Background: an optimization exercise with open tools, aiming at small area and a short achievable clock period. Do not read the settings as production practice. RTL that was checked went through simulation tests only; none was proved equivalent to the original. Not every run is shown, and edits may drop behaviour that the tests do not exercise. Function not checked in runs 2 and 4: the RTL went through the layout flow alone.

**flow/run.sh**
```bash
#!/bin/bash
# synth_recipe.tcl (not shown) runs the flow's synth.tcl, then flattens the netlist and writes it again
# the make line also repeats each setting of config.mk as NAME=value (left out here)
make -C /OpenROAD-flow-scripts/flow DESIGN_CONFIG=/design/flow/config.mk WORK_HOME=/design/flow/orfs CLKGATE_MAP_FILE= SYNTH_SCRIPT=/design/flow/synth_recipe.tcl finish
```
**flow/config.mk**
```make
export PLATFORM = sky130hd
export DESIGN_NAME = overall_neural_network_training
export DESIGN_NICKNAME = overall_neural_network_training
export VERILOG_FILES = /design/flow/design.v
export SDC_FILE = /design/flow/constraint.sdc
export NUM_CORES = 4
export LEC_CHECK = 0
export CAP_MARGIN = 20
export CORE_MARGIN = 2
export CORE_UTILIZATION = 40
export SLEW_MARGIN = 20
```
**flow/constraint.sdc**
```tcl
create_clock -name core_clock -period 10.0 [get_ports {clock}]
set_input_delay 2.0000 -clock core_clock [delete_from_list [all_inputs] [get_ports {clock}]]
set_output_delay 2.0000 -clock core_clock [all_outputs]
set_load 0.01 [all_outputs]
```
**flow/design.v**
```verilog
module overall_neural_network_training(
	input clock, 
	input reset,
	input inp_1,
	input inp_2,
	input inp_3,
	input inp_4,
	input inp_5,
	input inp_6,
	output outp_1,
	output outp_2,
	output outp_3
);
	wire h_1;
	wire h_2;
	wire h_3;
	wire h_4;
	wire h_5;
	wire h_6;
	wire act_outp_1;
	wire act_outp_2;
	wire act_outp_3;
	reg fin_outp_1;
	reg fin_outp_2;
	reg fin_outp_3;
	reg signed [11:0] wt_h_11; 
	reg signed [11:0] wt_h_12; 
	reg signed [11:0] wt_h_13; 
	reg signed [11:0] wt_h_14; 
	reg signed [11:0] wt_h_15; 
	reg signed [11:0] wt_h_16; 
	reg signed [11:0] wt_h_21; 
	reg signed [11:0] wt_h_22; 
	reg signed [11:0] wt_h_23; 
	reg signed [11:0] wt_h_24; 
	reg signed [11:0] wt_h_25; 
	reg signed [11:0] wt_h_26; 
	reg signed [11:0] wt_h_31; 
	reg signed [11:0] wt_h_32; 
	reg signed [11:0] wt_h_33; 
	reg signed [11:0] wt_h_34; 
	reg signed [11:0] wt_h_35; 
	reg signed [11:0] wt_h_36; 
	reg signed [11:0] wt_h_41; 
	reg signed [11:0] wt_h_42; 
	reg signed [11:0] wt_h_43; 
	reg signed [11:0] wt_h_44; 
	reg signed [11:0] wt_h_45; 
	reg signed [11:0] wt_h_46; 
	reg signed [11:0] wt_h_51; 
	reg signed [11:0] wt_h_52; 
	reg signed [11:0] wt_h_53; 
	reg signed [11:0] wt_h_54; 
	reg signed [11:0] wt_h_55; 
	reg signed [11:0] wt_h_56; 
	reg signed [11:0] wt_h_61; 
	reg signed [11:0] wt_h_62; 
	reg signed [11:0] wt_h_63; 
	reg signed [11:0] wt_h_64; 
	reg signed [11:0] wt_h_65; 
	reg signed [11:0] wt_h_66; 
	reg signed [11:0] wt_o_11; 
	reg signed [11:0] wt_o_12; 
	reg signed [11:0] wt_o_13; 
	reg signed [11:0] wt_o_14; 
	reg signed [11:0] wt_o_15; 
	reg signed [11:0] wt_o_16; 
	reg signed [11:0] wt_o_21; 
	reg signed [11:0] wt_o_22; 
	reg signed [11:0] wt_o_23; 
	reg signed [11:0] wt_o_24; 
	reg signed [11:0] wt_o_25; 
	reg signed [11:0] wt_o_26; 
	reg signed [11:0] wt_o_31; 
	reg signed [11:0] wt_o_32; 
	reg signed [11:0] wt_o_33; 
	reg signed [11:0] wt_o_34; 
	reg signed [11:0] wt_o_35; 
	reg signed [11:0] wt_o_36; 
	wire signed [11:0] dwt_h_11;
	wire signed [11:0] dwt_h_12;
	wire signed [11:0] dwt_h_13;
	wire signed [11:0] dwt_h_14;
	wire signed [11:0] dwt_h_15;
	wire signed [11:0] dwt_h_16;
	wire signed [11:0] dwt_h_21;
	wire signed [11:0] dwt_h_22;
	wire signed [11:0] dwt_h_23;
	wire signed [11:0] dwt_h_24;
	wire signed [11:0] dwt_h_25;
	wire signed [11:0] dwt_h_26;
	wire signed [11:0] dwt_h_31;
	wire signed [11:0] dwt_h_32;
	wire signed [11:0] dwt_h_33;
	wire signed [11:0] dwt_h_34;
	wire signed [11:0] dwt_h_35;
	wire signed [11:0] dwt_h_36;
	wire signed [11:0] dwt_h_41;
	wire signed [11:0] dwt_h_42;
	wire signed [11:0] dwt_h_43;
	wire signed [11:0] dwt_h_44;
	wire signed [11:0] dwt_h_45;
	wire signed [11:0] dwt_h_46;
	wire signed [11:0] dwt_h_51;
	wire signed [11:0] dwt_h_52;
	wire signed [11:0] dwt_h_53;
	wire signed [11:0] dwt_h_54;
	wire signed [11:0] dwt_h_55;
	wire signed [11:0] dwt_h_56;
	wire signed [11:0] dwt_h_61;
	wire signed [11:0] dwt_h_62;
	wire signed [11:0] dwt_h_63;
	wire signed [11:0] dwt_h_64;
	wire signed [11:0] dwt_h_65;
	wire signed [11:0] dwt_h_66;
	wire signed [11:0] dwt_o_11;
	wire signed [11:0] dwt_o_12;
	wire signed [11:0] dwt_o_13;
	wire signed [11:0] dwt_o_14;
	wire signed [11:0] dwt_o_15;
	wire signed [11:0] dwt_o_16;
	wire signed [11:0] dwt_o_21;
	wire signed [11:0] dwt_o_22;
	wire signed [11:0] dwt_o_23;
	wire signed [11:0] dwt_o_24;
	wire signed [11:0] dwt_o_25;
	wire signed [11:0] dwt_o_26;
	wire signed [11:0] dwt_o_31;
	wire signed [11:0] dwt_o_32;
	wire signed [11:0] dwt_o_33;
	wire signed [11:0] dwt_o_34;
	wire signed [11:0] dwt_o_35;
	wire signed [11:0] dwt_o_36;
	wire signed [11:0] wte_h_11 = wt_h_11 + dwt_h_11;
	wire signed [11:0] wte_h_12 = wt_h_12 + dwt_h_12;
	wire signed [11:0] wte_h_13 = wt_h_13 + dwt_h_13;
	wire signed [11:0] wte_h_14 = wt_h_14 + dwt_h_14;
	wire signed [11:0] wte_h_15 = wt_h_15 + dwt_h_15;
	wire signed [11:0] wte_h_16 = wt_h_16 + dwt_h_16;
	wire signed [11:0] wte_h_21 = wt_h_21 + dwt_h_21;
	wire signed [11:0] wte_h_22 = wt_h_22 + dwt_h_22;
	wire signed [11:0] wte_h_23 = wt_h_23 + dwt_h_23;
	wire signed [11:0] wte_h_24 = wt_h_24 + dwt_h_24;
	wire signed [11:0] wte_h_25 = wt_h_25 + dwt_h_25;
	wire signed [11:0] wte_h_26 = wt_h_26 + dwt_h_26;
	wire signed [11:0] wte_h_31 = wt_h_31 + dwt_h_31;
	wire signed [11:0] wte_h_32 = wt_h_32 + dwt_h_32;
	wire signed [11:0] wte_h_33 = wt_h_33 + dwt_h_33;
	wire signed [11:0] wte_h_34 = wt_h_34 + dwt_h_34;
	wire signed [11:0] wte_h_35 = wt_h_35 + dwt_h_35;
	wire signed [11:0] wte_h_36 = wt_h_36 + dwt_h_36;
	wire signed [11:0] wte_h_41 = wt_h_41 + dwt_h_41;
	wire signed [11:0] wte_h_42 = wt_h_42 + dwt_h_42;
	wire signed [11:0] wte_h_43 = wt_h_43 + dwt_h_43;
	wire signed [11:0] wte_h_44 = wt_h_44 + dwt_h_44;
	wire signed [11:0] wte_h_45 = wt_h_45 + dwt_h_45;
	wire signed [11:0] wte_h_46 = wt_h_46 + dwt_h_46;
	wire signed [11:0] wte_h_51 = wt_h_51 + dwt_h_51;
	wire signed [11:0] wte_h_52 = wt_h_52 + dwt_h_52;
	wire signed [11:0] wte_h_53 = wt_h_53 + dwt_h_53;
	wire signed [11:0] wte_h_54 = wt_h_54 + dwt_h_54;
	wire signed [11:0] wte_h_55 = wt_h_55 + dwt_h_55;
	wire signed [11:0] wte_h_56 = wt_h_56 + dwt_h_56;
	wire signed [11:0] wte_h_61 = wt_h_61 + dwt_h_61;
	wire signed [11:0] wte_h_62 = wt_h_62 + dwt_h_62;
	wire signed [11:0] wte_h_63 = wt_h_63 + dwt_h_63;
	wire signed [11:0] wte_h_64 = wt_h_64 + dwt_h_64;
	wire signed [11:0] wte_h_65 = wt_h_65 + dwt_h_65;
	wire signed [11:0] wte_h_66 = wt_h_66 + dwt_h_66;
	wire signed [11:0] wte_o_11 = wt_o_11 + dwt_o_11;
	wire signed [11:0] wte_o_12 = wt_o_12 + dwt_o_12;
	wire signed [11:0] wte_o_13 = wt_o_13 + dwt_o_13;
	wire signed [11:0] wte_o_14 = wt_o_14 + dwt_o_14;
	wire signed [11:0] wte_o_15 = wt_o_15 + dwt_o_15;
	wire signed [11:0] wte_o_16 = wt_o_16 + dwt_o_16;
	wire signed [11:0] wte_o_21 = wt_o_21 + dwt_o_21;
	wire signed [11:0] wte_o_22 = wt_o_22 + dwt_o_22;
	wire signed [11:0] wte_o_23 = wt_o_23 + dwt_o_23;
	wire signed [11:0] wte_o_24 = wt_o_24 + dwt_o_24;
	wire signed [11:0] wte_o_25 = wt_o_25 + dwt_o_25;
	wire signed [11:0] wte_o_26 = wt_o_26 + dwt_o_26;
	wire signed [11:0] wte_o_31 = wt_o_31 + dwt_o_31;
	wire signed [11:0] wte_o_32 = wt_o_32 + dwt_o_32;
	wire signed [11:0] wte_o_33 = wt_o_33 + dwt_o_33;
	wire signed [11:0] wte_o_34 = wt_o_34 + dwt_o_34;
	wire signed [11:0] wte_o_35 = wt_o_35 + dwt_o_35;
	wire signed [11:0] wte_o_36 = wt_o_36 + dwt_o_36;
	spiking_neuron H1(
		.clock(clock),.reset(reset),
		.in1(inp_1),.in2(inp_2),.in3(inp_3),
		.in4(inp_4),.in5(inp_5),.in6(inp_6),
		.wt1(wte_h_11),.wt2(wte_h_12),.wt3(wte_h_13),
		.wt4(wte_h_14),.wt5(wte_h_15),.wt6(wte_h_16),
		.out(h_1)
	);
	stdp_learning LH11(
		.clock(clock),.reset(reset),
		.in_neuron(inp_1),.out_neuron(h_1),
		.delta_weight(dwt_h_11)
	);
	stdp_learning LH12(
		.clock(clock),.reset(reset),
		.in_neuron(inp_2),.out_neuron(h_1),
		.delta_weight(dwt_h_12)
	);
	stdp_learning LH13(
		.clock(clock),.reset(reset),
		.in_neuron(inp_3),.out_neuron(h_1),
		.delta_weight(dwt_h_13)
	);
	stdp_learning LH14(
		.clock(clock),.reset(reset),
		.in_neuron(inp_4),.out_neuron(h_1),
		.delta_weight(dwt_h_14)
	);
	stdp_learning LH15(
		.clock(clock),.reset(reset),
		.in_neuron(inp_5),.out_neuron(h_1),
		.delta_weight(dwt_h_15)
	);
	stdp_learning LH16(
		.clock(clock),.reset(reset),
		.in_neuron(inp_6),.out_neuron(h_1),
		.delta_weight(dwt_h_16)
	);
	spiking_neuron H2(
		.clock(clock),.reset(reset),
		.in1(inp_1),.in2(inp_2),.in3(inp_3),
		.in4(inp_4),.in5(inp_5),.in6(inp_6),
		.wt1(wte_h_21),.wt2(wte_h_22),.wt3(wte_h_23),
		.wt4(wte_h_24),.wt5(wte_h_25),.wt6(wte_h_26),
		.out(h_2)
	);
	stdp_learning LH21(
		.clock(clock),.reset(reset),
		.in_neuron(inp_1),.out_neuron(h_2),
		.delta_weight(dwt_h_21)
	);
	stdp_learning LH22(
		.clock(clock),.reset(reset),
		.in_neuron(inp_2),.out_neuron(h_2),
		.delta_weight(dwt_h_22)
	);
	stdp_learning LH23(
		.clock(clock),.reset(reset),
		.in_neuron(inp_3),.out_neuron(h_2),
		.delta_weight(dwt_h_23)
	);
	stdp_learning LH24(
		.clock(clock),.reset(reset),
		.in_neuron(inp_4),.out_neuron(h_2),
		.delta_weight(dwt_h_24)
	);
	stdp_learning LH25(
		.clock(clock),.reset(reset),
		.in_neuron(inp_5),.out_neuron(h_2),
		.delta_weight(dwt_h_25)
	);
	stdp_learning LH26(
		.clock(clock),.reset(reset),
		.in_neuron(inp_6),.out_neuron(h_2),
		.delta_weight(dwt_h_26)
	);
	spiking_neuron H3(
		.clock(clock),.reset(reset),
		.in1(inp_1),.in2(inp_2),.in3(inp_3),
		.in4(inp_4),.in5(inp_5),.in6(inp_6),
		.wt1(wte_h_31),.wt2(wte_h_32),.wt3(wte_h_33),
		.wt4(wte_h_34),.wt5(wte_h_35),.wt6(wte_h_36),
		.out(h_3)
	);
	stdp_learning LH31(
		.clock(clock),.reset(reset),
		.in_neuron(inp_1),.out_neuron(h_3),
		.delta_weight(dwt_h_31)
	);
	stdp_learning LH32(
		.clock(clock),.reset(reset),
		.in_neuron(inp_2),.out_neuron(h_3),
		.delta_weight(dwt_h_32)
	);
	stdp_learning LH33(
		.clock(clock),.reset(reset),
		.in_neuron(inp_3),.out_neuron(h_3),
		.delta_weight(dwt_h_33)
	);
	stdp_learning LH34(
		.clock(clock),.reset(reset),
		.in_neuron(inp_4),.out_neuron(h_3),
		.delta_weight(dwt_h_34)
	);
	stdp_learning LH35(
		.clock(clock),.reset(reset),
		.in_neuron(inp_5),.out_neuron(h_3),
		.delta_weight(dwt_h_35)
	);
	stdp_learning LH36(
		.clock(clock),.reset(reset),
		.in_neuron(inp_6),.out_neuron(h_3),
		.delta_weight(dwt_h_36)
	);
	spiking_neuron H4(
		.clock(clock),.reset(reset),
		.in1(inp_1),.in2(inp_2),.in3(inp_3),
		.in4(inp_4),.in5(inp_5),.in6(inp_6),
		.wt1(wte_h_41),.wt2(wte_h_42),.wt3(wte_h_43),
		.wt4(wte_h_44),.wt5(wte_h_45),.wt6(wte_h_46),
		.out(h_4)
	);
	stdp_learning LH41(
		.clock(clock),.reset(reset),
		.in_neuron(inp_1),.out_neuron(h_4),
		.delta_weight(dwt_h_41)
	);
	stdp_learning LH42(
		.clock(clock),.reset(reset),
		.in_neuron(inp_2),.out_neuron(h_4),
		.delta_weight(dwt_h_42)
	);
	stdp_learning LH43(
		.clock(clock),.reset(reset),
		.in_neuron(inp_3),.out_neuron(h_4),
		.delta_weight(dwt_h_43)
	);
	stdp_learning LH44(
		.clock(clock),.reset(reset),
		.in_neuron(inp_4),.out_neuron(h_4),
		.delta_weight(dwt_h_44)
	);
	stdp_learning LH45(
		.clock(clock),.reset(reset),
		.in_neuron(inp_5),.out_neuron(h_4),
		.delta_weight(dwt_h_45)
	);
	stdp_learning LH46(
		.clock(clock),.reset(reset),
		.in_neuron(inp_6),.out_neuron(h_4),
		.delta_weight(dwt_h_46)
	);
	spiking_neuron H5(
		.clock(clock),.reset(reset),
		.in1(inp_1),.in2(inp_2),.in3(inp_3),
		.in4(inp_4),.in5(inp_5),.in6(inp_6),
		.wt1(wte_h_51),.wt2(wte_h_52),.wt3(wte_h_53),
		.wt4(wte_h_54),.wt5(wte_h_55),.wt6(wte_h_56),
		.out(h_5)
	);
	stdp_learning LH51(
		.clock(clock),.reset(reset),
		.in_neuron(inp_1),.out_neuron(h_5),
		.delta_weight(dwt_h_51)
	);
	stdp_learning LH52(
		.clock(clock),.reset(reset),
		.in_neuron(inp_2),.out_neuron(h_5),
		.delta_weight(dwt_h_52)
	);
	stdp_learning LH53(
		.clock(clock),.reset(reset),
		.in_neuron(inp_3),.out_neuron(h_5),
		.delta_weight(dwt_h_53)
	);
	stdp_learning LH54(
		.clock(clock),.reset(reset),
		.in_neuron(inp_4),.out_neuron(h_5),
		.delta_weight(dwt_h_54)
	);
	stdp_learning LH55(
		.clock(clock),.reset(reset),
		.in_neuron(inp_5),.out_neuron(h_5),
		.delta_weight(dwt_h_55)
	);
	stdp_learning LH56(
		.clock(clock),.reset(reset),
		.in_neuron(inp_6),.out_neuron(h_5),
		.delta_weight(dwt_h_56)
	);
	spiking_neuron H6(
		.clock(clock),.reset(reset),
		.in1(inp_1),.in2(inp_2),.in3(inp_3),
		.in4(inp_4),.in5(inp_5),.in6(inp_6),
		.wt1(wte_h_61),.wt2(wte_h_62),.wt3(wte_h_63),
		.wt4(wte_h_64),.wt5(wte_h_65),.wt6(wte_h_66),
		.out(h_6)
	);
	stdp_learning LH61(
		.clock(clock),.reset(reset),
		.in_neuron(inp_1),.out_neuron(h_6),
		.delta_weight(dwt_h_61)
	);
	stdp_learning LH62(
		.clock(clock),.reset(reset),
		.in_neuron(inp_2),.out_neuron(h_6),
		.delta_weight(dwt_h_62)
	);
	stdp_learning LH63(
		.clock(clock),.reset(reset),
		.in_neuron(inp_3),.out_neuron(h_6),
		.delta_weight(dwt_h_63)
	);
	stdp_learning LH64(
		.clock(clock),.reset(reset),
		.in_neuron(inp_4),.out_neuron(h_6),
		.delta_weight(dwt_h_64)
	);
	stdp_learning LH65(
		.clock(clock),.reset(reset),
		.in_neuron(inp_5),.out_neuron(h_6),
		.delta_weight(dwt_h_65)
	);
	stdp_learning LH66(
		.clock(clock),.reset(reset),
		.in_neuron(inp_6),.out_neuron(h_6),
		.delta_weight(dwt_h_66)
	);
	spiking_neuron O1(
		.clock(clock),.reset(reset),
		.in1(h_1),.in2(h_2),.in3(h_3),
		.in4(h_4),.in5(h_5),.in6(h_6),
		.wt1(wte_o_11),.wt2(wte_o_12),.wt3(wte_o_13),
		.wt4(wte_o_14),.wt5(wte_o_15),.wt6(wte_o_16),
		.out(act_outp_1)
	);
	stdp_learning LO11(
		.clock(clock),.reset(reset),
		.in_neuron(h_1),.out_neuron(act_outp_1),
		.delta_weight(dwt_o_11)
	);
	stdp_learning LO12(
		.clock(clock),.reset(reset),
		.in_neuron(h_2),.out_neuron(act_outp_1),
		.delta_weight(dwt_o_12)
	);
	stdp_learning LO13(
		.clock(clock),.reset(reset),
		.in_neuron(h_3),.out_neuron(act_outp_1),
		.delta_weight(dwt_o_13)
	);
	stdp_learning LO14(
		.clock(clock),.reset(reset),
		.in_neuron(h_4),.out_neuron(act_outp_1),
		.delta_weight(dwt_o_14)
	);
	stdp_learning LO15(
		.clock(clock),.reset(reset),
		.in_neuron(h_5),.out_neuron(act_outp_1),
		.delta_weight(dwt_o_15)
	);
	stdp_learning LO16(
		.clock(clock),.reset(reset),
		.in_neuron(h_6),.out_neuron(act_outp_1),
		.delta_weight(dwt_o_16)
	);
	spiking_neuron O2(
		.clock(clock),.reset(reset),
		.in1(h_1),.in2(h_2),.in3(h_3),
		.in4(h_4),.in5(h_5),.in6(h_6),
		.wt1(wte_o_21),.wt2(wte_o_22),.wt3(wte_o_23),
		.wt4(wte_o_24),.wt5(wte_o_25),.wt6(wte_o_26),
		.out(act_outp_2)
	);
	stdp_learning LO21(
		.clock(clock),.reset(reset),
		.in_neuron(h_1),.out_neuron(act_outp_2),
		.delta_weight(dwt_o_21)
	);
	stdp_learning LO22(
		.clock(clock),.reset(reset),
		.in_neuron(h_2),.out_neuron(act_outp_2),
		.delta_weight(dwt_o_22)
	);
	stdp_learning LO23(
		.clock(clock),.reset(reset),
		.in_neuron(h_3),.out_neuron(act_outp_2),
		.delta_weight(dwt_o_23)
	);
	stdp_learning LO24(
		.clock(clock),.reset(reset),
		.in_neuron(h_4),.out_neuron(act_outp_2),
		.delta_weight(dwt_o_24)
	);
	stdp_learning LO25(
		.clock(clock),.reset(reset),
		.in_neuron(h_5),.out_neuron(act_outp_2),
		.delta_weight(dwt_o_25)
	);
	stdp_learning LO26(
		.clock(clock),.reset(reset),
		.in_neuron(h_6),.out_neuron(act_outp_2),
		.delta_weight(dwt_o_26)
	);
	spiking_neuron O3(
		.clock(clock),.reset(reset),
		.in1(h_1),.in2(h_2),.in3(h_3),
		.in4(h_4),.in5(h_5),.in6(h_6),
		.wt1(wte_o_31),.wt2(wte_o_32),.wt3(wte_o_33),
		.wt4(wte_o_34),.wt5(wte_o_35),.wt6(wte_o_36),
		.out(act_outp_3)
	);
	stdp_learning LO31(
		.clock(clock),.reset(reset),
		.in_neuron(h_1),.out_neuron(act_outp_3),
		.delta_weight(dwt_o_31)
	);
	stdp_learning LO32(
		.clock(clock),.reset(reset),
		.in_neuron(h_2),.out_neuron(act_outp_3),
		.delta_weight(dwt_o_32)
	);
	stdp_learning LO33(
		.clock(clock),.reset(reset),
		.in_neuron(h_3),.out_neuron(act_outp_3),
		.delta_weight(dwt_o_33)
	);
	stdp_learning LO34(
		.clock(clock),.reset(reset),
		.in_neuron(h_4),.out_neuron(act_outp_3),
		.delta_weight(dwt_o_34)
	);
	stdp_learning LO35(
		.clock(clock),.reset(reset),
		.in_neuron(h_5),.out_neuron(act_outp_3),
		.delta_weight(dwt_o_35)
	);
	stdp_learning LO36(
		.clock(clock),.reset(reset),
		.in_neuron(h_6),.out_neuron(act_outp_3),
		.delta_weight(dwt_o_36)
	);
	always@(posedge clock) 
		begin
			casex({act_outp_1,act_outp_2,act_outp_3}) 
				3'b1xx: {fin_outp_1,fin_outp_2,fin_outp_3} <= 3'b100; 
				3'b01x: {fin_outp_1,fin_outp_2,fin_outp_3} <= 3'b010; 
				3'b001: {fin_outp_1,fin_outp_2,fin_outp_3} <= 3'b001; 
				default: {fin_outp_1,fin_outp_2,fin_outp_3} <= 3'b000; 
			endcase
		end
	always@(posedge clock or posedge reset)
		begin
			if(reset == 1'b1) 
				begin
					wt_h_11 <= - 12'sd23;
					wt_h_12 <= + 12'sd14;
					wt_h_13 <= - 12'sd36;
					wt_h_14 <= + 12'sd23;
					wt_h_15 <= - 12'sd10;
					wt_h_16 <= + 12'sd25;
					wt_h_21 <= + 12'sd32;
					wt_h_22 <= - 12'sd15;
					wt_h_23 <= + 12'sd18;
					wt_h_24 <= - 12'sd37;
					wt_h_25 <= - 12'sd27;
					wt_h_26 <= + 12'sd12;
					wt_h_31 <= - 12'sd22;
					wt_h_32 <= + 12'sd21;
					wt_h_33 <= - 12'sd21;
					wt_h_34 <= + 12'sd16;
					wt_h_35 <= - 12'sd13;
					wt_h_36 <= + 12'sd8;
					wt_h_41 <= + 12'sd19;
					wt_h_42 <= - 12'sd25;
					wt_h_43 <= + 12'sd31;
					wt_h_44 <= + 12'sd33;
					wt_h_45 <= - 12'sd15;
					wt_h_46 <= + 12'sd29;
					wt_h_51 <= - 12'sd5;
					wt_h_52 <= + 12'sd21;
					wt_h_53 <= - 12'sd19;
					wt_h_54 <= + 12'sd3;
					wt_h_55 <= - 12'sd15;
					wt_h_56 <= + 12'sd19;
					wt_h_61 <= - 12'sd31;
					wt_h_62 <= + 12'sd28;
					wt_h_63 <= - 12'sd12;
					wt_h_64 <= + 12'sd37;
					wt_h_65 <= - 12'sd22;
					wt_h_66 <= + 12'sd5;
					wt_o_11 <= - 12'sd11;
					wt_o_12 <= - 12'sd30;
					wt_o_13 <= + 12'sd27;
					wt_o_14 <= + 12'sd20;
					wt_o_15 <= - 12'sd19;
					wt_o_16 <= + 12'sd2;
					wt_o_21 <= - 12'sd28;
					wt_o_22 <= + 12'sd34;
					wt_o_23 <= + 12'sd6;
					wt_o_24 <= - 12'sd30;
					wt_o_25 <= - 12'sd3;
					wt_o_26 <= + 12'sd16;
					wt_o_31 <= - 12'sd30;
					wt_o_32 <= + 12'sd25;
					wt_o_33 <= - 12'sd29;
					wt_o_34 <= + 12'sd35;
					wt_o_35 <= - 12'sd10;
					wt_o_36 <= + 12'sd5;
				end
			else
				begin
					wt_h_11 <= wte_h_11;
					wt_h_12 <= wte_h_12;
					wt_h_13 <= wte_h_13;
					wt_h_14 <= wte_h_14;
					wt_h_15 <= wte_h_15;
					wt_h_16 <= wte_h_16;
					wt_h_21 <= wte_h_21;
					wt_h_22 <= wte_h_22;
					wt_h_23 <= wte_h_23;
					wt_h_24 <= wte_h_24;
					wt_h_25 <= wte_h_25;
					wt_h_26 <= wte_h_26;
					wt_h_31 <= wte_h_31;
					wt_h_32 <= wte_h_32;
					wt_h_33 <= wte_h_33;
					wt_h_34 <= wte_h_34;
					wt_h_35 <= wte_h_35;
					wt_h_36 <= wte_h_36;
					wt_h_41 <= wte_h_41;
					wt_h_42 <= wte_h_42;
					wt_h_43 <= wte_h_43;
					wt_h_44 <= wte_h_44;
					wt_h_45 <= wte_h_45;
					wt_h_46 <= wte_h_46;
					wt_h_51 <= wte_h_51;
					wt_h_52 <= wte_h_52;
					wt_h_53 <= wte_h_53;
					wt_h_54 <= wte_h_54;
					wt_h_55 <= wte_h_55;
					wt_h_56 <= wte_h_56;
					wt_h_61 <= wte_h_61;
					wt_h_62 <= wte_h_62;
					wt_h_63 <= wte_h_63;
					wt_h_64 <= wte_h_64;
					wt_h_65 <= wte_h_65;
					wt_h_66 <= wte_h_66;
					wt_o_11 <= wte_o_11;
					wt_o_12 <= wte_o_12;
					wt_o_13 <= wte_o_13;
					wt_o_14 <= wte_o_14;
					wt_o_15 <= wte_o_15;
					wt_o_16 <= wte_o_16;
					wt_o_21 <= wte_o_21;
					wt_o_22 <= wte_o_22;
					wt_o_23 <= wte_o_23;
					wt_o_24 <= wte_o_24;
					wt_o_25 <= wte_o_25;
					wt_o_26 <= wte_o_26;
					wt_o_31 <= wte_o_31;
					wt_o_32 <= wte_o_32;
					wt_o_33 <= wte_o_33;
					wt_o_34 <= wte_o_34;
					wt_o_35 <= wte_o_35;
					wt_o_36 <= wte_o_36;
				end
		end
	assign {outp_1,outp_2,outp_3} = {fin_outp_1,fin_outp_2,fin_outp_3}; 
endmodule
module spiking_neuron(
	input clock, 
	input reset, 
	input in1,
	input in2,
	input in3,
	input in4,
	input in5,
	input in6,
	input signed [11:0] wt1,
	input signed [11:0] wt2,
	input signed [11:0] wt3,
	input signed [11:0] wt4,
	input signed [11:0] wt5,
	input signed [11:0] wt6,
	output out
);
	localparam signed [19:0] V_rest = + 20'sd10; 
	localparam signed [19:0] V_thre = + 20'sd3700; 
	localparam signed [19:0] V_leak = - 20'sd3; 
	reg signed [19:0] wt_sum; 
	reg signed [19:0] V_memb_now; 
	reg signed [19:0] V_memb_prev; 
	reg out_final; 
	always@(posedge clock or posedge reset) 
		begin
			if(reset == 1'b1) 
				begin
					V_memb_now = 20'd0; 
					V_memb_prev = V_rest; 
					out_final <= 1'b0; 
				end
			else
				begin
					wt_sum = (in1*wt1)+(in2*wt2)+(in3*wt3)+(in4*wt4)+(in5*wt5)+(in6*wt6);
					V_memb_now = V_memb_prev + wt_sum + V_leak;
					V_memb_now = (V_memb_now >= V_rest) ? V_memb_now : V_rest;
					if(V_memb_now >= V_thre) 
						begin
							out_final <= 1'b1; 
							V_memb_now = 20'd0; 
							V_memb_prev = V_rest; 
						end
					else
						begin
							out_final <= 1'b0; 
							V_memb_prev = V_memb_now; 
							V_memb_now = 20'd0; 
						end
				end
		end
	assign out = out_final; 
endmodule
module stdp_learning(
	input clock, 
	input reset, 
	input in_neuron, 
	input out_neuron, 
	output signed [11:0] delta_weight
);
	reg signed [11:0] delta_weight_reg; 
	localparam signed [11:0] A_pluss = + 12'sd1; 
	localparam signed [11:0] A_minus = - 12'sd2; 
	localparam signed [11:0] A_maxi = + 12'sd3; 
	localparam [11:0] thres_pluss = 12'd3; 
	localparam [11:0] thres_minus = 12'd2; 
	reg [11:0] count_pluss_now; 
	reg [11:0] count_minus_now; 
	reg [11:0] count_pluss_prev; 
	reg [11:0] count_minus_prev; 
	always@(posedge clock or posedge reset) 
		begin
			if(reset == 1'b1) 
				begin
					delta_weight_reg <= 12'd0; 
					count_pluss_now = 12'd0; 
					count_minus_now = 12'd0; 
					count_pluss_prev = 12'd0; 
					count_minus_prev = 12'd0; 
				end
			else
				begin
					if(in_neuron == 1'b0 && out_neuron == 1'b0) 
						begin
							delta_weight_reg <= 12'd0; 
							count_pluss_now = count_pluss_prev + 12'd1;
							count_minus_now = count_minus_prev + 12'd1;
							count_pluss_prev = count_pluss_now; 
							count_minus_prev = count_minus_now; 
						end
					else if(in_neuron == 1'b0 && out_neuron == 1'b1) 
						begin
							count_pluss_now = count_pluss_prev + 12'd1;
							if(count_pluss_now <= thres_pluss) 
								begin
									delta_weight_reg <= A_pluss * (12'd1 - (count_pluss_now >>> 1));
									count_pluss_prev = count_pluss_now; 
									count_minus_prev = count_minus_now; 
								end
							else 
								begin
									delta_weight_reg <= 12'd0; 
									count_pluss_prev = count_pluss_now; 
									count_minus_prev = count_minus_now; 
								end
						end
					else if(in_neuron == 1'b1 && out_neuron == 1'b0) 
						begin
							count_minus_now = count_minus_prev + 12'd1;
							if(count_minus_now <= thres_minus) 
								begin
									delta_weight_reg <= A_minus * (12'd1 + (count_minus_now >>> 1));
									count_pluss_prev = count_pluss_now; 
									count_minus_prev = count_minus_now; 
								end
							else 
								begin
									delta_weight_reg <= 12'd0; 
									count_pluss_prev = count_pluss_now; 
									count_minus_prev = count_minus_now; 
								end
						end
					else if(in_neuron == 1'b1 && out_neuron == 1'b1) 
						begin
							delta_weight_reg <= A_maxi; 
							count_pluss_now = count_pluss_prev; 
							count_minus_now = count_minus_prev; 
							count_pluss_prev = 12'd0; 
							count_minus_prev = 12'd0; 
						end
					else 
						begin
							delta_weight_reg <= 12'd0; 
							count_pluss_now = count_pluss_prev; 
							count_minus_now = count_minus_prev; 
							count_pluss_prev = 12'd0; 
							count_minus_prev = 12'd0; 
						end
				end
		end
	assign delta_weight = delta_weight_reg; 
endmodule
```
### Routed clock nets over the placement, run 1

The bar under the picture is 200 um long.
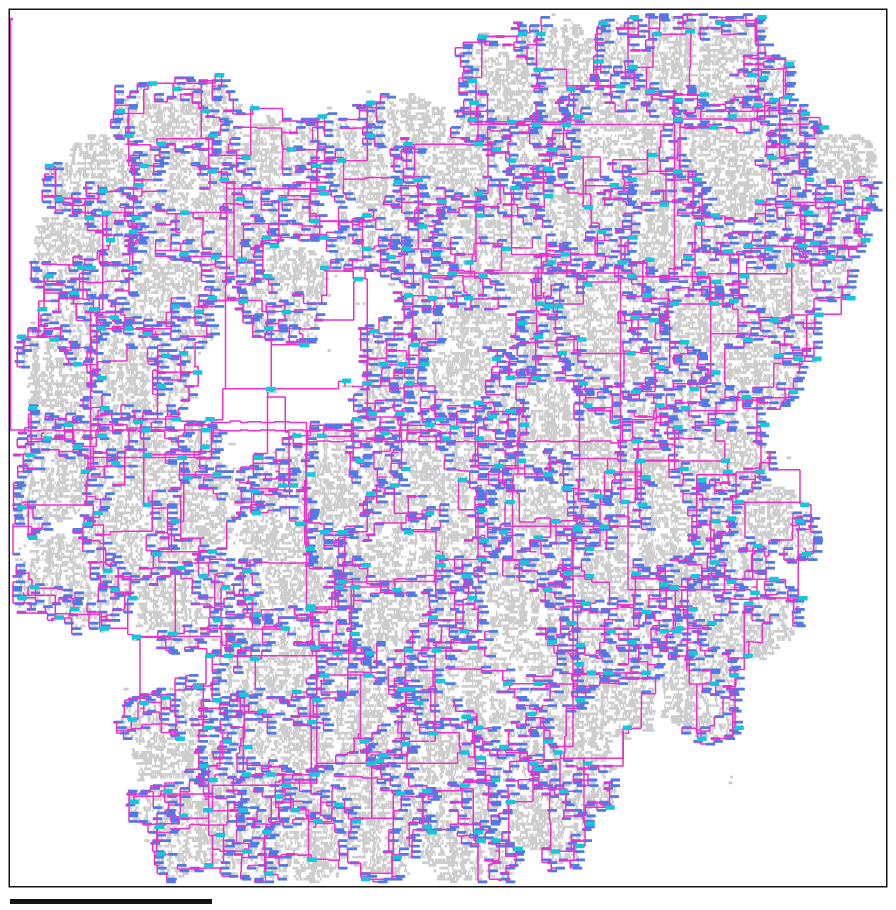
- cells driving clock nets: cyan (count 475)
- clock wires: magenta (length 61.2 mm)
- flip-flops: blue (count 4080)
- routed clock nets: 476
- flops lie: all over the die
Clock Skews: 0.131 ns
clock latency on the worst-skew pair: 1.10 ns

### Critical path on the layout, run 1

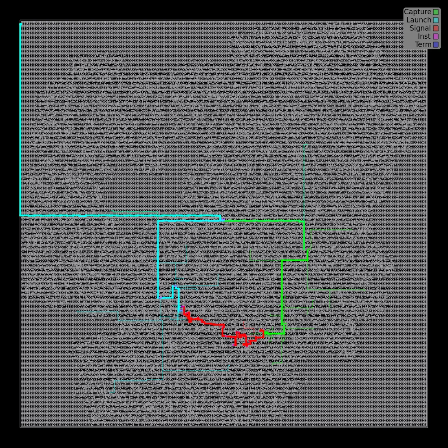
Finished Layout Cells: 40500
Period minus WS final: 8.23 ns
setup TNS: 0 ns
fin util: 0.440

### Wire density map, run 1

22 x 22 tiles, from dark blue (low) to red (high), scaled to the fullest tile. Values are wire area over tile area, all layers added.
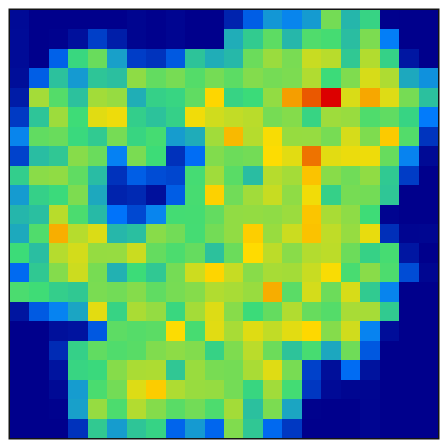
- emptiest ninth of the die: bottom right
- nearly empty tiles: 16%
- tiles over half the peak: 51%
- mean over tiles: 0.14
- fullest tile: 0.33
total length of routed wires: 650 mm
Total GRT Usage: 0.175
DR vias: 202000

==> results.ini, run 1 <==
[synth]
synthSimpleGateAreaFrac=0.108
synth-edff-count=0
ys_ff_latch=4080
synth.area.top_cells=dfrtp_1, fa_1, ha_1, xnor2_1, inv_1
seq_area_frac_synth=0.345

[clock_network]
clock-sinks=4080
cts_buffer_depth=4
path_clk_slew_ns=0.06
post_cts_resized=0
htree_num_levels=5

[setup_path]
worst_ep_arrival_time_ns=9.15

[die]
dieArea_um2=749000
rows=316

[status]
status=complete, no violations

[hold_path]
hold_path_class=register to register

[route]
dr_wl_met2_mm=296
wl_met1_mm=313

[cells_and_area]
fin_area_um2=326000

[sta]
rsz0062_at_grt=no
tightest_slew_ns=1.09
hold_viol_final=0
finalCritPeriodShare=0.823

[place]
gp_congestion=0.848
dp.cells=39600

[grt]
grt_pass1_vias=211000
antenna_found_initial=33

[run 1: area by class of cell]
| type | instances | area (um2) |
|---|---|---|
| Tap cell | 9858 | 12300 |
| Clock buffer | 643 | 13500 |
| Inverter | 4578 | 17200 |
| Timing Repair Buffer | 241 | 2170 |
| Antenna cell | 24 | 60.1 |
| Multi-Input combinational cell | 20800 | 175000 |
| Sequential cell | 4080 | 103000 |
| Fill cell | 70500 | 414000 |
| Clock inverter | 262 | 3530 |
[run 1: worst register-to-register path, delay by kind of cell, from the launching register on]
family                     cells  cell delay (ns)
buffers and inverters          4             0.25
muxes                          1             0.39
AOI/OAI and AO/OA             10             2.03
and+or+nand+nor                9             2.25
adders and majority gates      7             2.84
DFF                            1             0.37
[run 1: path summary, 6_finish.rpt]
path	from	endpoint	depth (start not counted)
worst max register to register	wt_h_23[0]$_DFF_PP0_	H2.V_memb_prev[3]$_DFF_PP1_	31
worst min-delay path	LH51.count_pluss_prev[11]$_DFF_PP0_	LH51.count_pluss_now[11]$_DFFE_PP0P_	1
min in group asynchronous	reset	LH26.count_minus_prev[4]$_DFF_PP0_	3
max in group asynchronous	reset	LH61.count_minus_now[5]$_DFFE_PP0P_	4
worst max-delay path	wt_h_23[0]$_DFF_PP0_	H2.V_memb_prev[3]$_DFF_PP1_	31
worst min register to register	LH51.count_pluss_prev[11]$_DFF_PP0_	LH51.count_pluss_now[11]$_DFFE_PP0P_	1
[run 1: kinds of logic (layout without fill, tap and decap cells)]
kind of cell | Yosys count | in the layout
simple gates | 6811 | 6811
compound gates | 5566 | 5566
buf+inv | 5339 | 5724
fa+ha+maj | 4788 | 4788
flops | 4080 | 4080
xor+xnor | 3426 | 3426
mux | 157 | 157
other cells | 1 | 96
[run 1: cells in the final DEF (no fill, tap or decap), drive strengths merged, types with 52 or more instances in the layout]
cell    Yosys  routed
a211oi     70      70
a21boi    111     111
a21o     1793    1793
a21oi    1017    1017
a22o       52      52
a31oi      65      65
and2      328     328
and3      226     226
and4       52      52
buf       105     232
bufinv      0      65
clkbuf    656     648
clkinv      7     132
conb        1      72
dfrtp    3747    3747
dfstp     330     330
fa       1998    1998
ha       2790    2790
inv      4571    4604
mux2      107     107
nand2    2586    2586
nand2b    205     205
nand3     807     807
nand3b     85      85
nand4     183     183
nor2     1404    1404
nor2b     153     153
nor3      358     358
nor3b      60      60
nor4      122     122
o21a       77      77
o21ai    1641    1641
o21bai    237     237
o22ai     135     135
o31a       58      58
o41ai      68      68
or3        57      57
xnor2    2263    2263
xor2     1154    1154
[run 1: routing by layer]
layer | global-route usage | up-vias
met3 | 0.0214 | 824
met4 | 0.0422 | 4
met1 | 0.249 | 100000
li1 | - | 98300
met2 | 0.284 | 2494
met5 | 0 | -
[run 1: stage by stage]
stage               utilization
finish                    0.440
global placement          0.417
floorplan                     -
detailed placement        0.417
CTS                       0.440
global route              0.440
==> run 2: a larger rewrite; changed files in full <==
==> flow/design.v <==
module overall_neural_network_training(
	input clock,
	input reset,
	input inp_1,
	input inp_2,
	input inp_3,
	input inp_4,
	input inp_5,
	input inp_6,
	output outp_1,
	output outp_2,
	output outp_3
);
	wire [5:0] x = {inp_6, inp_5, inp_4, inp_3, inp_2, inp_1};
	wire [5:0] h;    
	wire [2:0] o;    
	wire [2:0] o_nx;  
	reg  [5:0] xr;   
	reg  r1;         
	always @(posedge clock)
		xr <= x;
	always @(posedge clock or posedge reset)
		if (reset) r1 <= 1'b1;
		else r1 <= 1'b0;
	wire [5:0] xn = xr & {6{~r1}};
	wire [5:0] xc = xr | {6{r1}};
	wire [5:0] hc = h | {6{r1}};
	wire [2:0] oc = o | {3{r1}};
	reg  [2:0] fin;  
	localparam [36*12-1:0] INIT_H = {
		12'h005, 12'hFEA, 12'h025, 12'hFF4, 12'h01C, 12'hFE1,    
		12'h013, 12'hFF1, 12'h003, 12'hFED, 12'h015, 12'hFFB,    
		12'h01D, 12'hFF1, 12'h021, 12'h01F, 12'hFE7, 12'h013,    
		12'h008, 12'hFF3, 12'h010, 12'hFEB, 12'h015, 12'hFEA,    
		12'h00C, 12'hFE5, 12'hFDB, 12'h012, 12'hFF1, 12'h020,    
		12'h019, 12'hFF6, 12'h017, 12'hFDC, 12'h00E, 12'hFE9};   
	localparam [18*12-1:0] INIT_O = {
		12'h005, 12'hFF6, 12'h023, 12'hFE3, 12'h019, 12'hFE2,    
		12'h010, 12'hFFD, 12'hFE2, 12'h006, 12'h022, 12'hFE4,    
		12'h002, 12'hFED, 12'h014, 12'h01B, 12'hFE2, 12'hFF5};   
	wire [36*12-1:0] wh;
	wire [18*12-1:0] wo;
	genvar i, j;
	generate
		for (i = 0; i < 6; i = i + 1) begin : hid
			for (j = 0; j < 6; j = j + 1) begin : syn
				synapse #(.INIT(INIT_H[(6*i+j)*12 +: 12])) s (
					.clock(clock), .reset(reset),
					.pre_w(xn[j]), .post_w(h[i]), .pre_c(xc[j]), .post_c(hc[i]),
					.w(wh[(6*i+j)*12 +: 12]));
			end
			neuron n (
				.clock(clock), .reset(reset),
				.in(xn), .w(wh[72*i +: 72]), .spike(h[i]), .spike_nx());
		end
		for (i = 0; i < 3; i = i + 1) begin : out
			for (j = 0; j < 6; j = j + 1) begin : syn
				synapse #(.INIT(INIT_O[(6*i+j)*12 +: 12])) s (
					.clock(clock), .reset(reset),
					.pre_w(h[j]), .post_w(o[i]), .pre_c(hc[j]), .post_c(oc[i]),
					.w(wo[(6*i+j)*12 +: 12]));
			end
			neuron n (
				.clock(clock), .reset(reset),
				.in(h), .w(wo[72*i +: 72]), .spike(o[i]), .spike_nx(o_nx[i]));
		end
	endgenerate
	always @(posedge clock)
		fin <= o_nx[0] ? 3'b100 : o_nx[1] ? 3'b010 : o_nx[2] ? 3'b001 : 3'b000;
	assign {outp_1, outp_2, outp_3} = fin;
endmodule
module neuron(
	input clock,
	input reset,
	input [5:0] in,
	input [71:0] w,
	output reg spike,
	output spike_nx
);
	reg [11:0] v;
	wire [14:0] sum = (in[0] ? w[11:0]  : 12'd0) + (in[1] ? w[23:12] : 12'd0)
	                + (in[2] ? w[35:24] : 12'd0) + (in[3] ? w[47:36] : 12'd0)
	                + (in[4] ? w[59:48] : 12'd0) + (in[5] ? w[71:60] : 12'd0);
	wire [15:0] t = {4'd0, v} + {1'b0, sum} - 16'd3;    
	assign spike_nx = (t >= 16'd3700);
	always @(posedge clock or posedge reset)
		if (reset) begin
			v <= 12'd10;
			spike <= 1'b0;
		end else if (t >= 16'd3700) begin
			v <= 12'd10;
			spike <= 1'b1;
		end else begin
			v <= (t < 16'd10) ? 12'd10 : t[11:0];
			spike <= 1'b0;
		end
endmodule
module synapse #(parameter [11:0] INIT = 12'd0) (
	input clock,
	input reset,
	input pre_w,      
	input post_w,
	input pre_c,      
	input post_c,
	output reg [11:0] w
);
	reg [11:0] cp;    
	reg [11:0] cm;    
	reg f;            
	wire zp = ~|cp[10:0];
	wire zm1 = ~|cm[10:1];
	wire zm = zm1 & ~cm[0];
	wire [11:0] cp_inc = f ? 12'd1 : {cp[10:0], cp[11] ^ cp[7] ^ cp[1] ^ cp[0] ^ zp};
	wire [11:0] cm_inc = f ? 12'd1 : {cm[10:0], cm[11] ^ cm[7] ^ cm[1] ^ cm[0] ^ zm};
	wire p_le1 = f | zp;
	wire m_le1 = f | zm;
	wire m_eq1 = ~f & zm1 & cm[0] & ~cm[11];
	reg [11:0] dw;
	always @(*)
		case ({pre_w, post_w})
			2'b01: dw = p_le1 ? 12'd1 : 12'd0;
			2'b10: dw = m_le1 ? 12'hFFE : m_eq1 ? 12'hFFC : 12'd0;
			2'b11: dw = 12'd3;
			default: dw = 12'd0;
		endcase
	always @(posedge clock or posedge reset)
		if (reset) begin
			f <= 1'b1;
			w <= INIT;
		end else begin
			f <= pre_c & post_c;
			w <= w + dw;
		end
	always @(posedge clock) begin
		cp <= pre_c ? (cp & {12{~(post_c & f)}}) : cp_inc;
		cm <= post_c ? (cm & {12{~(pre_c & f)}}) : cm_inc;
	end
endmodule
### Routed metal, one colour a layer, run 2

Only two layers are drawn.
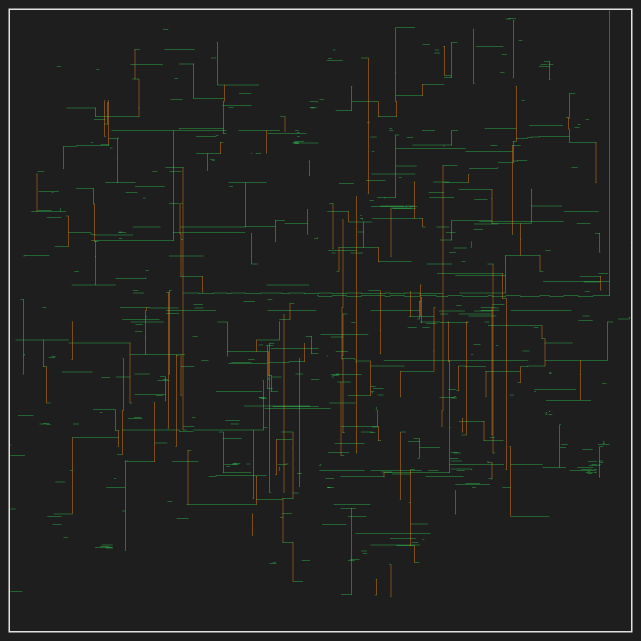
- met3: green (wire length 8470 um)
- met4: orange (wire length 7030 um)

### Finished layout with every layer on, run 2

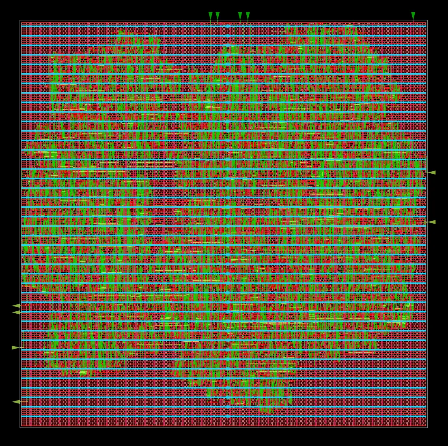
Final Cell Area: 147000 um2
die area: 339000 um2
fin util: 0.442

### Wire density map, run 2

29 x 29 tiles, from dark blue (low) to red (high), scaled to the fullest tile. Values are wire area over tile area, all layers added.
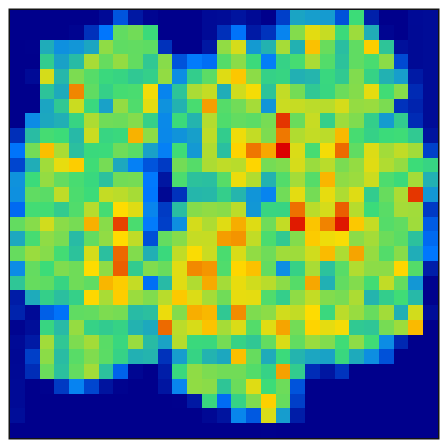
- mean over tiles: 0.14
- nearly empty tiles: 17%
- tiles over half the peak: 48%

### Sequential cells coloured by netlist name, run 2

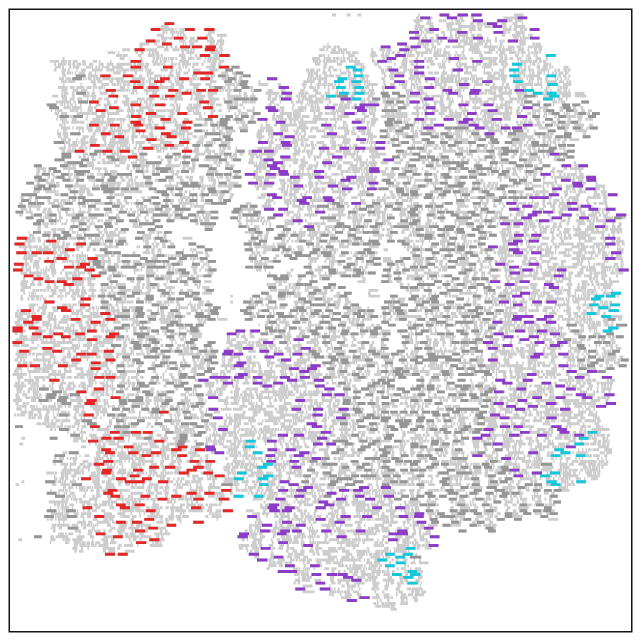
- `out.syn.s.w`: red (placed flops 216; where a vertical strip on the left)
- `hid.syn.s.w`: purple (placed flops 432)
- `hid.n.v`: cyan (placed flops 72)
flip-flop and latch area: 47200 um2
sequential cell area share: 0.320

==> results.ini, run 2 <==
[synth]
ys_ff_latch=2125  ; -48%
syn_inst=14700
ys.flop_type=dfxtp_1
synth-edff-count=0  ; unchanged
syn_avg_cell_area_um2=9.10
synth_cell_types=87
yosys.area.top_type=dfxtp_1
synth.area.top_cells=dfxtp_1, ha_1, dfrtp_1, dfstp_2, fa_1
seq_area_frac_synth=0.352  ; +0.00655

[place]
dpl.hpwl_mm=220
gp_congestion=0.810  ; -4.5%
dp.cells=18800  ; -53%

[route]
totalWireLength_mm=307  ; -53%
postRouteAntennaNets=0
num_vias=100000  ; -50%

[clock_network]
clock-sinks=2125  ; -48%
root_buffer=clkbuf_16
post_cts_resized=0  ; unchanged
cts_buffer_depth=4  ; unchanged
htree_num_levels=4  ; -1
clk_latency_ns=0.93  ; -0.17 ns
path_clk_slew_ns=0.06  ; about the same

[cells_and_area]
fillCellCount=32100  ; -54%
areaGrowthSynthToFinish_pct=10.1
multiInputGateArea_um2=80700  ; -54%
layoutNonFillerInstCount=19200  ; -53%
final_cell_mix=nand2_1, dfxtp_1, inv_1, o21ai_0, ha_1
layout_commonest_cell=nand2_1

[flow_run]
drv_cap=0

[sta]
rsz0062_at_grt=no
finalCritPeriodShare=0.909  ; +0.0859
tightest_slew_ns=1.09  ; -0.00370 ns
finalCriticalPeriod_ns=9.09  ; +0.859 ns
finClkSkew_ns=0.0660  ; -0.0652 ns
finalSetupTns_ns=0  ; unchanged
hold_viol_final=0  ; unchanged

[grt]
grt_pass1_vias=97500  ; -54%
antenna_found_initial=6  ; -82%
grt_use_total=0.178  ; +0.00387

[setup_path]
worst_ep_arrival_time_ns=9.89  ; +0.74 ns
cp-start-kind=register

[hold_path]
hold_path_class=register to register

[status]
status=complete, no violations

[die]
rows=212  ; -33%

[run 2: changes by cell type in the layout (fill, tap and decap cells not counted), sizes merged, moves of 1302 or more]
cell,change
xnor2,-1454
ha,-1701
fa,-1602
a21o,-1555
inv,-3393
dfxtp,+1302
dfrtp,-3312
[run 2: logic make-up after synthesis]
| family | share of synthesized area |
|---|---|
| AND/OR/NAND/NOR | 0.162 |
| AO/OA/AOI/OAI | 0.160 |
| flip-flops | 0.352 |
| buffers and inverters | 0.0469 |
| adder cells (fa/ha/maj) | 0.161 |
| XOR/XNOR | 0.0698 |
| multiplexers | 0.0482 |
| other | 0.0000280 |
[run 2: worst paths after layout]
check,start,endpoint,cells past startpoint
worst max-delay path,r1$_DFF_PP1_,hid[0].n.v[3]$_DFF_PP1_,30
worst min-delay path,hid[0].syn[4].s.cm[8]$_DFF_P_,hid[0].syn[4].s.cm[9]$_DFF_P_,1
worst max register to register,r1$_DFF_PP1_,hid[0].n.v[3]$_DFF_PP1_,30
worst min register to register,hid[0].syn[4].s.cm[8]$_DFF_P_,hid[0].syn[4].s.cm[9]$_DFF_P_,1
max in group asynchronous,reset,hid[1].n.spike$_DFF_PP0_,4
min in group asynchronous,reset,out[0].syn[2].s.w[2]$_DFF_PP0_,2
[run 2: area by class of cell]
type                       instances  share of cell area
sequential                      2125               0.320
inverter                        1197              0.0305
timing repair buffer             128             0.00728
multi-input combinational      10900               0.547
antenna                            3           0.0000509
clock buffer                     343              0.0492
clock inverter                   110             0.00861
tap                             4387              0.0372
[run 2: metal layers]
metal  wire (um)  GRT usage
met5           0          0
met4        7030     0.0437
met3        8470     0.0173
met2      141000      0.295
met1      151000      0.249
[run 2: worst max-delay path, delay by kind of cell (launching register included)]
family	cells	cell delay (ns)
AOI/OAI and AO/OA	13	2.85
and+or+nand+nor	8	2.64
adders and majority gates	7	2.77
buffers and inverters	2	0.15
DFF	1	0.57
[run 2: through the flow]
| step | setup WS [ns] | hold WS [ns] | area [um2] |
|---|---|---|---|
| floorplan | -2.95 | 0.464 | 134000 |
| global route | 0.211 | 0.490 | 147000 |
| global placement | 1.07 | 0.474 | 139000 |
| finish | 0.910 | 0.476 | 147000 |
| detailed placement | 0.973 | 0.477 | 139000 |
| CTS | 0.909 | 0.470 | 147000 |
==> run 2 -> run 3 <==
--- a/flow/design.v
+++ b/flow/design.v
@@ -14,18 +14,6 @@
 	wire [5:0] x = {inp_6, inp_5, inp_4, inp_3, inp_2, inp_1};
 	wire [5:0] h;    
 	wire [2:0] o;    
-	wire [2:0] o_nx;  
-	reg  [5:0] xr;   
-	reg  r1;         
-	always @(posedge clock)
-		xr <= x;
-	always @(posedge clock or posedge reset)
-		if (reset) r1 <= 1'b1;
-		else r1 <= 1'b0;
-	wire [5:0] xn = xr & {6{~r1}};
-	wire [5:0] xc = xr | {6{r1}};
-	wire [5:0] hc = h | {6{r1}};
-	wire [2:0] oc = o | {3{r1}};
 	reg  [2:0] fin;  
 	localparam [36*12-1:0] INIT_H = {
 		12'h005, 12'hFEA, 12'h025, 12'hFF4, 12'h01C, 12'hFE1,    
@@ -46,27 +34,27 @@
 			for (j = 0; j < 6; j = j + 1) begin : syn
 				synapse #(.INIT(INIT_H[(6*i+j)*12 +: 12])) s (
 					.clock(clock), .reset(reset),
-					.pre_w(xn[j]), .post_w(h[i]), .pre_c(xc[j]), .post_c(hc[i]),
+					.pre(x[j]), .post(h[i]),
 					.w(wh[(6*i+j)*12 +: 12]));
 			end
 			neuron n (
 				.clock(clock), .reset(reset),
-				.in(xn), .w(wh[72*i +: 72]), .spike(h[i]), .spike_nx());
+				.in(x), .w(wh[72*i +: 72]), .spike(h[i]));
 		end
 		for (i = 0; i < 3; i = i + 1) begin : out
 			for (j = 0; j < 6; j = j + 1) begin : syn
 				synapse #(.INIT(INIT_O[(6*i+j)*12 +: 12])) s (
 					.clock(clock), .reset(reset),
-					.pre_w(h[j]), .post_w(o[i]), .pre_c(hc[j]), .post_c(oc[i]),
+					.pre(h[j]), .post(o[i]),
 					.w(wo[(6*i+j)*12 +: 12]));
 			end
 			neuron n (
 				.clock(clock), .reset(reset),
-				.in(h), .w(wo[72*i +: 72]), .spike(o[i]), .spike_nx(o_nx[i]));
+				.in(h), .w(wo[72*i +: 72]), .spike(o[i]));
 		end
 	endgenerate
 	always @(posedge clock)
-		fin <= o_nx[0] ? 3'b100 : o_nx[1] ? 3'b010 : o_nx[2] ? 3'b001 : 3'b000;
+		fin <= o[0] ? 3'b100 : o[1] ? 3'b010 : o[2] ? 3'b001 : 3'b000;
 	assign {outp_1, outp_2, outp_3} = fin;
 endmodule
 module neuron(
@@ -74,15 +62,13 @@
 	input reset,
 	input [5:0] in,
 	input [71:0] w,
-	output reg spike,
-	output spike_nx
+	output reg spike
 );
 	reg [11:0] v;
 	wire [14:0] sum = (in[0] ? w[11:0]  : 12'd0) + (in[1] ? w[23:12] : 12'd0)
 	                + (in[2] ? w[35:24] : 12'd0) + (in[3] ? w[47:36] : 12'd0)
 	                + (in[4] ? w[59:48] : 12'd0) + (in[5] ? w[71:60] : 12'd0);
 	wire [15:0] t = {4'd0, v} + {1'b0, sum} - 16'd3;    
-	assign spike_nx = (t >= 16'd3700);
 	always @(posedge clock or posedge reset)
 		if (reset) begin
 			v <= 12'd10;
@@ -98,10 +84,8 @@
 module synapse #(parameter [11:0] INIT = 12'd0) (
 	input clock,
 	input reset,
-	input pre_w,      
-	input post_w,
-	input pre_c,      
-	input post_c,
+	input pre,
+	input post,
 	output reg [11:0] w
 );
 	reg [11:0] cp;    
@@ -117,7 +101,7 @@
 	wire m_eq1 = ~f & zm1 & cm[0] & ~cm[11];
 	reg [11:0] dw;
 	always @(*)
-		case ({pre_w, post_w})
+		case ({pre, post})
 			2'b01: dw = p_le1 ? 12'd1 : 12'd0;
 			2'b10: dw = m_le1 ? 12'hFFE : m_eq1 ? 12'hFFC : 12'd0;
 			2'b11: dw = 12'd3;
@@ -125,14 +109,14 @@
 		endcase
 	always @(posedge clock or posedge reset)
 		if (reset) begin
-			f <= 1'b1;
+			cp <= 12'd0;
+			cm <= 12'd0;
+			f <= 1'b0;
 			w <= INIT;
 		end else begin
-			f <= pre_c & post_c;
+			f <= pre & post;
+			cp <= pre ? (cp & {12{~(post & f)}}) : cp_inc;
+			cm <= post ? (cm & {12{~(pre & f)}}) : cm_inc;
 			w <= w + dw;
 		end
-	always @(posedge clock) begin
-		cp <= pre_c ? (cp & {12{~(post_c & f)}}) : cp_inc;
-		cm <= post_c ? (cm & {12{~(pre_c & f)}}) : cm_inc;
-	end
 endmodule
### Wire density map, run 3

30 x 30 tiles, from dark blue (low) to red (high), scaled to the fullest tile. Values are wire area over tile area, all layers added.
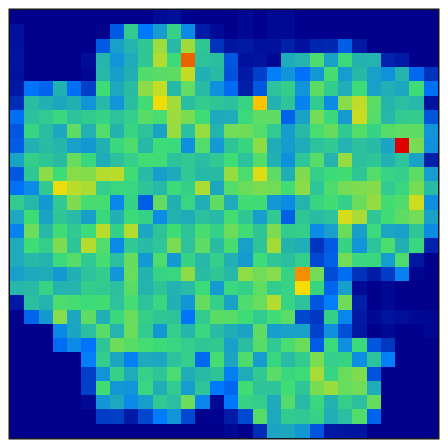
- mean over tiles: 0.13
- fullest tile: 0.39
- tiles over half the peak: 21%
- nearly empty tiles: 19%

### Routed metal, one colour a layer, run 3

Only two layers are drawn.
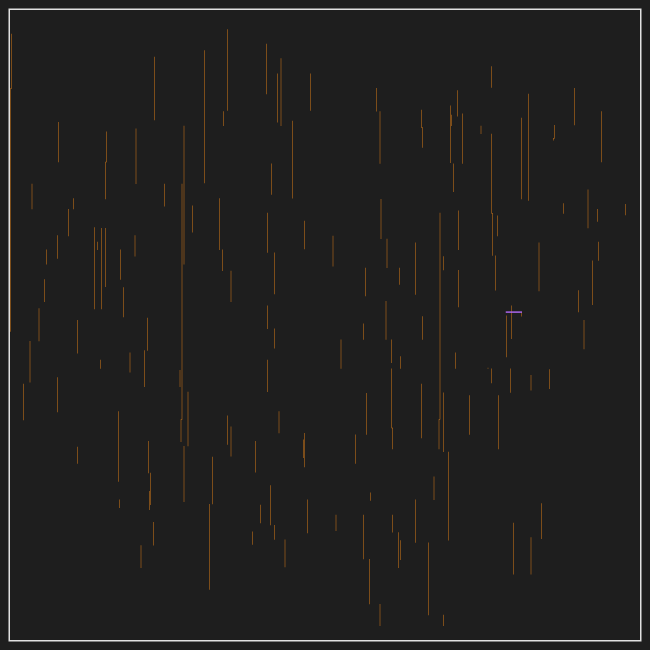
total length of routed wires: 290 mm
DR vias: 99700
Total GRT Usage: 0.165

### Critical path on the layout, run 3

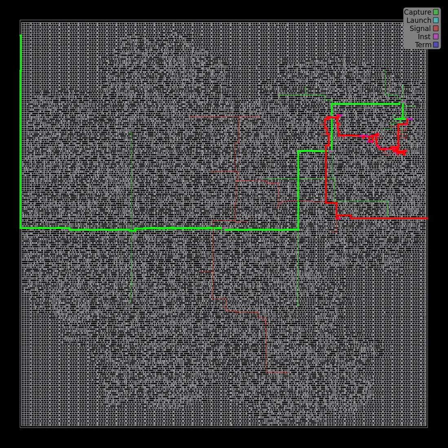
fin util: 0.442
final worst slack: 1.13 ns
Finished Layout Cells: 18900
Period minus WS final: 8.87 ns

### Sequential cells coloured by netlist name, run 3

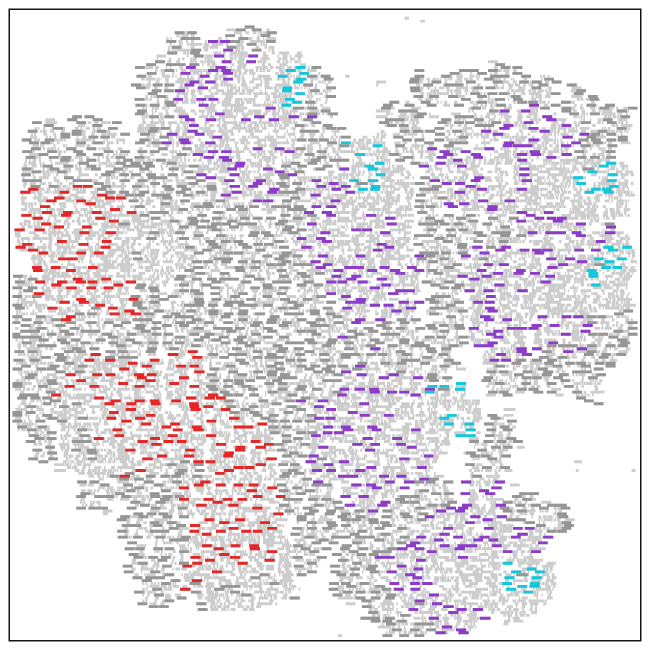
- `hid.syn.s.w`: purple (placed flops 432)
- `out.syn.s.w`: red (placed flops 216)
- `hid.n.v`: cyan (placed flops 72)

==> results.ini, run 3 <==
[setup_path]
rr_startpoint=hid[0].n.spike$_DFF_PP0_
worst_r2r_endpoint=out[0].n.v[10]$_DFF_PP0_
worst_ep_arrival_time_ns=9.65  ; -0.24 ns
cp-start-kind=input pin
reg2reg_depth=31  ; +3.3%

[synth]
synth.area.top_cells=dfrtp_1, ha_1, dfstp_2, fa_1, xnor2_1
yosys.area.top_type=dfrtp_1
seq_area_frac_synth=0.387  ; +0.0353
syn_inst=14400  ; -2.3%
syn_avg_cell_area_um2=9.59  ; +5.4%
synth-compound-area-share=0.158  ; -0.00246
ys.flop_type=dfrtp_1
synth_xor_area_frac=0.0697  ; -0.000174
synth-edff-count=0  ; unchanged
synthSimpleGateAreaFrac=0.176  ; +0.0138
ys_ff_latch=2118  ; -0.33%

[sta]
finalCritPeriodShare=0.887  ; -0.0224
finClkSkew_ns=0.0659  ; -0.0000577 ns
rsz0062_at_grt=no
hold_viol_final=0  ; unchanged
finalSetupTns_ns=0  ; unchanged

[clock_network]
root_buffer=clkbuf_16
cts_buffer_depth=4  ; unchanged
post_cts_resized=0  ; unchanged
clock-sinks=2118  ; -0.33%
htree_num_levels=5  ; +1
path_clk_slew_ns=0.06  ; about the same

[route]
dr_wl_met2_mm=132  ; -6.0%
postRouteAntennaNets=0  ; unchanged
wl_met1_mm=144  ; -5.0%

[die]
dieArea_um2=350000  ; +3.0%
rows=215  ; +1.4%

[flow_run]
drv_cap=0  ; unchanged

[hold_path]
hold_path_class=register to register
hold_path_end=hid[2].syn[3].s.w[0]$_DFF_PP0_
hp-start=hid[2].syn[3].s.w[0]$_DFF_PP0_
worstHoldPathCells=1  ; unchanged

[grt]
grt_pass1_vias=97600  ; +0.11%
antenna_found_initial=10  ; +4

[cells_and_area]
areaGrowthSynthToFinish_pct=9.90
final_cell_mix=dfrtp_1, inv_1, ha_1, nand2_1, o21ai_0
register_area_um2=53400  ; +13%
fillCellCount=32900  ; +2.5%
multiInputGateArea_um2=77900  ; -3.4%

[place]
gp_congestion=0.819  ; +1.1%
placed_area_um2=143000  ; +2.7%
pre_cts_slack_ns=0.286  ; -0.687 ns

[status]
status=complete, no violations

==> run 3: metal layers <==
layer,track usage,up-vias
li1,-,49900
met1,0.238,48300
met2,0.267,1052
met3,0.0172,365
met4,0.0366,2
met5,0,-
==> run 3: stage by stage <==
stage / hold slack, ns / cells
6_report: 0.497 / 18900
4_1_cts: 0.504 / 18900
5_1_grt: 0.518 / 18900
3_5_place_dp: 0.491 / 18500
3_3_place_gp: 0.480 / 18500
2_1_floorplan: 0.382 / 14400
==> run 3: how the worst max path moves through the flow <==
stage,endpoint,slack (ns)
after floorplan,hid[0].n.spike$_DFF_PP0_,-21.10
after global placement,hid[5].n.v[1]$_DFF_PP1_,0.36
after detailed placement,hid[5].n.v[1]$_DFF_PP1_,0.29
after CTS,hid[5].n.v[1]$_DFF_PP1_,1.22
after global routing,hid[5].n.v[1]$_DFF_PP1_,0.48
final,hid[5].n.v[1]$_DFF_PP1_,1.13
==> run 3: logic make-up after synthesis <==
group | Yosys count
flops | 2118
compound gates | 3185
fa+ha+maj | 1485
mux | 74
xor+xnor | 1097
buf+inv | 1756
simple gates | 4670
==> run 3: layout make-up <==
cell class	instances	area share
multi-input cells	10500	0.514
well taps	4557	0.0376
clock buffers	398	0.0510
clock inverters	79	0.00777
flip-flops and latches	2118	0.353
inverters	1110	0.0275
repair buffers	159	0.00933
diodes	7	0.000116
==> run 3: critical path, delay by kind of cell <==
family                   cells  cell delay [ns]
XOR/XNOR                     3             0.54
AO/OA/AOI/OAI               11             2.09
AND/OR/NAND/NOR              8             1.55
adder cells (fa/ha/maj)      7             2.89
buffers and inverters        4             0.53
==> run 4: a larger rewrite; changed files in full <==
==> flow/design.v <==
module overall_neural_network_training(
	input clock,
	input reset,
	input inp_1,
	input inp_2,
	input inp_3,
	input inp_4,
	input inp_5,
	input inp_6,
	output outp_1,
	output outp_2,
	output outp_3
);
	wire [5:0] x = {inp_6, inp_5, inp_4, inp_3, inp_2, inp_1};
	wire [5:0] h;    
	wire [2:0] o;    
	wire [2:0] o_nx;  
	reg  [5:0] xr;   
	reg  r1;         
	always @(posedge clock)
		xr <= x;
	always @(posedge clock or posedge reset)
		if (reset) r1 <= 1'b1;
		else r1 <= 1'b0;
	wire [5:0] xn = xr & {6{~r1}};
	wire [5:0] xc = xr | {6{r1}};
	wire [5:0] hc = h | {6{r1}};
	wire [2:0] oc = o | {3{r1}};
	reg  [2:0] fin;  
	localparam [36*12-1:0] INIT_H = {
		12'h005, 12'hFEA, 12'h025, 12'hFF4, 12'h01C, 12'hFE1,    
		12'h013, 12'hFF1, 12'h003, 12'hFED, 12'h015, 12'hFFB,    
		12'h01D, 12'hFF1, 12'h021, 12'h01F, 12'hFE7, 12'h013,    
		12'h008, 12'hFF3, 12'h010, 12'hFEB, 12'h015, 12'hFEA,    
		12'h00C, 12'hFE5, 12'hFDB, 12'h012, 12'hFF1, 12'h020,    
		12'h019, 12'hFF6, 12'h017, 12'hFDC, 12'h00E, 12'hFE9};   
	localparam [18*12-1:0] INIT_O = {
		12'h005, 12'hFF6, 12'h023, 12'hFE3, 12'h019, 12'hFE2,    
		12'h010, 12'hFFD, 12'hFE2, 12'h006, 12'h022, 12'hFE4,    
		12'h002, 12'hFED, 12'h014, 12'h01B, 12'hFE2, 12'hFF5};   
	wire [36*12-1:0] wh;
	wire [18*12-1:0] wo;
	genvar i, j;
	generate
		for (i = 0; i < 6; i = i + 1) begin : hid
			for (j = 0; j < 6; j = j + 1) begin : syn
				synapse #(.INIT(INIT_H[(6*i+j)*12 +: 12])) s (
					.clock(clock), .reset(reset),
					.pre_w(xn[j]), .post_w(h[i]), .pre_c(xc[j]), .post_c(hc[i]),
					.w(wh[(6*i+j)*12 +: 12]));
			end
			neuron n (
				.clock(clock), .reset(reset),
				.in(xn), .w(wh[72*i +: 72]), .spike(h[i]), .spike_nx());
		end
		for (i = 0; i < 3; i = i + 1) begin : out
			for (j = 0; j < 6; j = j + 1) begin : syn
				synapse #(.INIT(INIT_O[(6*i+j)*12 +: 12])) s (
					.clock(clock), .reset(reset),
					.pre_w(h[j]), .post_w(o[i]), .pre_c(hc[j]), .post_c(oc[i]),
					.w(wo[(6*i+j)*12 +: 12]));
			end
			neuron n (
				.clock(clock), .reset(reset),
				.in(h), .w(wo[72*i +: 72]), .spike(o[i]), .spike_nx(o_nx[i]));
		end
	endgenerate
	always @(posedge clock)
		fin <= o_nx[0] ? 3'b100 : o_nx[1] ? 3'b010 : o_nx[2] ? 3'b001 : 3'b000;
	assign {outp_1, outp_2, outp_3} = fin;
endmodule
module neuron(
	input clock,
	input reset,
	input [5:0] in,
	input [71:0] w,
	output reg spike,
	output spike_nx
);
	reg [11:0] v;
	wire [15:0] op0 = {4'd0, w[11:0]  & {12{in[0]}}};
	wire [15:0] op1 = {4'd0, w[23:12] & {12{in[1]}}};
	wire [15:0] op2 = {4'd0, w[35:24] & {12{in[2]}}};
	wire [15:0] op3 = {4'd0, w[47:36] & {12{in[3]}}};
	wire [15:0] op4 = {4'd0, w[59:48] & {12{in[4]}}};
	wire [15:0] op5 = {4'd0, w[71:60] & {12{in[5]}}};
	wire [15:0] op6 = {4'd0, v};
	wire [15:0] s1a = op0 ^ op1 ^ op2;
	wire [15:0] c1a = ((op0 & op1) | (op0 & op2) | (op1 & op2)) << 1;
	wire [15:0] s1b = op3 ^ op4 ^ op5;
	wire [15:0] c1b = ((op3 & op4) | (op3 & op5) | (op4 & op5)) << 1;
	wire [15:0] s2a = s1a ^ c1a ^ s1b;
	wire [15:0] c2a = ((s1a & c1a) | (s1a & s1b) | (c1a & s1b)) << 1;
	wire [15:0] s2b = c1b ^ op6;
	wire [15:0] c2b = (c1b & op6) << 1;
	wire [15:0] s3 = s2a ^ c2a ^ s2b;
	wire [15:0] c3 = ((s2a & c2a) | (s2a & s2b) | (c2a & s2b)) << 1;
	wire [15:0] s4 = s3 ^ c3 ^ c2b;
	wire [15:0] c4 = ((s3 & c3) | (s3 & c2b) | (c3 & c2b)) << 1;
	function [31:0] addk;
		input [15:0] a, b, k;
		addk = {a ^ b ^ k, ((a & b) | (a & k) | (b & k)) << 1};
	endfunction
	wire [31:0] pt = addk(s4, c4, 16'hFFFD);    
	wire [31:0] ph = addk(s4, c4, 16'hF189);    
	wire [31:0] pl = addk(s4, c4, 16'hFFF3);    
	wire [15:0] t  = pt[31:16] + pt[15:0];
	wire [15:0] th = ph[31:16] + ph[15:0];
	wire [15:0] tl = pl[31:16] + pl[15:0];
	wire fire = ~th[15];    
	wire low = tl[15];      
	assign spike_nx = fire;
	always @(posedge clock or posedge reset)
		if (reset) begin
			v <= 12'd10;
			spike <= 1'b0;
		end else begin
			v <= (fire | low) ? 12'd10 : t[11:0];
			spike <= fire;
		end
endmodule
module synapse #(parameter [11:0] INIT = 12'd0) (
	input clock,
	input reset,
	input pre_w,      
	input post_w,
	input pre_c,      
	input post_c,
	output reg [11:0] w
);
	reg [11:0] cp;    
	reg [11:0] cm;    
	reg f;            
	wire zp = ~|cp[10:0];
	wire zm1 = ~|cm[10:1];
	wire zm = zm1 & ~cm[0];
	wire [11:0] cp_inc = f ? 12'd1 : {cp[10:0], cp[11] ^ cp[7] ^ cp[1] ^ cp[0] ^ zp};
	wire [11:0] cm_inc = f ? 12'd1 : {cm[10:0], cm[11] ^ cm[7] ^ cm[1] ^ cm[0] ^ zm};
	wire up1 = ~pre_w & post_w & (f | zp);
	wire up3 = pre_w & post_w;
	wire dn2 = pre_w & ~post_w & (f | zm);
	wire dn4 = pre_w & ~post_w & ~f & zm1 & cm[0] & ~cm[11];
	wire [2:0] d = {dn2 | dn4, up3 | dn2, up1 | up3};
	wire [3:0] lo = {1'b0, w[2:0]} + {1'b0, d};
	wire inc = (up1 | up3) & lo[3];
	wire dec = (dn2 | dn4) & ~lo[3];
	reg [11:0] wn;
	reg all1, all0;
	integer k;
	always @(*) begin
		wn[2:0] = lo[2:0];
		all1 = inc;
		all0 = dec;
		for (k = 3; k < 12; k = k + 1) begin
			wn[k] = w[k] ^ (all1 | all0);
			all1 = all1 & w[k];
			all0 = all0 & ~w[k];
		end
	end
	always @(posedge clock or posedge reset)
		if (reset) begin
			f <= 1'b1;
			w <= INIT;
		end else begin
			f <= pre_c & post_c;
			w <= wn;
		end
	always @(posedge clock) begin
		cp <= pre_c ? (cp & {12{~(post_c & f)}}) : cp_inc;
		cm <= post_c ? (cm & {12{~(pre_c & f)}}) : cm_inc;
	end
endmodule
### Wire density map, run 4

28 x 28 tiles, from dark blue (low) to red (high), scaled to the fullest tile. Values are wire area over tile area, all layers added.
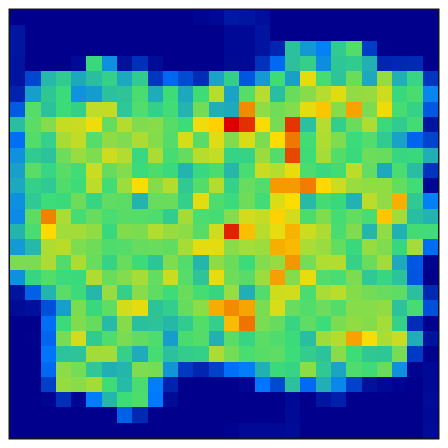
Avg WL per Cell: 16.4 um
total length of routed wires: 285 mm
Total GRT Usage: 0.179

### Sequential cells coloured by netlist name, run 4

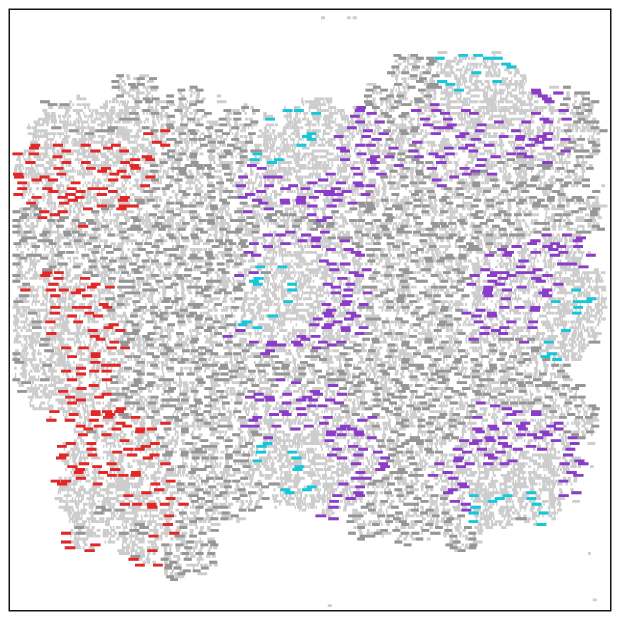
- `out.syn.s.w`: red (placed flops 216)
- `hid.syn.s.w`: purple (placed flops 432)
- `hid.n.v`: cyan (placed flops 72)
- not coloured: 1405

### Finished layout with every layer on, run 4

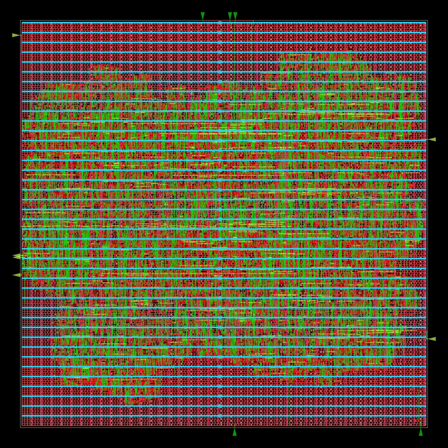
# rows: 205
Finished Layout Cells: 17400

### Routed metal, one colour a layer, run 4

Only two layers are drawn.
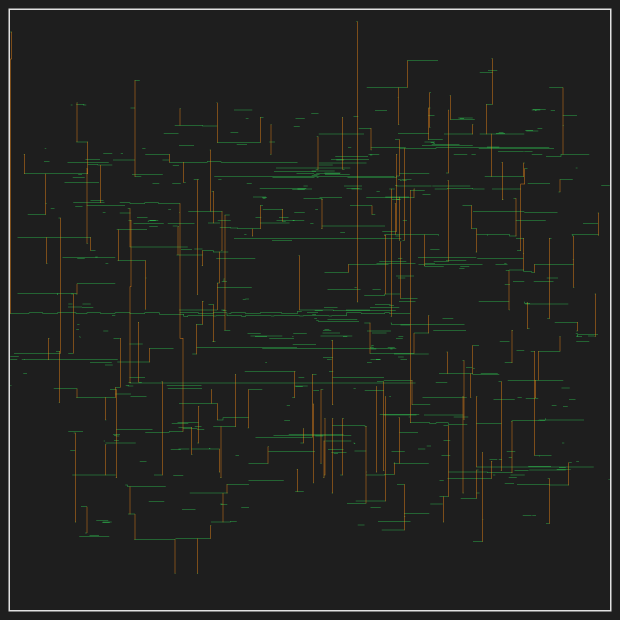
- met4: orange (wire length 7050 um)
- met3: green (wire length 9950 um)
DR vias: 89900

==> results.ini, run 4 <==
[synth]
ys_ff_latch=2125  ; +0.33%
yosys.area.top_type=dfxtp_1
ys.flop_type=dfxtp_1
syn_avg_cell_area_um2=9.40  ; -1.9%
synth.area.top_cells=dfxtp_1, fa_1, dfrtp_1, dfstp_2, mux2i_1
syn_inst=13300  ; -7.4%
synth-edff-count=0  ; unchanged

[grt]
grt_pass1_wl_mm=470
grt_pass1_vias=87700  ; -10%
antenna_found_initial=7  ; -3

[setup_path]
reg2reg_depth=20  ; -35%
critPathKind=register to register
max_stage_delay_ns=0.95
crit_family=adder cells
cp.depth=20  ; -39%
crit_buf_inv=6  ; +2
cp-start-kind=register
worst_ep_arrival_time_ns=7.54  ; -2.11 ns

[clock_network]
root_buffer=clkbuf_16
post_cts_resized=0  ; unchanged
cts_buffer_depth=4  ; unchanged
path_clk_slew_ns=0.06  ; about the same
clock-sinks=2125  ; +0.33%
htree_num_levels=4  ; -1

[sta]
finalCriticalPeriod_ns=6.72  ; -2.14 ns
hold_viol_final=0  ; unchanged
timing.hold.ws_ns=0.456  ; -0.0409 ns
finClkSkew_ns=0.0722  ; +0.00626 ns
finalCritPeriodShare=0.672  ; -0.214

[hold_path]
worstHoldPathCells=1  ; unchanged
hold_path_class=register to register

[cells_and_area]
areaGrowthSynthToFinish_pct=9.32
final_util=0.439  ; -0.00261
final_cell_mix=nand2_1, dfxtp_1, o21ai_0, mux2i_1, inv_1

[die]
die_h_um=564
dieArea_um2=318000  ; -9.1%
io-pin-count=11

[status]
status=complete, no violations

[place]
dp.cells=16900  ; -8.4%
placed_area_um2=129000  ; -9.6%
gp_congestion=0.819  ; about the same

[flow_run]
drv_cap=0  ; unchanged

[route]
wl_met1_mm=139  ; -2.9%
wl_met3_mm=9.95

==> run 4: cell types whose count changed after synthesis, moves of 240 or more <==
cell,before,now
nand2_1,1033,1964
ha_1,1089,697
dfrtp_1,1785,435
a21oi_1,694,306
dfxtp_1,3,1305
xnor2_1,772,502
and2_1,567,131
nand3_1,756,229
mux2i_1,74,981
nor2b_1,304,64
a32o_1,584,10
nand2b_1,596,36
==> run 4: through the flow <==
step | setup WS [ns]
floorplan | -2.95
global placement | 3.43
detailed placement | 3.34
CTS | 3.25
global route | 2.90
finish | 3.28
==> run 4: final timing paths <==
path                            slack [ns]                             from                         endpoint
worst max-delay path                  3.28                     r1$_DFF_PP1_          hid[0].n.v[1]$_DFF_PP1_
worst max register to register        3.28                     r1$_DFF_PP1_          hid[0].n.v[1]$_DFF_PP1_
worst min register to register        0.46  hid[3].syn[2].s.w[11]$_DFF_PP0_  hid[3].syn[2].s.w[11]$_DFF_PP0_
worst min-delay path                  0.46  hid[3].syn[2].s.w[11]$_DFF_PP0_  hid[3].syn[2].s.w[11]$_DFF_PP0_
max in group asynchronous             6.69                            reset          out[1].n.v[6]$_DFF_PP0_
min in group asynchronous             1.48                            reset  hid[0].syn[1].s.w[10]$_DFF_PP0_
==> run 4: cell families after synthesis <==
group,count (synthesis),share of synthesized area
simple gates,3903,0.144
compound gates,2440,0.121
flops,2125,0.376
fa+ha+maj,1280,0.162
xor+xnor,996,0.0697
other cells,1,0.0000299
mux,983,0.0786
buf+inv,1590,0.0486
==> run 4: area by class of cell <==
| cell class | instances | area [um2] |
|---|---|---|
| antenna | 8 | 20.0 |
| clock buffer | 354 | 7160 |
| clock inverter | 87 | 791 |
| fill | 30000 | 175000 |
| inverter | 946 | 3550 |
| multi-input combinational | 9603 | 72200 |
| sequential | 2125 | 47200 |
| tap | 4140 | 5180 |
| timing repair buffer | 94 | 843 |
==> run 4: metal layers <==
layer  global-route usage  up-vias
met1                0.253    43500
met4               0.0468        0
met2                0.286     1125
li1                     -    45000
met3               0.0232      368
met5                    0        -
==> run 4 -> run 5 <==
--- a/flow/design.v
+++ b/flow/design.v
@@ -15,18 +15,20 @@
 	wire [5:0] h;    
 	wire [2:0] o;    
 	wire [2:0] o_nx;  
+	reg  [2:0] fin;  
 	reg  [5:0] xr;   
 	reg  r1;         
-	always @(posedge clock)
-		xr <= x;
 	always @(posedge clock or posedge reset)
-		if (reset) r1 <= 1'b1;
-		else r1 <= 1'b0;
-	wire [5:0] xn = xr & {6{~r1}};
+		if (reset) begin
+			xr <= 6'd0;
+			r1 <= 1'b1;
+		end else begin
+			xr <= x;
+			r1 <= 1'b0;
+		end
 	wire [5:0] xc = xr | {6{r1}};
 	wire [5:0] hc = h | {6{r1}};
 	wire [2:0] oc = o | {3{r1}};
-	reg  [2:0] fin;  
 	localparam [36*12-1:0] INIT_H = {
 		12'h005, 12'hFEA, 12'h025, 12'hFF4, 12'h01C, 12'hFE1,    
 		12'h013, 12'hFF1, 12'h003, 12'hFED, 12'h015, 12'hFFB,    
@@ -46,12 +48,12 @@
 			for (j = 0; j < 6; j = j + 1) begin : syn
 				synapse #(.INIT(INIT_H[(6*i+j)*12 +: 12])) s (
 					.clock(clock), .reset(reset),
-					.pre_w(xn[j]), .post_w(h[i]), .pre_c(xc[j]), .post_c(hc[i]),
+					.pre_w(xr[j]), .post_w(h[i]), .pre_c(xc[j]), .post_c(hc[i]),
 					.w(wh[(6*i+j)*12 +: 12]));
 			end
 			neuron n (
 				.clock(clock), .reset(reset),
-				.in(xn), .w(wh[72*i +: 72]), .spike(h[i]), .spike_nx());
+				.in(xr), .w(wh[72*i +: 72]), .spike(h[i]), .spike_nx());
 		end
 		for (i = 0; i < 3; i = i + 1) begin : out
 			for (j = 0; j < 6; j = j + 1) begin : syn
@@ -104,7 +106,7 @@
 	wire [31:0] pt = addk(s4, c4, 16'hFFFD);    
 	wire [31:0] ph = addk(s4, c4, 16'hF189);    
 	wire [31:0] pl = addk(s4, c4, 16'hFFF3);    
-	wire [15:0] t  = pt[31:16] + pt[15:0];
+	wire [11:0] t  = pt[27:16] + pt[11:0];
 	wire [15:0] th = ph[31:16] + ph[15:0];
 	wire [15:0] tl = pl[31:16] + pl[15:0];
 	wire fire = ~th[15];    
@@ -134,8 +136,16 @@
 	wire zp = ~|cp[10:0];
 	wire zm1 = ~|cm[10:1];
 	wire zm = zm1 & ~cm[0];
-	wire [11:0] cp_inc = f ? 12'd1 : {cp[10:0], cp[11] ^ cp[7] ^ cp[1] ^ cp[0] ^ zp};
-	wire [11:0] cm_inc = f ? 12'd1 : {cm[10:0], cm[11] ^ cm[7] ^ cm[1] ^ cm[0] ^ zm};
+	wire fp = cp[11] ^ cp[7] ^ cp[1] ^ cp[0] ^ zp;
+	wire fm = cm[11] ^ cm[7] ^ cm[1] ^ cm[0] ^ zm;
+	wire hold_p = pre_c & ~(post_c & f);
+	wire step_p = ~pre_c & ~f;
+	wire one_p = ~pre_c & f;
+	wire hold_m = post_c & ~(pre_c & f);
+	wire step_m = ~post_c & ~f;
+	wire one_m = ~post_c & f;
+	wire [11:0] cp_nx = ({12{hold_p}} & cp) | ({12{step_p}} & {cp[10:0], fp}) | {11'd0, one_p};
+	wire [11:0] cm_nx = ({12{hold_m}} & cm) | ({12{step_m}} & {cm[10:0], fm}) | {11'd0, one_m};
 	wire up1 = ~pre_w & post_w & (f | zp);
 	wire up3 = pre_w & post_w;
 	wire dn2 = pre_w & ~post_w & (f | zm);
@@ -166,7 +176,7 @@
 			w <= wn;
 		end
 	always @(posedge clock) begin
-		cp <= pre_c ? (cp & {12{~(post_c & f)}}) : cp_inc;
-		cm <= post_c ? (cm & {12{~(pre_c & f)}}) : cm_inc;
+		cp <= cp_nx;
+		cm <= cm_nx;
 	end
 endmodule
### Wire density map, run 5

28 x 28 tiles, from dark blue (low) to red (high), scaled to the fullest tile. Values are wire area over tile area, all layers added.
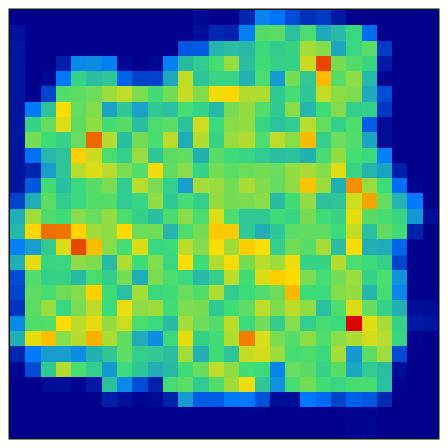
- nearly empty tiles: 22%
- fullest tile: 0.37
- tiles over half the peak: 42%
- densest ninth of the die: middle
- mean over tiles: 0.14

### Critical path on the layout, run 5

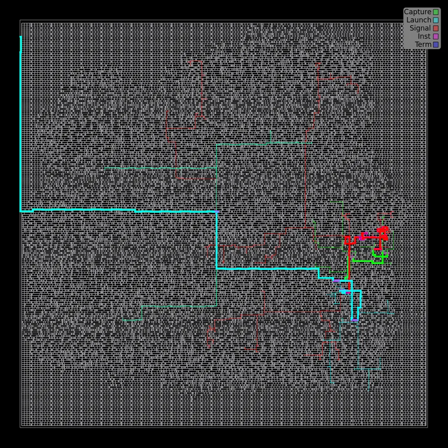
Finished Layout Cells: 17200
final worst slack: 3.58 ns

### Routed metal, one colour a layer, run 5

Only two layers are drawn.
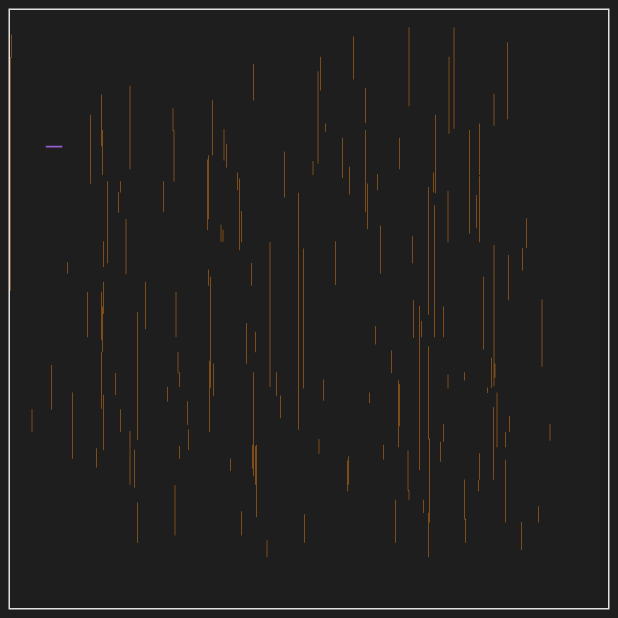
- met5: purple (wire length 13.8 um)
- met4: orange (wire length 6380 um)
DR vias: 89100
total length of routed wires: 279 mm
Total GRT Usage: 0.174
Avg WL per Cell: 16.2 um

### Finished layout with every layer on, run 5

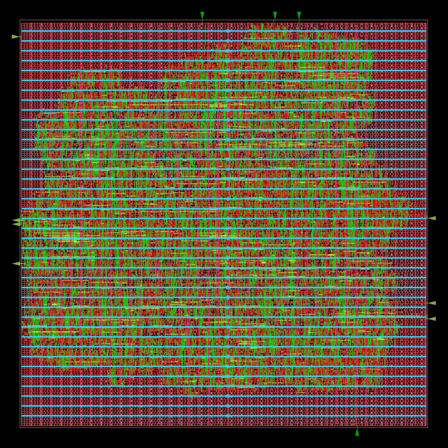
# rows: 204
die outline height: 562 um
Die X: 562 um
io pins: 11

==> results.ini, run 5 <==
[synth]
syn_inst=13200  ; -1.2%
synth_xor_area_frac=0.0698  ; +0.000184
synth_top_family_by_area=adder cells
ys.flop_type=dfxtp_1
ys_ff_latch=2125  ; unchanged
yosys.area.top_type=dfxtp_1

[setup_path]
reg2reg_depth=16  ; -20%
worst_r2r_endpoint=hid[0].n.v[1]$_DFF_PP1_
rr_startpoint=xr[4]$_DFF_PP0_
critPathKind=register to register

[place]
dp.cells=16800  ; -0.88%
placed_area_um2=128000  ; -0.43%

[sta]
timing.hold.ws_ns=0.459  ; +0.00296 ns
finalCriticalPeriod_ns=6.42  ; -0.309 ns

[hold_path]
hold_path_class=register to register

[cells_and_area]
fillCellCount=29800  ; -0.90%
final_util=0.442  ; +0.00293
register_area_um2=47200  ; +0.11%
multiInputGateArea_um2=71600  ; -0.85%

[clock_network]
cts_buffer_depth=4  ; unchanged
root_buffer=clkbuf_16
htree_num_levels=4  ; unchanged

[status]
status=complete, no violations

[grt]
met2_usage=0.272  ; -0.0139

[die]
dieArea_um2=316000  ; -0.56%

[flow_run]
drv_cap=0  ; unchanged

## run 5: worst min path at each step
stage,from,to
floorplan,hid[0].syn[1].s.w[11]$_DFF_PP0_,hid[0].syn[1].s.w[11]$_DFF_PP0_
global placement,out[1].syn[1].s.w[11]$_DFF_PP0_,out[1].syn[1].s.w[11]$_DFF_PP0_
detailed placement,hid[4].syn[1].s.w[11]$_DFF_PP0_,hid[4].syn[1].s.w[11]$_DFF_PP0_
CTS,hid[3].syn[3].s.w[11]$_DFF_PP0_,hid[3].syn[3].s.w[11]$_DFF_PP0_
global route,hid[3].syn[0].s.w[11]$_DFF_PP0_,hid[3].syn[0].s.w[11]$_DFF_PP0_
finish,out[2].syn[5].s.w[11]$_DFF_PP0_,out[2].syn[5].s.w[11]$_DFF_PP0_
## run 5: layer usage
| metal | vias to the layer above | wire length [um] |
|---|---|---|
| li1 | 44700 | - |
| met1 | 42900 | 139000 |
| met2 | 1130 | 123000 |
| met3 | 350 | 10000 |
| met4 | 2 | 6380 |
| met5 | - | 13 |
## run 5: cell type report
class	instances	share of cell area
sequential	2125	0.345
inverter	947	0.0260
clock inverter	90	0.00762
tap	4120	0.0377
antenna	1	0.0000183
multi-input combinational	9474	0.523
timing repair buffer	94	0.00626
clock buffer	361	0.0541
## run 5: kinds of logic after synthesis
kind of cell    Yosys count
compound gates         2542
xor+xnor                993
fa+ha+maj              1278
buf+inv                1565
flops                  2125
mux                     907
other cells               1
simple gates           3753
## run 5: through the flow
step | TNS [ns] | setup slack (ns)
finish | 0 | 3.58
global route | 0 | 3.20
floorplan | -1336.25 | -3.03
CTS | 0 | 3.54
detailed placement | 0 | 3.54
global placement | 0 | 3.63
## run 5: critical path: stages (launching register included)
cell	delay (ns)
dfrtp_4	0.82
buf_4	0.79
nand2_1	0.17
fa_1	0.53
fa_1	0.46
fa_1	0.48
fa_1	0.52
inv_1	0.05
ha_1	0.36
inv_1	0.09
ha_1	0.28
a21o_1	0.16
a21oi_1	0.12
o21ai_0	0.09
a2111oi_0	0.54
o22ai_1	0.45
or2_2	0.40
==> run 5 -> run 6 <==
--- a/flow/config.mk
+++ b/flow/config.mk
@@ -8,4 +8,5 @@
 export CAP_MARGIN = 20
 export CORE_MARGIN = 2
 export CORE_UTILIZATION = 40
+export SETUP_SLACK_MARGIN = 4
 export SLEW_MARGIN = 20
### Wire density map, run 6

28 x 28 tiles, from dark blue (low) to red (high), scaled to the fullest tile. Values are wire area over tile area, all layers added.
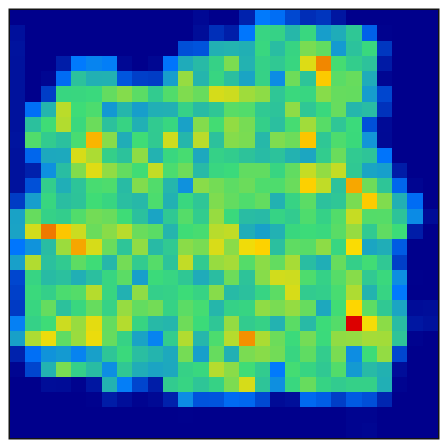
Avg WL per Cell: 16.5 um
Total GRT Usage: 0.177

### Routed metal, one colour a layer, run 6

Only two layers are drawn.
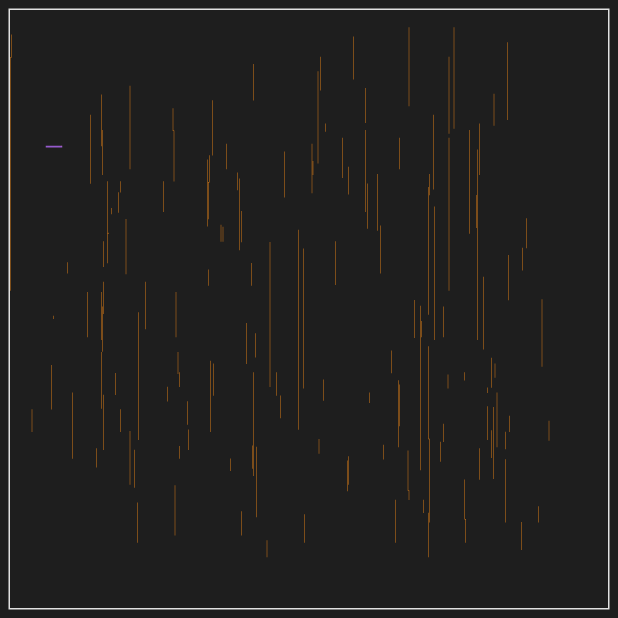
- met4: orange (wire length 6370 um)
- met5: purple (wire length 13.8 um)

### Finished layout with every layer on, run 6

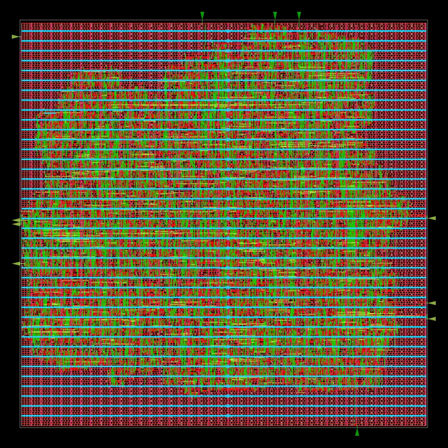
fin util: 0.444
total length of routed wires: 284 mm
Finished Layout Cells: 17200
Final Cell Area: 137000 um2
die area: 316000 um2

### Sequential cells coloured by netlist name, run 6

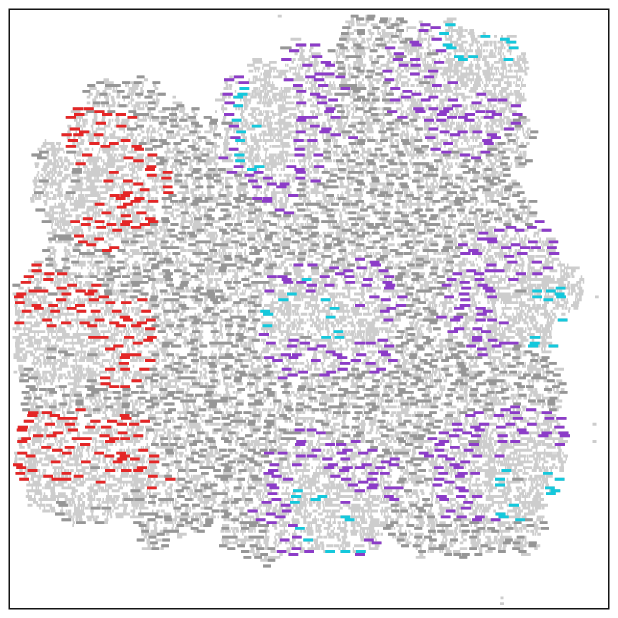
sequential cell area share: 0.344
flip-flop and latch area: 47200 um2

==> results.ini, run 6 <==
[route]
num_vias=89300  ; +0.28%
dr_wl_met2_mm=126  ; +2.6%
first_pass_iters=6
wl_met3_mm=10.7  ; +7.4%
wl_met1_mm=141  ; +0.87%
top_layer_used=met5

[sta]
finClkSkew_ns=0.0550
finalCritPeriodShare=0.574
timing.hold.ws_ns=0.460  ; +0.000452 ns
finalCriticalPeriod_ns=5.74  ; -0.677 ns

[die]
rows=204  ; unchanged
io-pin-count=11  ; unchanged
dieWidth_um=562  ; unchanged
die_h_um=562  ; unchanged

[grt]
grt_pass1_vias=86300
grt_pass1_wl_mm=465

[synth]
ys_top_cells_by_count=nand2_1, dfxtp_1, o21ai_0
yosys.area.top_type=dfxtp_1
synth.area.top_cells=dfxtp_1, fa_1, dfrtp_1, dfstp_2, mux2i_1
ys_ff_latch=2125  ; unchanged
syn_avg_cell_area_um2=9.46
synth_cell_types=88
synth_area_um2=125000
seq_area_frac_synth=0.379
ys.flop_type=dfxtp_1
syn_inst=13200  ; unchanged

[setup_path]
reg2reg_depth=16  ; unchanged
cp-start-kind=register
worst_r2r_endpoint=hid[4].n.v[10]$_DFF_PP0_
rr_startpoint=xr[4]$_DFF_PP0_
worst_ep_required_time_ns=10.79
critPathKind=register to register

[place]
dp.cells=16800  ; unchanged
placed_area_um2=128000  ; unchanged

[clock_network]
root_buffer=clkbuf_16
htree_num_levels=4  ; unchanged
ctsHoldBuffers=0
tritoncts=built
clk_latency_ns=0.91
cts_buffer_depth=4  ; unchanged

[status]
status=complete, no violations

[cells_and_area]
top_regs=hid.syn.s.cm (432), hid.syn.s.cp (432), hid.syn.s.w (432)
nets=14200
drive_gt1_frac=0.0786

[flow_run]
drv_cap=0  ; unchanged

[hold_path]
hold_path_class=register to register

run 6: cell count changes in the layout (fill, tap and decap cells not counted), moves of 2 or more:
cell / before / now
a2111oi_0: 14 / 12
a2111oi_1: 1 / 3
buf_12: 10 / 20
buf_16: 0 / 4
buf_6: 0 / 6
buf_8: 0 / 2
o21bai_1: 17 / 15
o21bai_2: 0 / 2
o22ai_1: 97 / 93
o22ai_2: 0 / 4
run 6: kinds of logic (layout without fill, tap and decap cells):
| kind of cell | Yosys count | after routing | share of synthesized area |
|---|---|---|---|
| and+or+nand+nor | 3753 | 3753 | 0.139 |
| AOI/OAI and AO/OA | 2542 | 2542 | 0.130 |
| DFF | 2125 | 2125 | 0.379 |
| buffers and inverters | 1565 | 1515 | 0.0474 |
| adders and majority gates | 1278 | 1278 | 0.163 |
| xor gates and xnor gates | 993 | 993 | 0.0698 |
| muxes | 907 | 907 | 0.0729 |
| other | 1 | 3 | 0.0000301 |
run 6: routing by layer:
metal  vias to the layer above  track usage
met5                         -            0
met4                         2       0.0428
met3                       347       0.0240
met2                      1183        0.276
met1                     43100        0.257
li1                      44700            -
run 6: how the worst min path moves through the flow:
stage / from / to / depth (start not counted)
finish: out[2].syn[5].s.w[11]$_DFF_PP0_ / out[2].syn[5].s.w[11]$_DFF_PP0_ / 1
global placement: out[1].syn[1].s.w[11]$_DFF_PP0_ / out[1].syn[1].s.w[11]$_DFF_PP0_ / 1
floorplan: hid[0].syn[1].s.w[11]$_DFF_PP0_ / hid[0].syn[1].s.w[11]$_DFF_PP0_ / 1
detailed placement: hid[4].syn[1].s.w[11]$_DFF_PP0_ / hid[4].syn[1].s.w[11]$_DFF_PP0_ / 1
CTS: hid[3].syn[3].s.w[11]$_DFF_PP0_ / hid[3].syn[3].s.w[11]$_DFF_PP0_ / 1
global route: hid[3].syn[0].s.w[11]$_DFF_PP0_ / hid[3].syn[0].s.w[11]$_DFF_PP0_ / 1
run 6: critical path, cell delays in order, from the launching register on:
cell	delay, ns
dfrtp_4	0.70
buf_12	0.36
nand2_1	0.14
fa_1	0.51
fa_1	0.51
fa_1	0.49
inv_1	0.05
fa_1	0.47
ha_1	0.41
inv_1	0.07
ha_1	0.28
a21o_1	0.16
a21o_1	0.18
a211o_1	0.29
a211oi_1	0.32
o22ai_2	0.26
nor4_1	0.34
run 6: per-stage QoR:
step	setup TNS, ns	utilization	worst slack, ns
2_1_floorplan	-1336.25	-	-3.03
3_3_place_gp	0	0.415	3.63
3_5_place_dp	0	0.415	3.54
4_1_cts	0	0.443	4.00
5_1_grt	0	0.444	4.00
6_report	0	0.444	4.26
run 6: final cells by class:
class | count | area [um2]
clock buffer | 361 | 7400
fill | 29700 | 172000
multi-input combinational | 9474 | 71600
timing repair buffer | 117 | 1290
clock inverter | 90 | 1040
antenna | 2 | 5.00
inverter | 947 | 3560
tap | 4120 | 5150
sequential | 2125 | 47200
run 6: what timing repair did:
action,CTS,global route
buffers inserted,7,17
pin swaps,0,0
endpoints found under the setup margin,107,78
resized for setup,15,13
==> run 6 -> run 7 <==
--- a/flow/config.mk
+++ b/flow/config.mk
@@ -8,5 +8,5 @@
 export CAP_MARGIN = 20
 export CORE_MARGIN = 2
 export CORE_UTILIZATION = 40
-export SETUP_SLACK_MARGIN = 4
+export SETUP_SLACK_MARGIN = 5
 export SLEW_MARGIN = 20
### Wire density map, run 7

28 x 28 tiles, from dark blue (low) to red (high), scaled to the fullest tile. Values are wire area over tile area, all layers added.
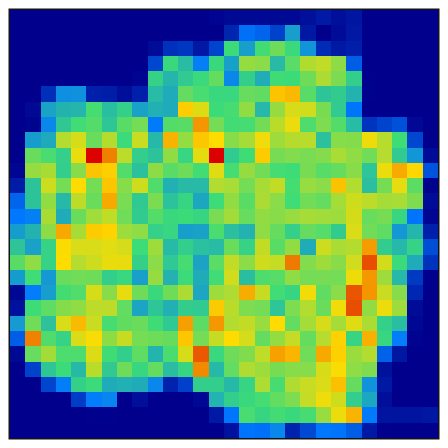
- tiles over half the peak: 47%
- fullest tile: 0.38
- nearly empty tiles: 22%
- mean over tiles: 0.15
- emptiest ninth of the die: top left
Total GRT Usage: 0.191
Avg WL per Cell: 17.8 um
total length of routed wires: 311 mm
DR vias: 91700

### Finished layout with every layer on, run 7

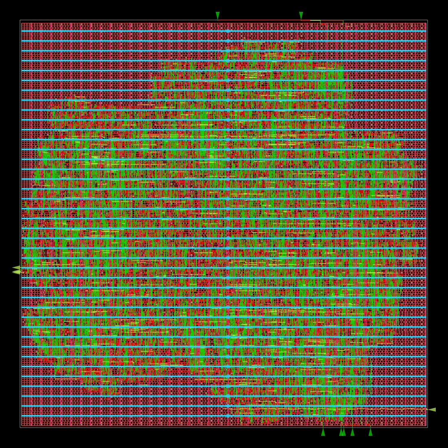
Finished Layout Cells: 17500
fin util: 0.467
Final Cell Area: 145000 um2

### Routed metal, one colour a layer, run 7

Only two layers are drawn.
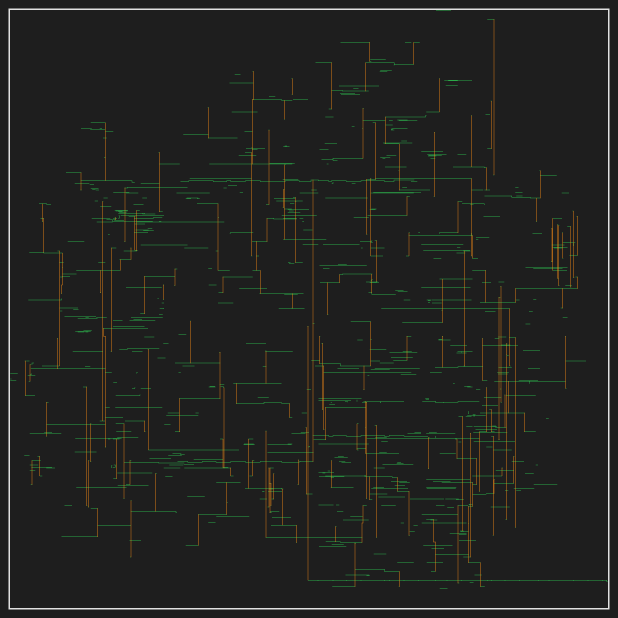
- met4: orange (wire length 7550 um)
- met3: green (wire length 10100 um)

### Critical path on the layout, run 7

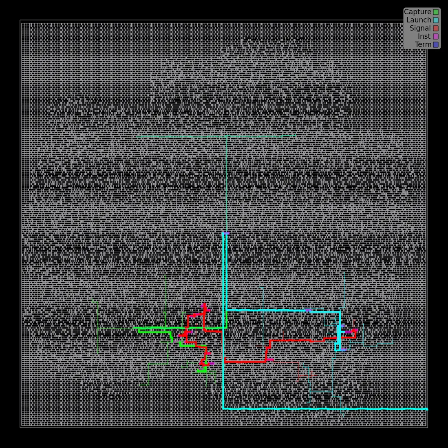
final worst slack: 4.82 ns
Period minus WS final: 5.18 ns

==> results.ini, run 7 <==
[hold_path]
hold_path_class=register to register

[grt]
grt_max_degree=130
grt_pass1_wl_mm=495  ; +6.5%
grt_pass1_vias=88700  ; +2.8%

[die]
dieWidth_um=562  ; unchanged
dieArea_um2=316000  ; unchanged
die_h_um=562  ; unchanged
start_util=0.403
rows=204  ; unchanged
io-pin-count=11  ; unchanged

[route]
first_pass_iters=6  ; unchanged

[synth]
syn_inst=13200  ; unchanged
ys.flop_type=dfxtp_1
syn_avg_cell_area_um2=9.46  ; unchanged
seq_area_frac_synth=0.379  ; unchanged
synth_area_um2=125000  ; unchanged
yosys.area.top_type=dfxtp_1
synth.area.top_cells=dfxtp_1, fa_1, dfrtp_1, dfstp_2, mux2i_1
ys_ff_latch=2125  ; unchanged
ys_top_cells_by_count=nand2_1, dfxtp_1, o21ai_0
yosysMostFrequentCell=nand2_1
synth_cell_types=88  ; unchanged

[clock_network]
tritoncts=built
htree_num_levels=4  ; unchanged
ctsHoldBuffers=0  ; unchanged
clk_latency_ns=0.92  ; about the same
root_buffer=clkbuf_16
cts_buffer_depth=4  ; unchanged

[cells_and_area]
top_regs=hid.syn.s.cm (432), hid.syn.s.cp (432), hid.syn.s.w (432)
fillCellCount=28800  ; -3.0%
drive_gt1_frac=0.145  ; +0.0661
nets=14500  ; +1.9%

[place]
dp.cells=16800  ; +0.042%
placed_area_um2=129000  ; +0.12%

[setup_path]
critical_path.max_fanout=8
critPathKind=register to register
cp-start-kind=register
worst_ep_required_time_ns=10.82  ; +0.03 ns

[sta]
timing.hold.ws_ns=0.461  ; +0.000946 ns
finClkSkew_ns=0.0693  ; +0.0143 ns
finalCritPeriodShare=0.518  ; -0.0556

[status]
status=complete, no violations

-- run 7: layout make-up --
cell class / count / area [um2] / area share
Multi-Input combinational cell: 9477 / 75400 / 0.521
Sequential cell: 2125 / 47200 / 0.326
Timing Repair Buffer: 396 / 5120 / 0.0354
Clock buffer: 340 / 7100 / 0.0491
Tap cell: 4120 / 5150 / 0.0356
Antenna cell: 2 / 5.00 / 0.0000346
Clock inverter: 105 / 1100 / 0.00761
Inverter: 947 / 3570 / 0.0247
-- run 7: worst paths after layout --
| kind | from | to | slack (ns) | cells past startpoint |
|---|---|---|---|---|
| hold / removal | hid[2].syn[1].s.w[11]$_DFF_PP0_ | hid[2].syn[1].s.w[11]$_DFF_PP0_ | 0.46 | 1 |
| hold reg to reg | hid[2].syn[1].s.w[11]$_DFF_PP0_ | hid[2].syn[1].s.w[11]$_DFF_PP0_ | 0.46 | 1 |
| setup / recovery | xr[3]$_DFF_PP0_ | hid[5].n.v[9]$_DFF_PP0_ | 4.82 | 21 |
| min in group asynchronous | reset | hid[2].n.v[11]$_DFF_PP0_ | 1.50 | 2 |
| max in group asynchronous | reset | hid[4].n.spike$_DFF_PP0_ | 6.61 | 4 |
| setup reg to reg | xr[3]$_DFF_PP0_ | hid[5].n.v[9]$_DFF_PP0_ | 4.82 | 21 |
-- run 7: cell families (layout without fill, tap and decap cells) --
group | after synthesis | in the layout | share of synthesized area
adder cells (fa/ha/maj) | 1278 | 1278 | 0.163
other | 1 | 3 | 0.0000301
AO/OA/AOI/OAI | 2542 | 2544 | 0.130
flip-flops | 2125 | 2125 | 0.379
AND/OR/NAND/NOR | 3753 | 3754 | 0.139
XOR/XNOR | 993 | 993 | 0.0698
buffers and inverters | 1565 | 1788 | 0.0474
multiplexers | 907 | 907 | 0.0729
-- run 7: worst max-delay path: stages (launching register included) --
cell and delay [ns]:
dfrtp_4 0.51, buf_12 0.14, buf_12 0.13, buf_6 0.12
buf_16 0.15, nand2_4 0.06, fa_1 0.43, fa_2 0.48
fa_1 0.52, inv_1 0.05, fa_2 0.57, inv_2 0.06
ha_4 0.29, inv_1 0.05, ha_2 0.17, a21boi_0 0.14
o21bai_2 0.29, a211oi_4 0.12, buf_4 0.15, o21a_1 0.17
or3_1 0.35, a21oi_2 0.12
-- run 7: per-stage QoR --
step / util / TNS (ns) / setup WS [ns]
5_1_grt: 0.467 / 0 / 4.69
6_report: 0.467 / 0 / 4.82
3_5_place_dp: 0.415 / 0 / 3.27
3_3_place_gp: 0.415 / 0 / 3.35
4_1_cts: 0.458 / 0 / 4.81
2_1_floorplan: - / -1336.25 / -3.03
-- run 7: what timing repair did --
action / CTS / global route
setup buffers: 183 / 71
setup endpoints to repair: 120 / 119
pin swaps: 223 / 314
cloned: 35 / 10
resized for setup: 491 / 473
-- run 7: layer usage --
metal  track usage  vias up  share of wire
li1              -    45300              -
met1         0.275    44700           0.49
met2         0.307     1283           0.46
met3        0.0192      402          0.033
met4        0.0447        0          0.024
met5             0        -              0
==> run 7 -> run 8 <==
--- a/flow/config.mk
+++ b/flow/config.mk
@@ -7,6 +7,6 @@
 export LEC_CHECK = 0
 export CAP_MARGIN = 20
 export CORE_MARGIN = 2
-export CORE_UTILIZATION = 40
+export CORE_UTILIZATION = 60
 export SETUP_SLACK_MARGIN = 5
 export SLEW_MARGIN = 20
### Finished layout with every layer on, run 8

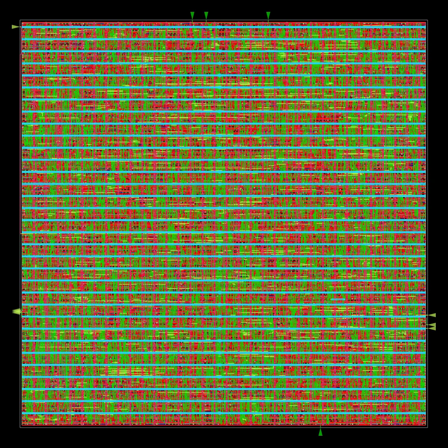
die outline height: 460 um
total length of routed wires: 321 mm

### Routed metal, one colour a layer, run 8

Only two layers are drawn.
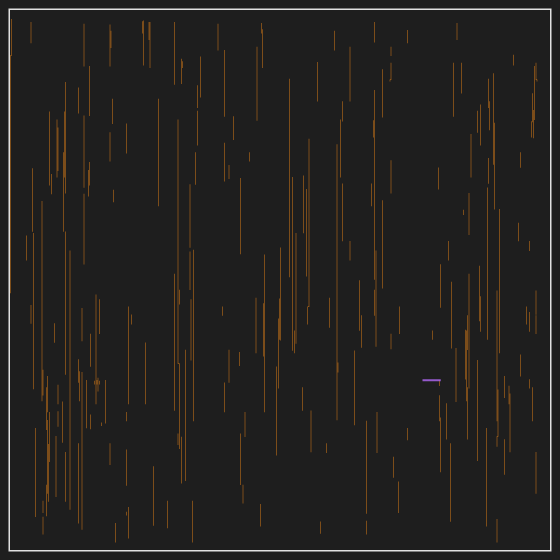
- met4: orange (wire length 9700 um)
- met5: purple (wire length 13.8 um)
DR vias: 94400
Avg WL per Cell: 19.9 um
Total GRT Usage: 0.293

### Critical path on the layout, run 8

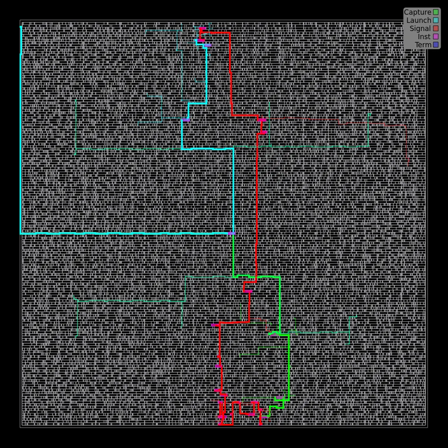
Finished Layout Cells: 16100
Period minus WS final: 5.25 ns

### Sequential cells coloured by netlist name, run 8

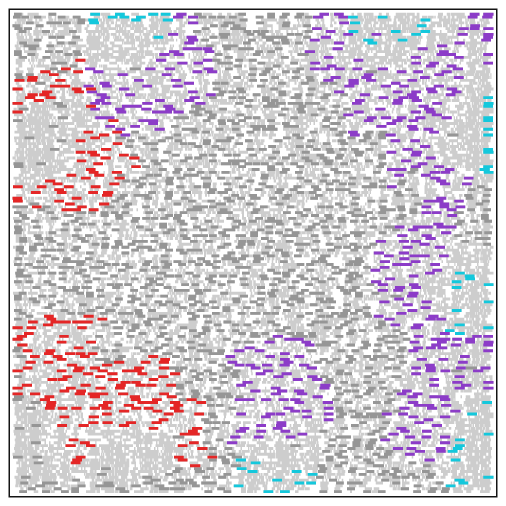
flip-flop and latch area: 47200 um2
fin util: 0.686

==> results.ini, run 8 <==
[synth]
yosysMostFrequentCell=nand2_1
ys_ff_latch=2125  ; unchanged
yosys.area.top_type=dfxtp_1
syn_avg_cell_area_um2=9.46  ; unchanged
ys.flop_type=dfxtp_1

[setup_path]
worst_ep_required_time_ns=10.79  ; -0.03 ns
max_stage_delay_ns=0.55  ; -0.02 ns
slowest_stage=fa_1
crit_path_cell_trace=buf_12, buf_16, buf_12, clkbuf_16, nand2_1, fa_1, inv_1, fa_1, fa_1, fa_1, inv_1, ha_4, ha_1, a21o_1, a21o_1, a211o_1, a211oi_4, o22ai_4, buf_6, a21oi_2
critical_path.max_fanout=6  ; -2
critPathKind=register to register

[die]
io-pin-count=11  ; unchanged
start_util=0.603  ; +0.200

[clock_network]
tritoncts=built
root_buffer=clkbuf_16
clk_latency_ns=0.88  ; -0.04 ns
htree_num_levels=4  ; unchanged
cts_buffer_depth=3  ; -1

[route]
first_pass_iters=5  ; -1

[place]
placed_area_um2=127000  ; -1.4%

[cells_and_area]
top_regs=hid.syn.s.cm (432), hid.syn.s.cp (432), hid.syn.s.w (432)
nets=14500  ; unchanged
fillCellCount=15900  ; -45%
drive_gt1_frac=0.134  ; -0.0109

[sta]
finalCritPeriodShare=0.525  ; +0.00709

[status]
status=complete, no violations

-- run 8: layer usage --
metal	vias up	global-route usage	part of all wire	routed length, um
li1	45300	-	-	-
met1	46700	0.400	0.45	144000
met2	1880	0.492	0.48	154000
met3	510	0.0351	0.041	13100
met4	2	0.0810	0.030	9700
met5	-	0	0.000041	13
-- run 8: what timing repair did --
item | CTS | global route
setup endpoints to repair | 120 | 119
resized for setup | 340 | 461
pin swaps | 111 | 275
gates cloned | 33 | 12
setup buffers | 149 | 118
-- run 8: final timing paths --
| path | start | end | slack [ns] | cells after the start |
|---|---|---|---|---|
| worst max-delay path | xr[0]$_DFF_PP0_ | hid[5].n.v[9]$_DFF_PP0_ | 4.75 | 20 |
| worst min-delay path | out[1].syn[5].s.w[11]$_DFF_PP0_ | out[1].syn[5].s.w[11]$_DFF_PP0_ | 0.46 | 1 |
| worst max register to register | xr[0]$_DFF_PP0_ | hid[5].n.v[9]$_DFF_PP0_ | 4.75 | 20 |
| worst min register to register | out[1].syn[5].s.w[11]$_DFF_PP0_ | out[1].syn[5].s.w[11]$_DFF_PP0_ | 0.46 | 1 |
| max in group asynchronous | reset | xr[0]$_DFF_PP0_ | 6.13 | 4 |
| min in group asynchronous | reset | hid[1].n.v[10]$_DFF_PP0_ | 1.70 | 2 |
-- run 8: kinds of logic (layout without fill, tap and decap cells) --
family / count (synthesis) / count (layout) / synth area share
adders and majority gates: 1278 / 1278 / 0.163
muxes: 907 / 907 / 0.0729
AOI/OAI and AO/OA: 2542 / 2547 / 0.130
DFF: 2125 / 2125 / 0.379
and+or+nand+nor: 3753 / 3754 / 0.139
other: 1 / 2 / 0.0000301
buffers and inverters: 1565 / 1784 / 0.0474
xor gates and xnor gates: 993 / 993 / 0.0698
-- run 8: critical path: cells and delay by family (launching register included) --
kind | cells | cell delay, ns
AOI/OAI and AO/OA | 6 | 1.36
DFF | 1 | 0.49
buffers and inverters | 7 | 0.93
and+or+nand+nor | 1 | 0.07
adders and majority gates | 6 | 2.28
-- run 8: layout make-up --
type                       instances  area share
clock inverter                    91     0.00703
timing repair buffer             401      0.0361
multi-input combinational       9480       0.527
tap                             2704      0.0239
inverter                         947      0.0252
clock buffer                     345      0.0477
sequential                      2125       0.333
antenna                            1   0.0000177
-- run 8: metrics by stage --
step                utilization  setup slack, ns
finish                    0.686             4.75
global route              0.686             4.64
CTS                       0.670             4.84
detailed placement        0.613             3.57
global placement          0.613             3.42
floorplan                     -            -3.03

==> gallery <==
Critical path on the layout.
Plate I
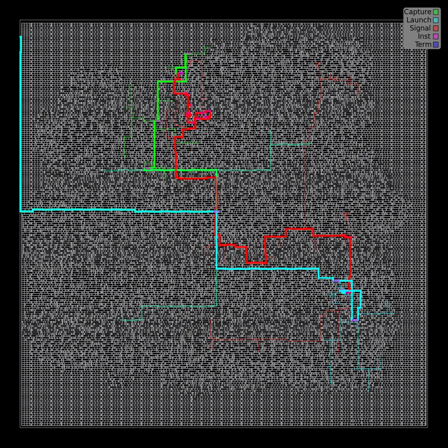
Plate II
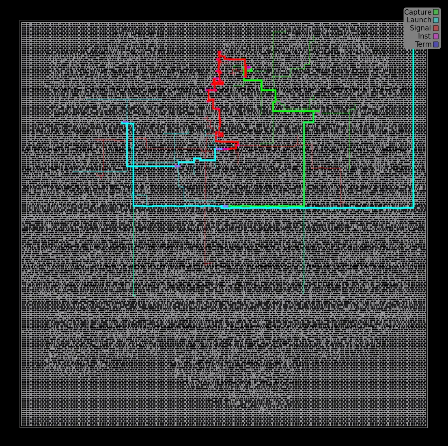
- run 6 = Plate I
- run 2 = Plate II

[port drivers added, routing unchanged]
How much do the figures lean on ideal ports? The routed layouts below were timed once more, with nothing changed but the port constraints.
Step 1, drivers: a clkbuf_16 drives clock and a buf_2 each remaining input, both assumed.
Step 2, shift: input delay + t, output delay - t, t = (earliest + latest rising clock arrival at the registers) / 2. This alone moves slack from input paths to output paths.
a / b / c = ideal ports / drivers / drivers and shift; a / b = the first two.
| run | t (ns) | setup slack, ns | worst setup path after step 2 | worst slew at a driven data input, ns |
|---|---|---|---|---|
| run 1 | 1.165 | 1.769 / 1.769 / 1.160 | input to register | 0.14 |
| run 2 | 1.005 | 0.910 / 0.910 / 0.910 | register to register | 0.12 |
| run 3 | 0.993 | 1.135 / 1.095 / 0.102 | input to register | 0.14 |
| run 4 | 0.993 | 3.276 / 3.276 / 3.276 | register to register | 0.06 |
| run 5 | 0.978 | 3.585 / 3.585 / 3.585 | register to register | 0.05 |
| run 6 | 0.976 | 4.262 / 4.262 / 4.262 | register to register | 0.05 |
| run 7 | 1.002 | 4.818 / 4.818 / 4.818 | register to register | 0.09 |
| run 8 | 0.950 | 4.747 / 4.747 / 4.747 | register to register | 0.03 |
After both steps setup and hold are still met in every run listed. The setup slack of run 3, which loses most, moves by -0.040 ns with the drivers and by -1.033 ns with both steps.
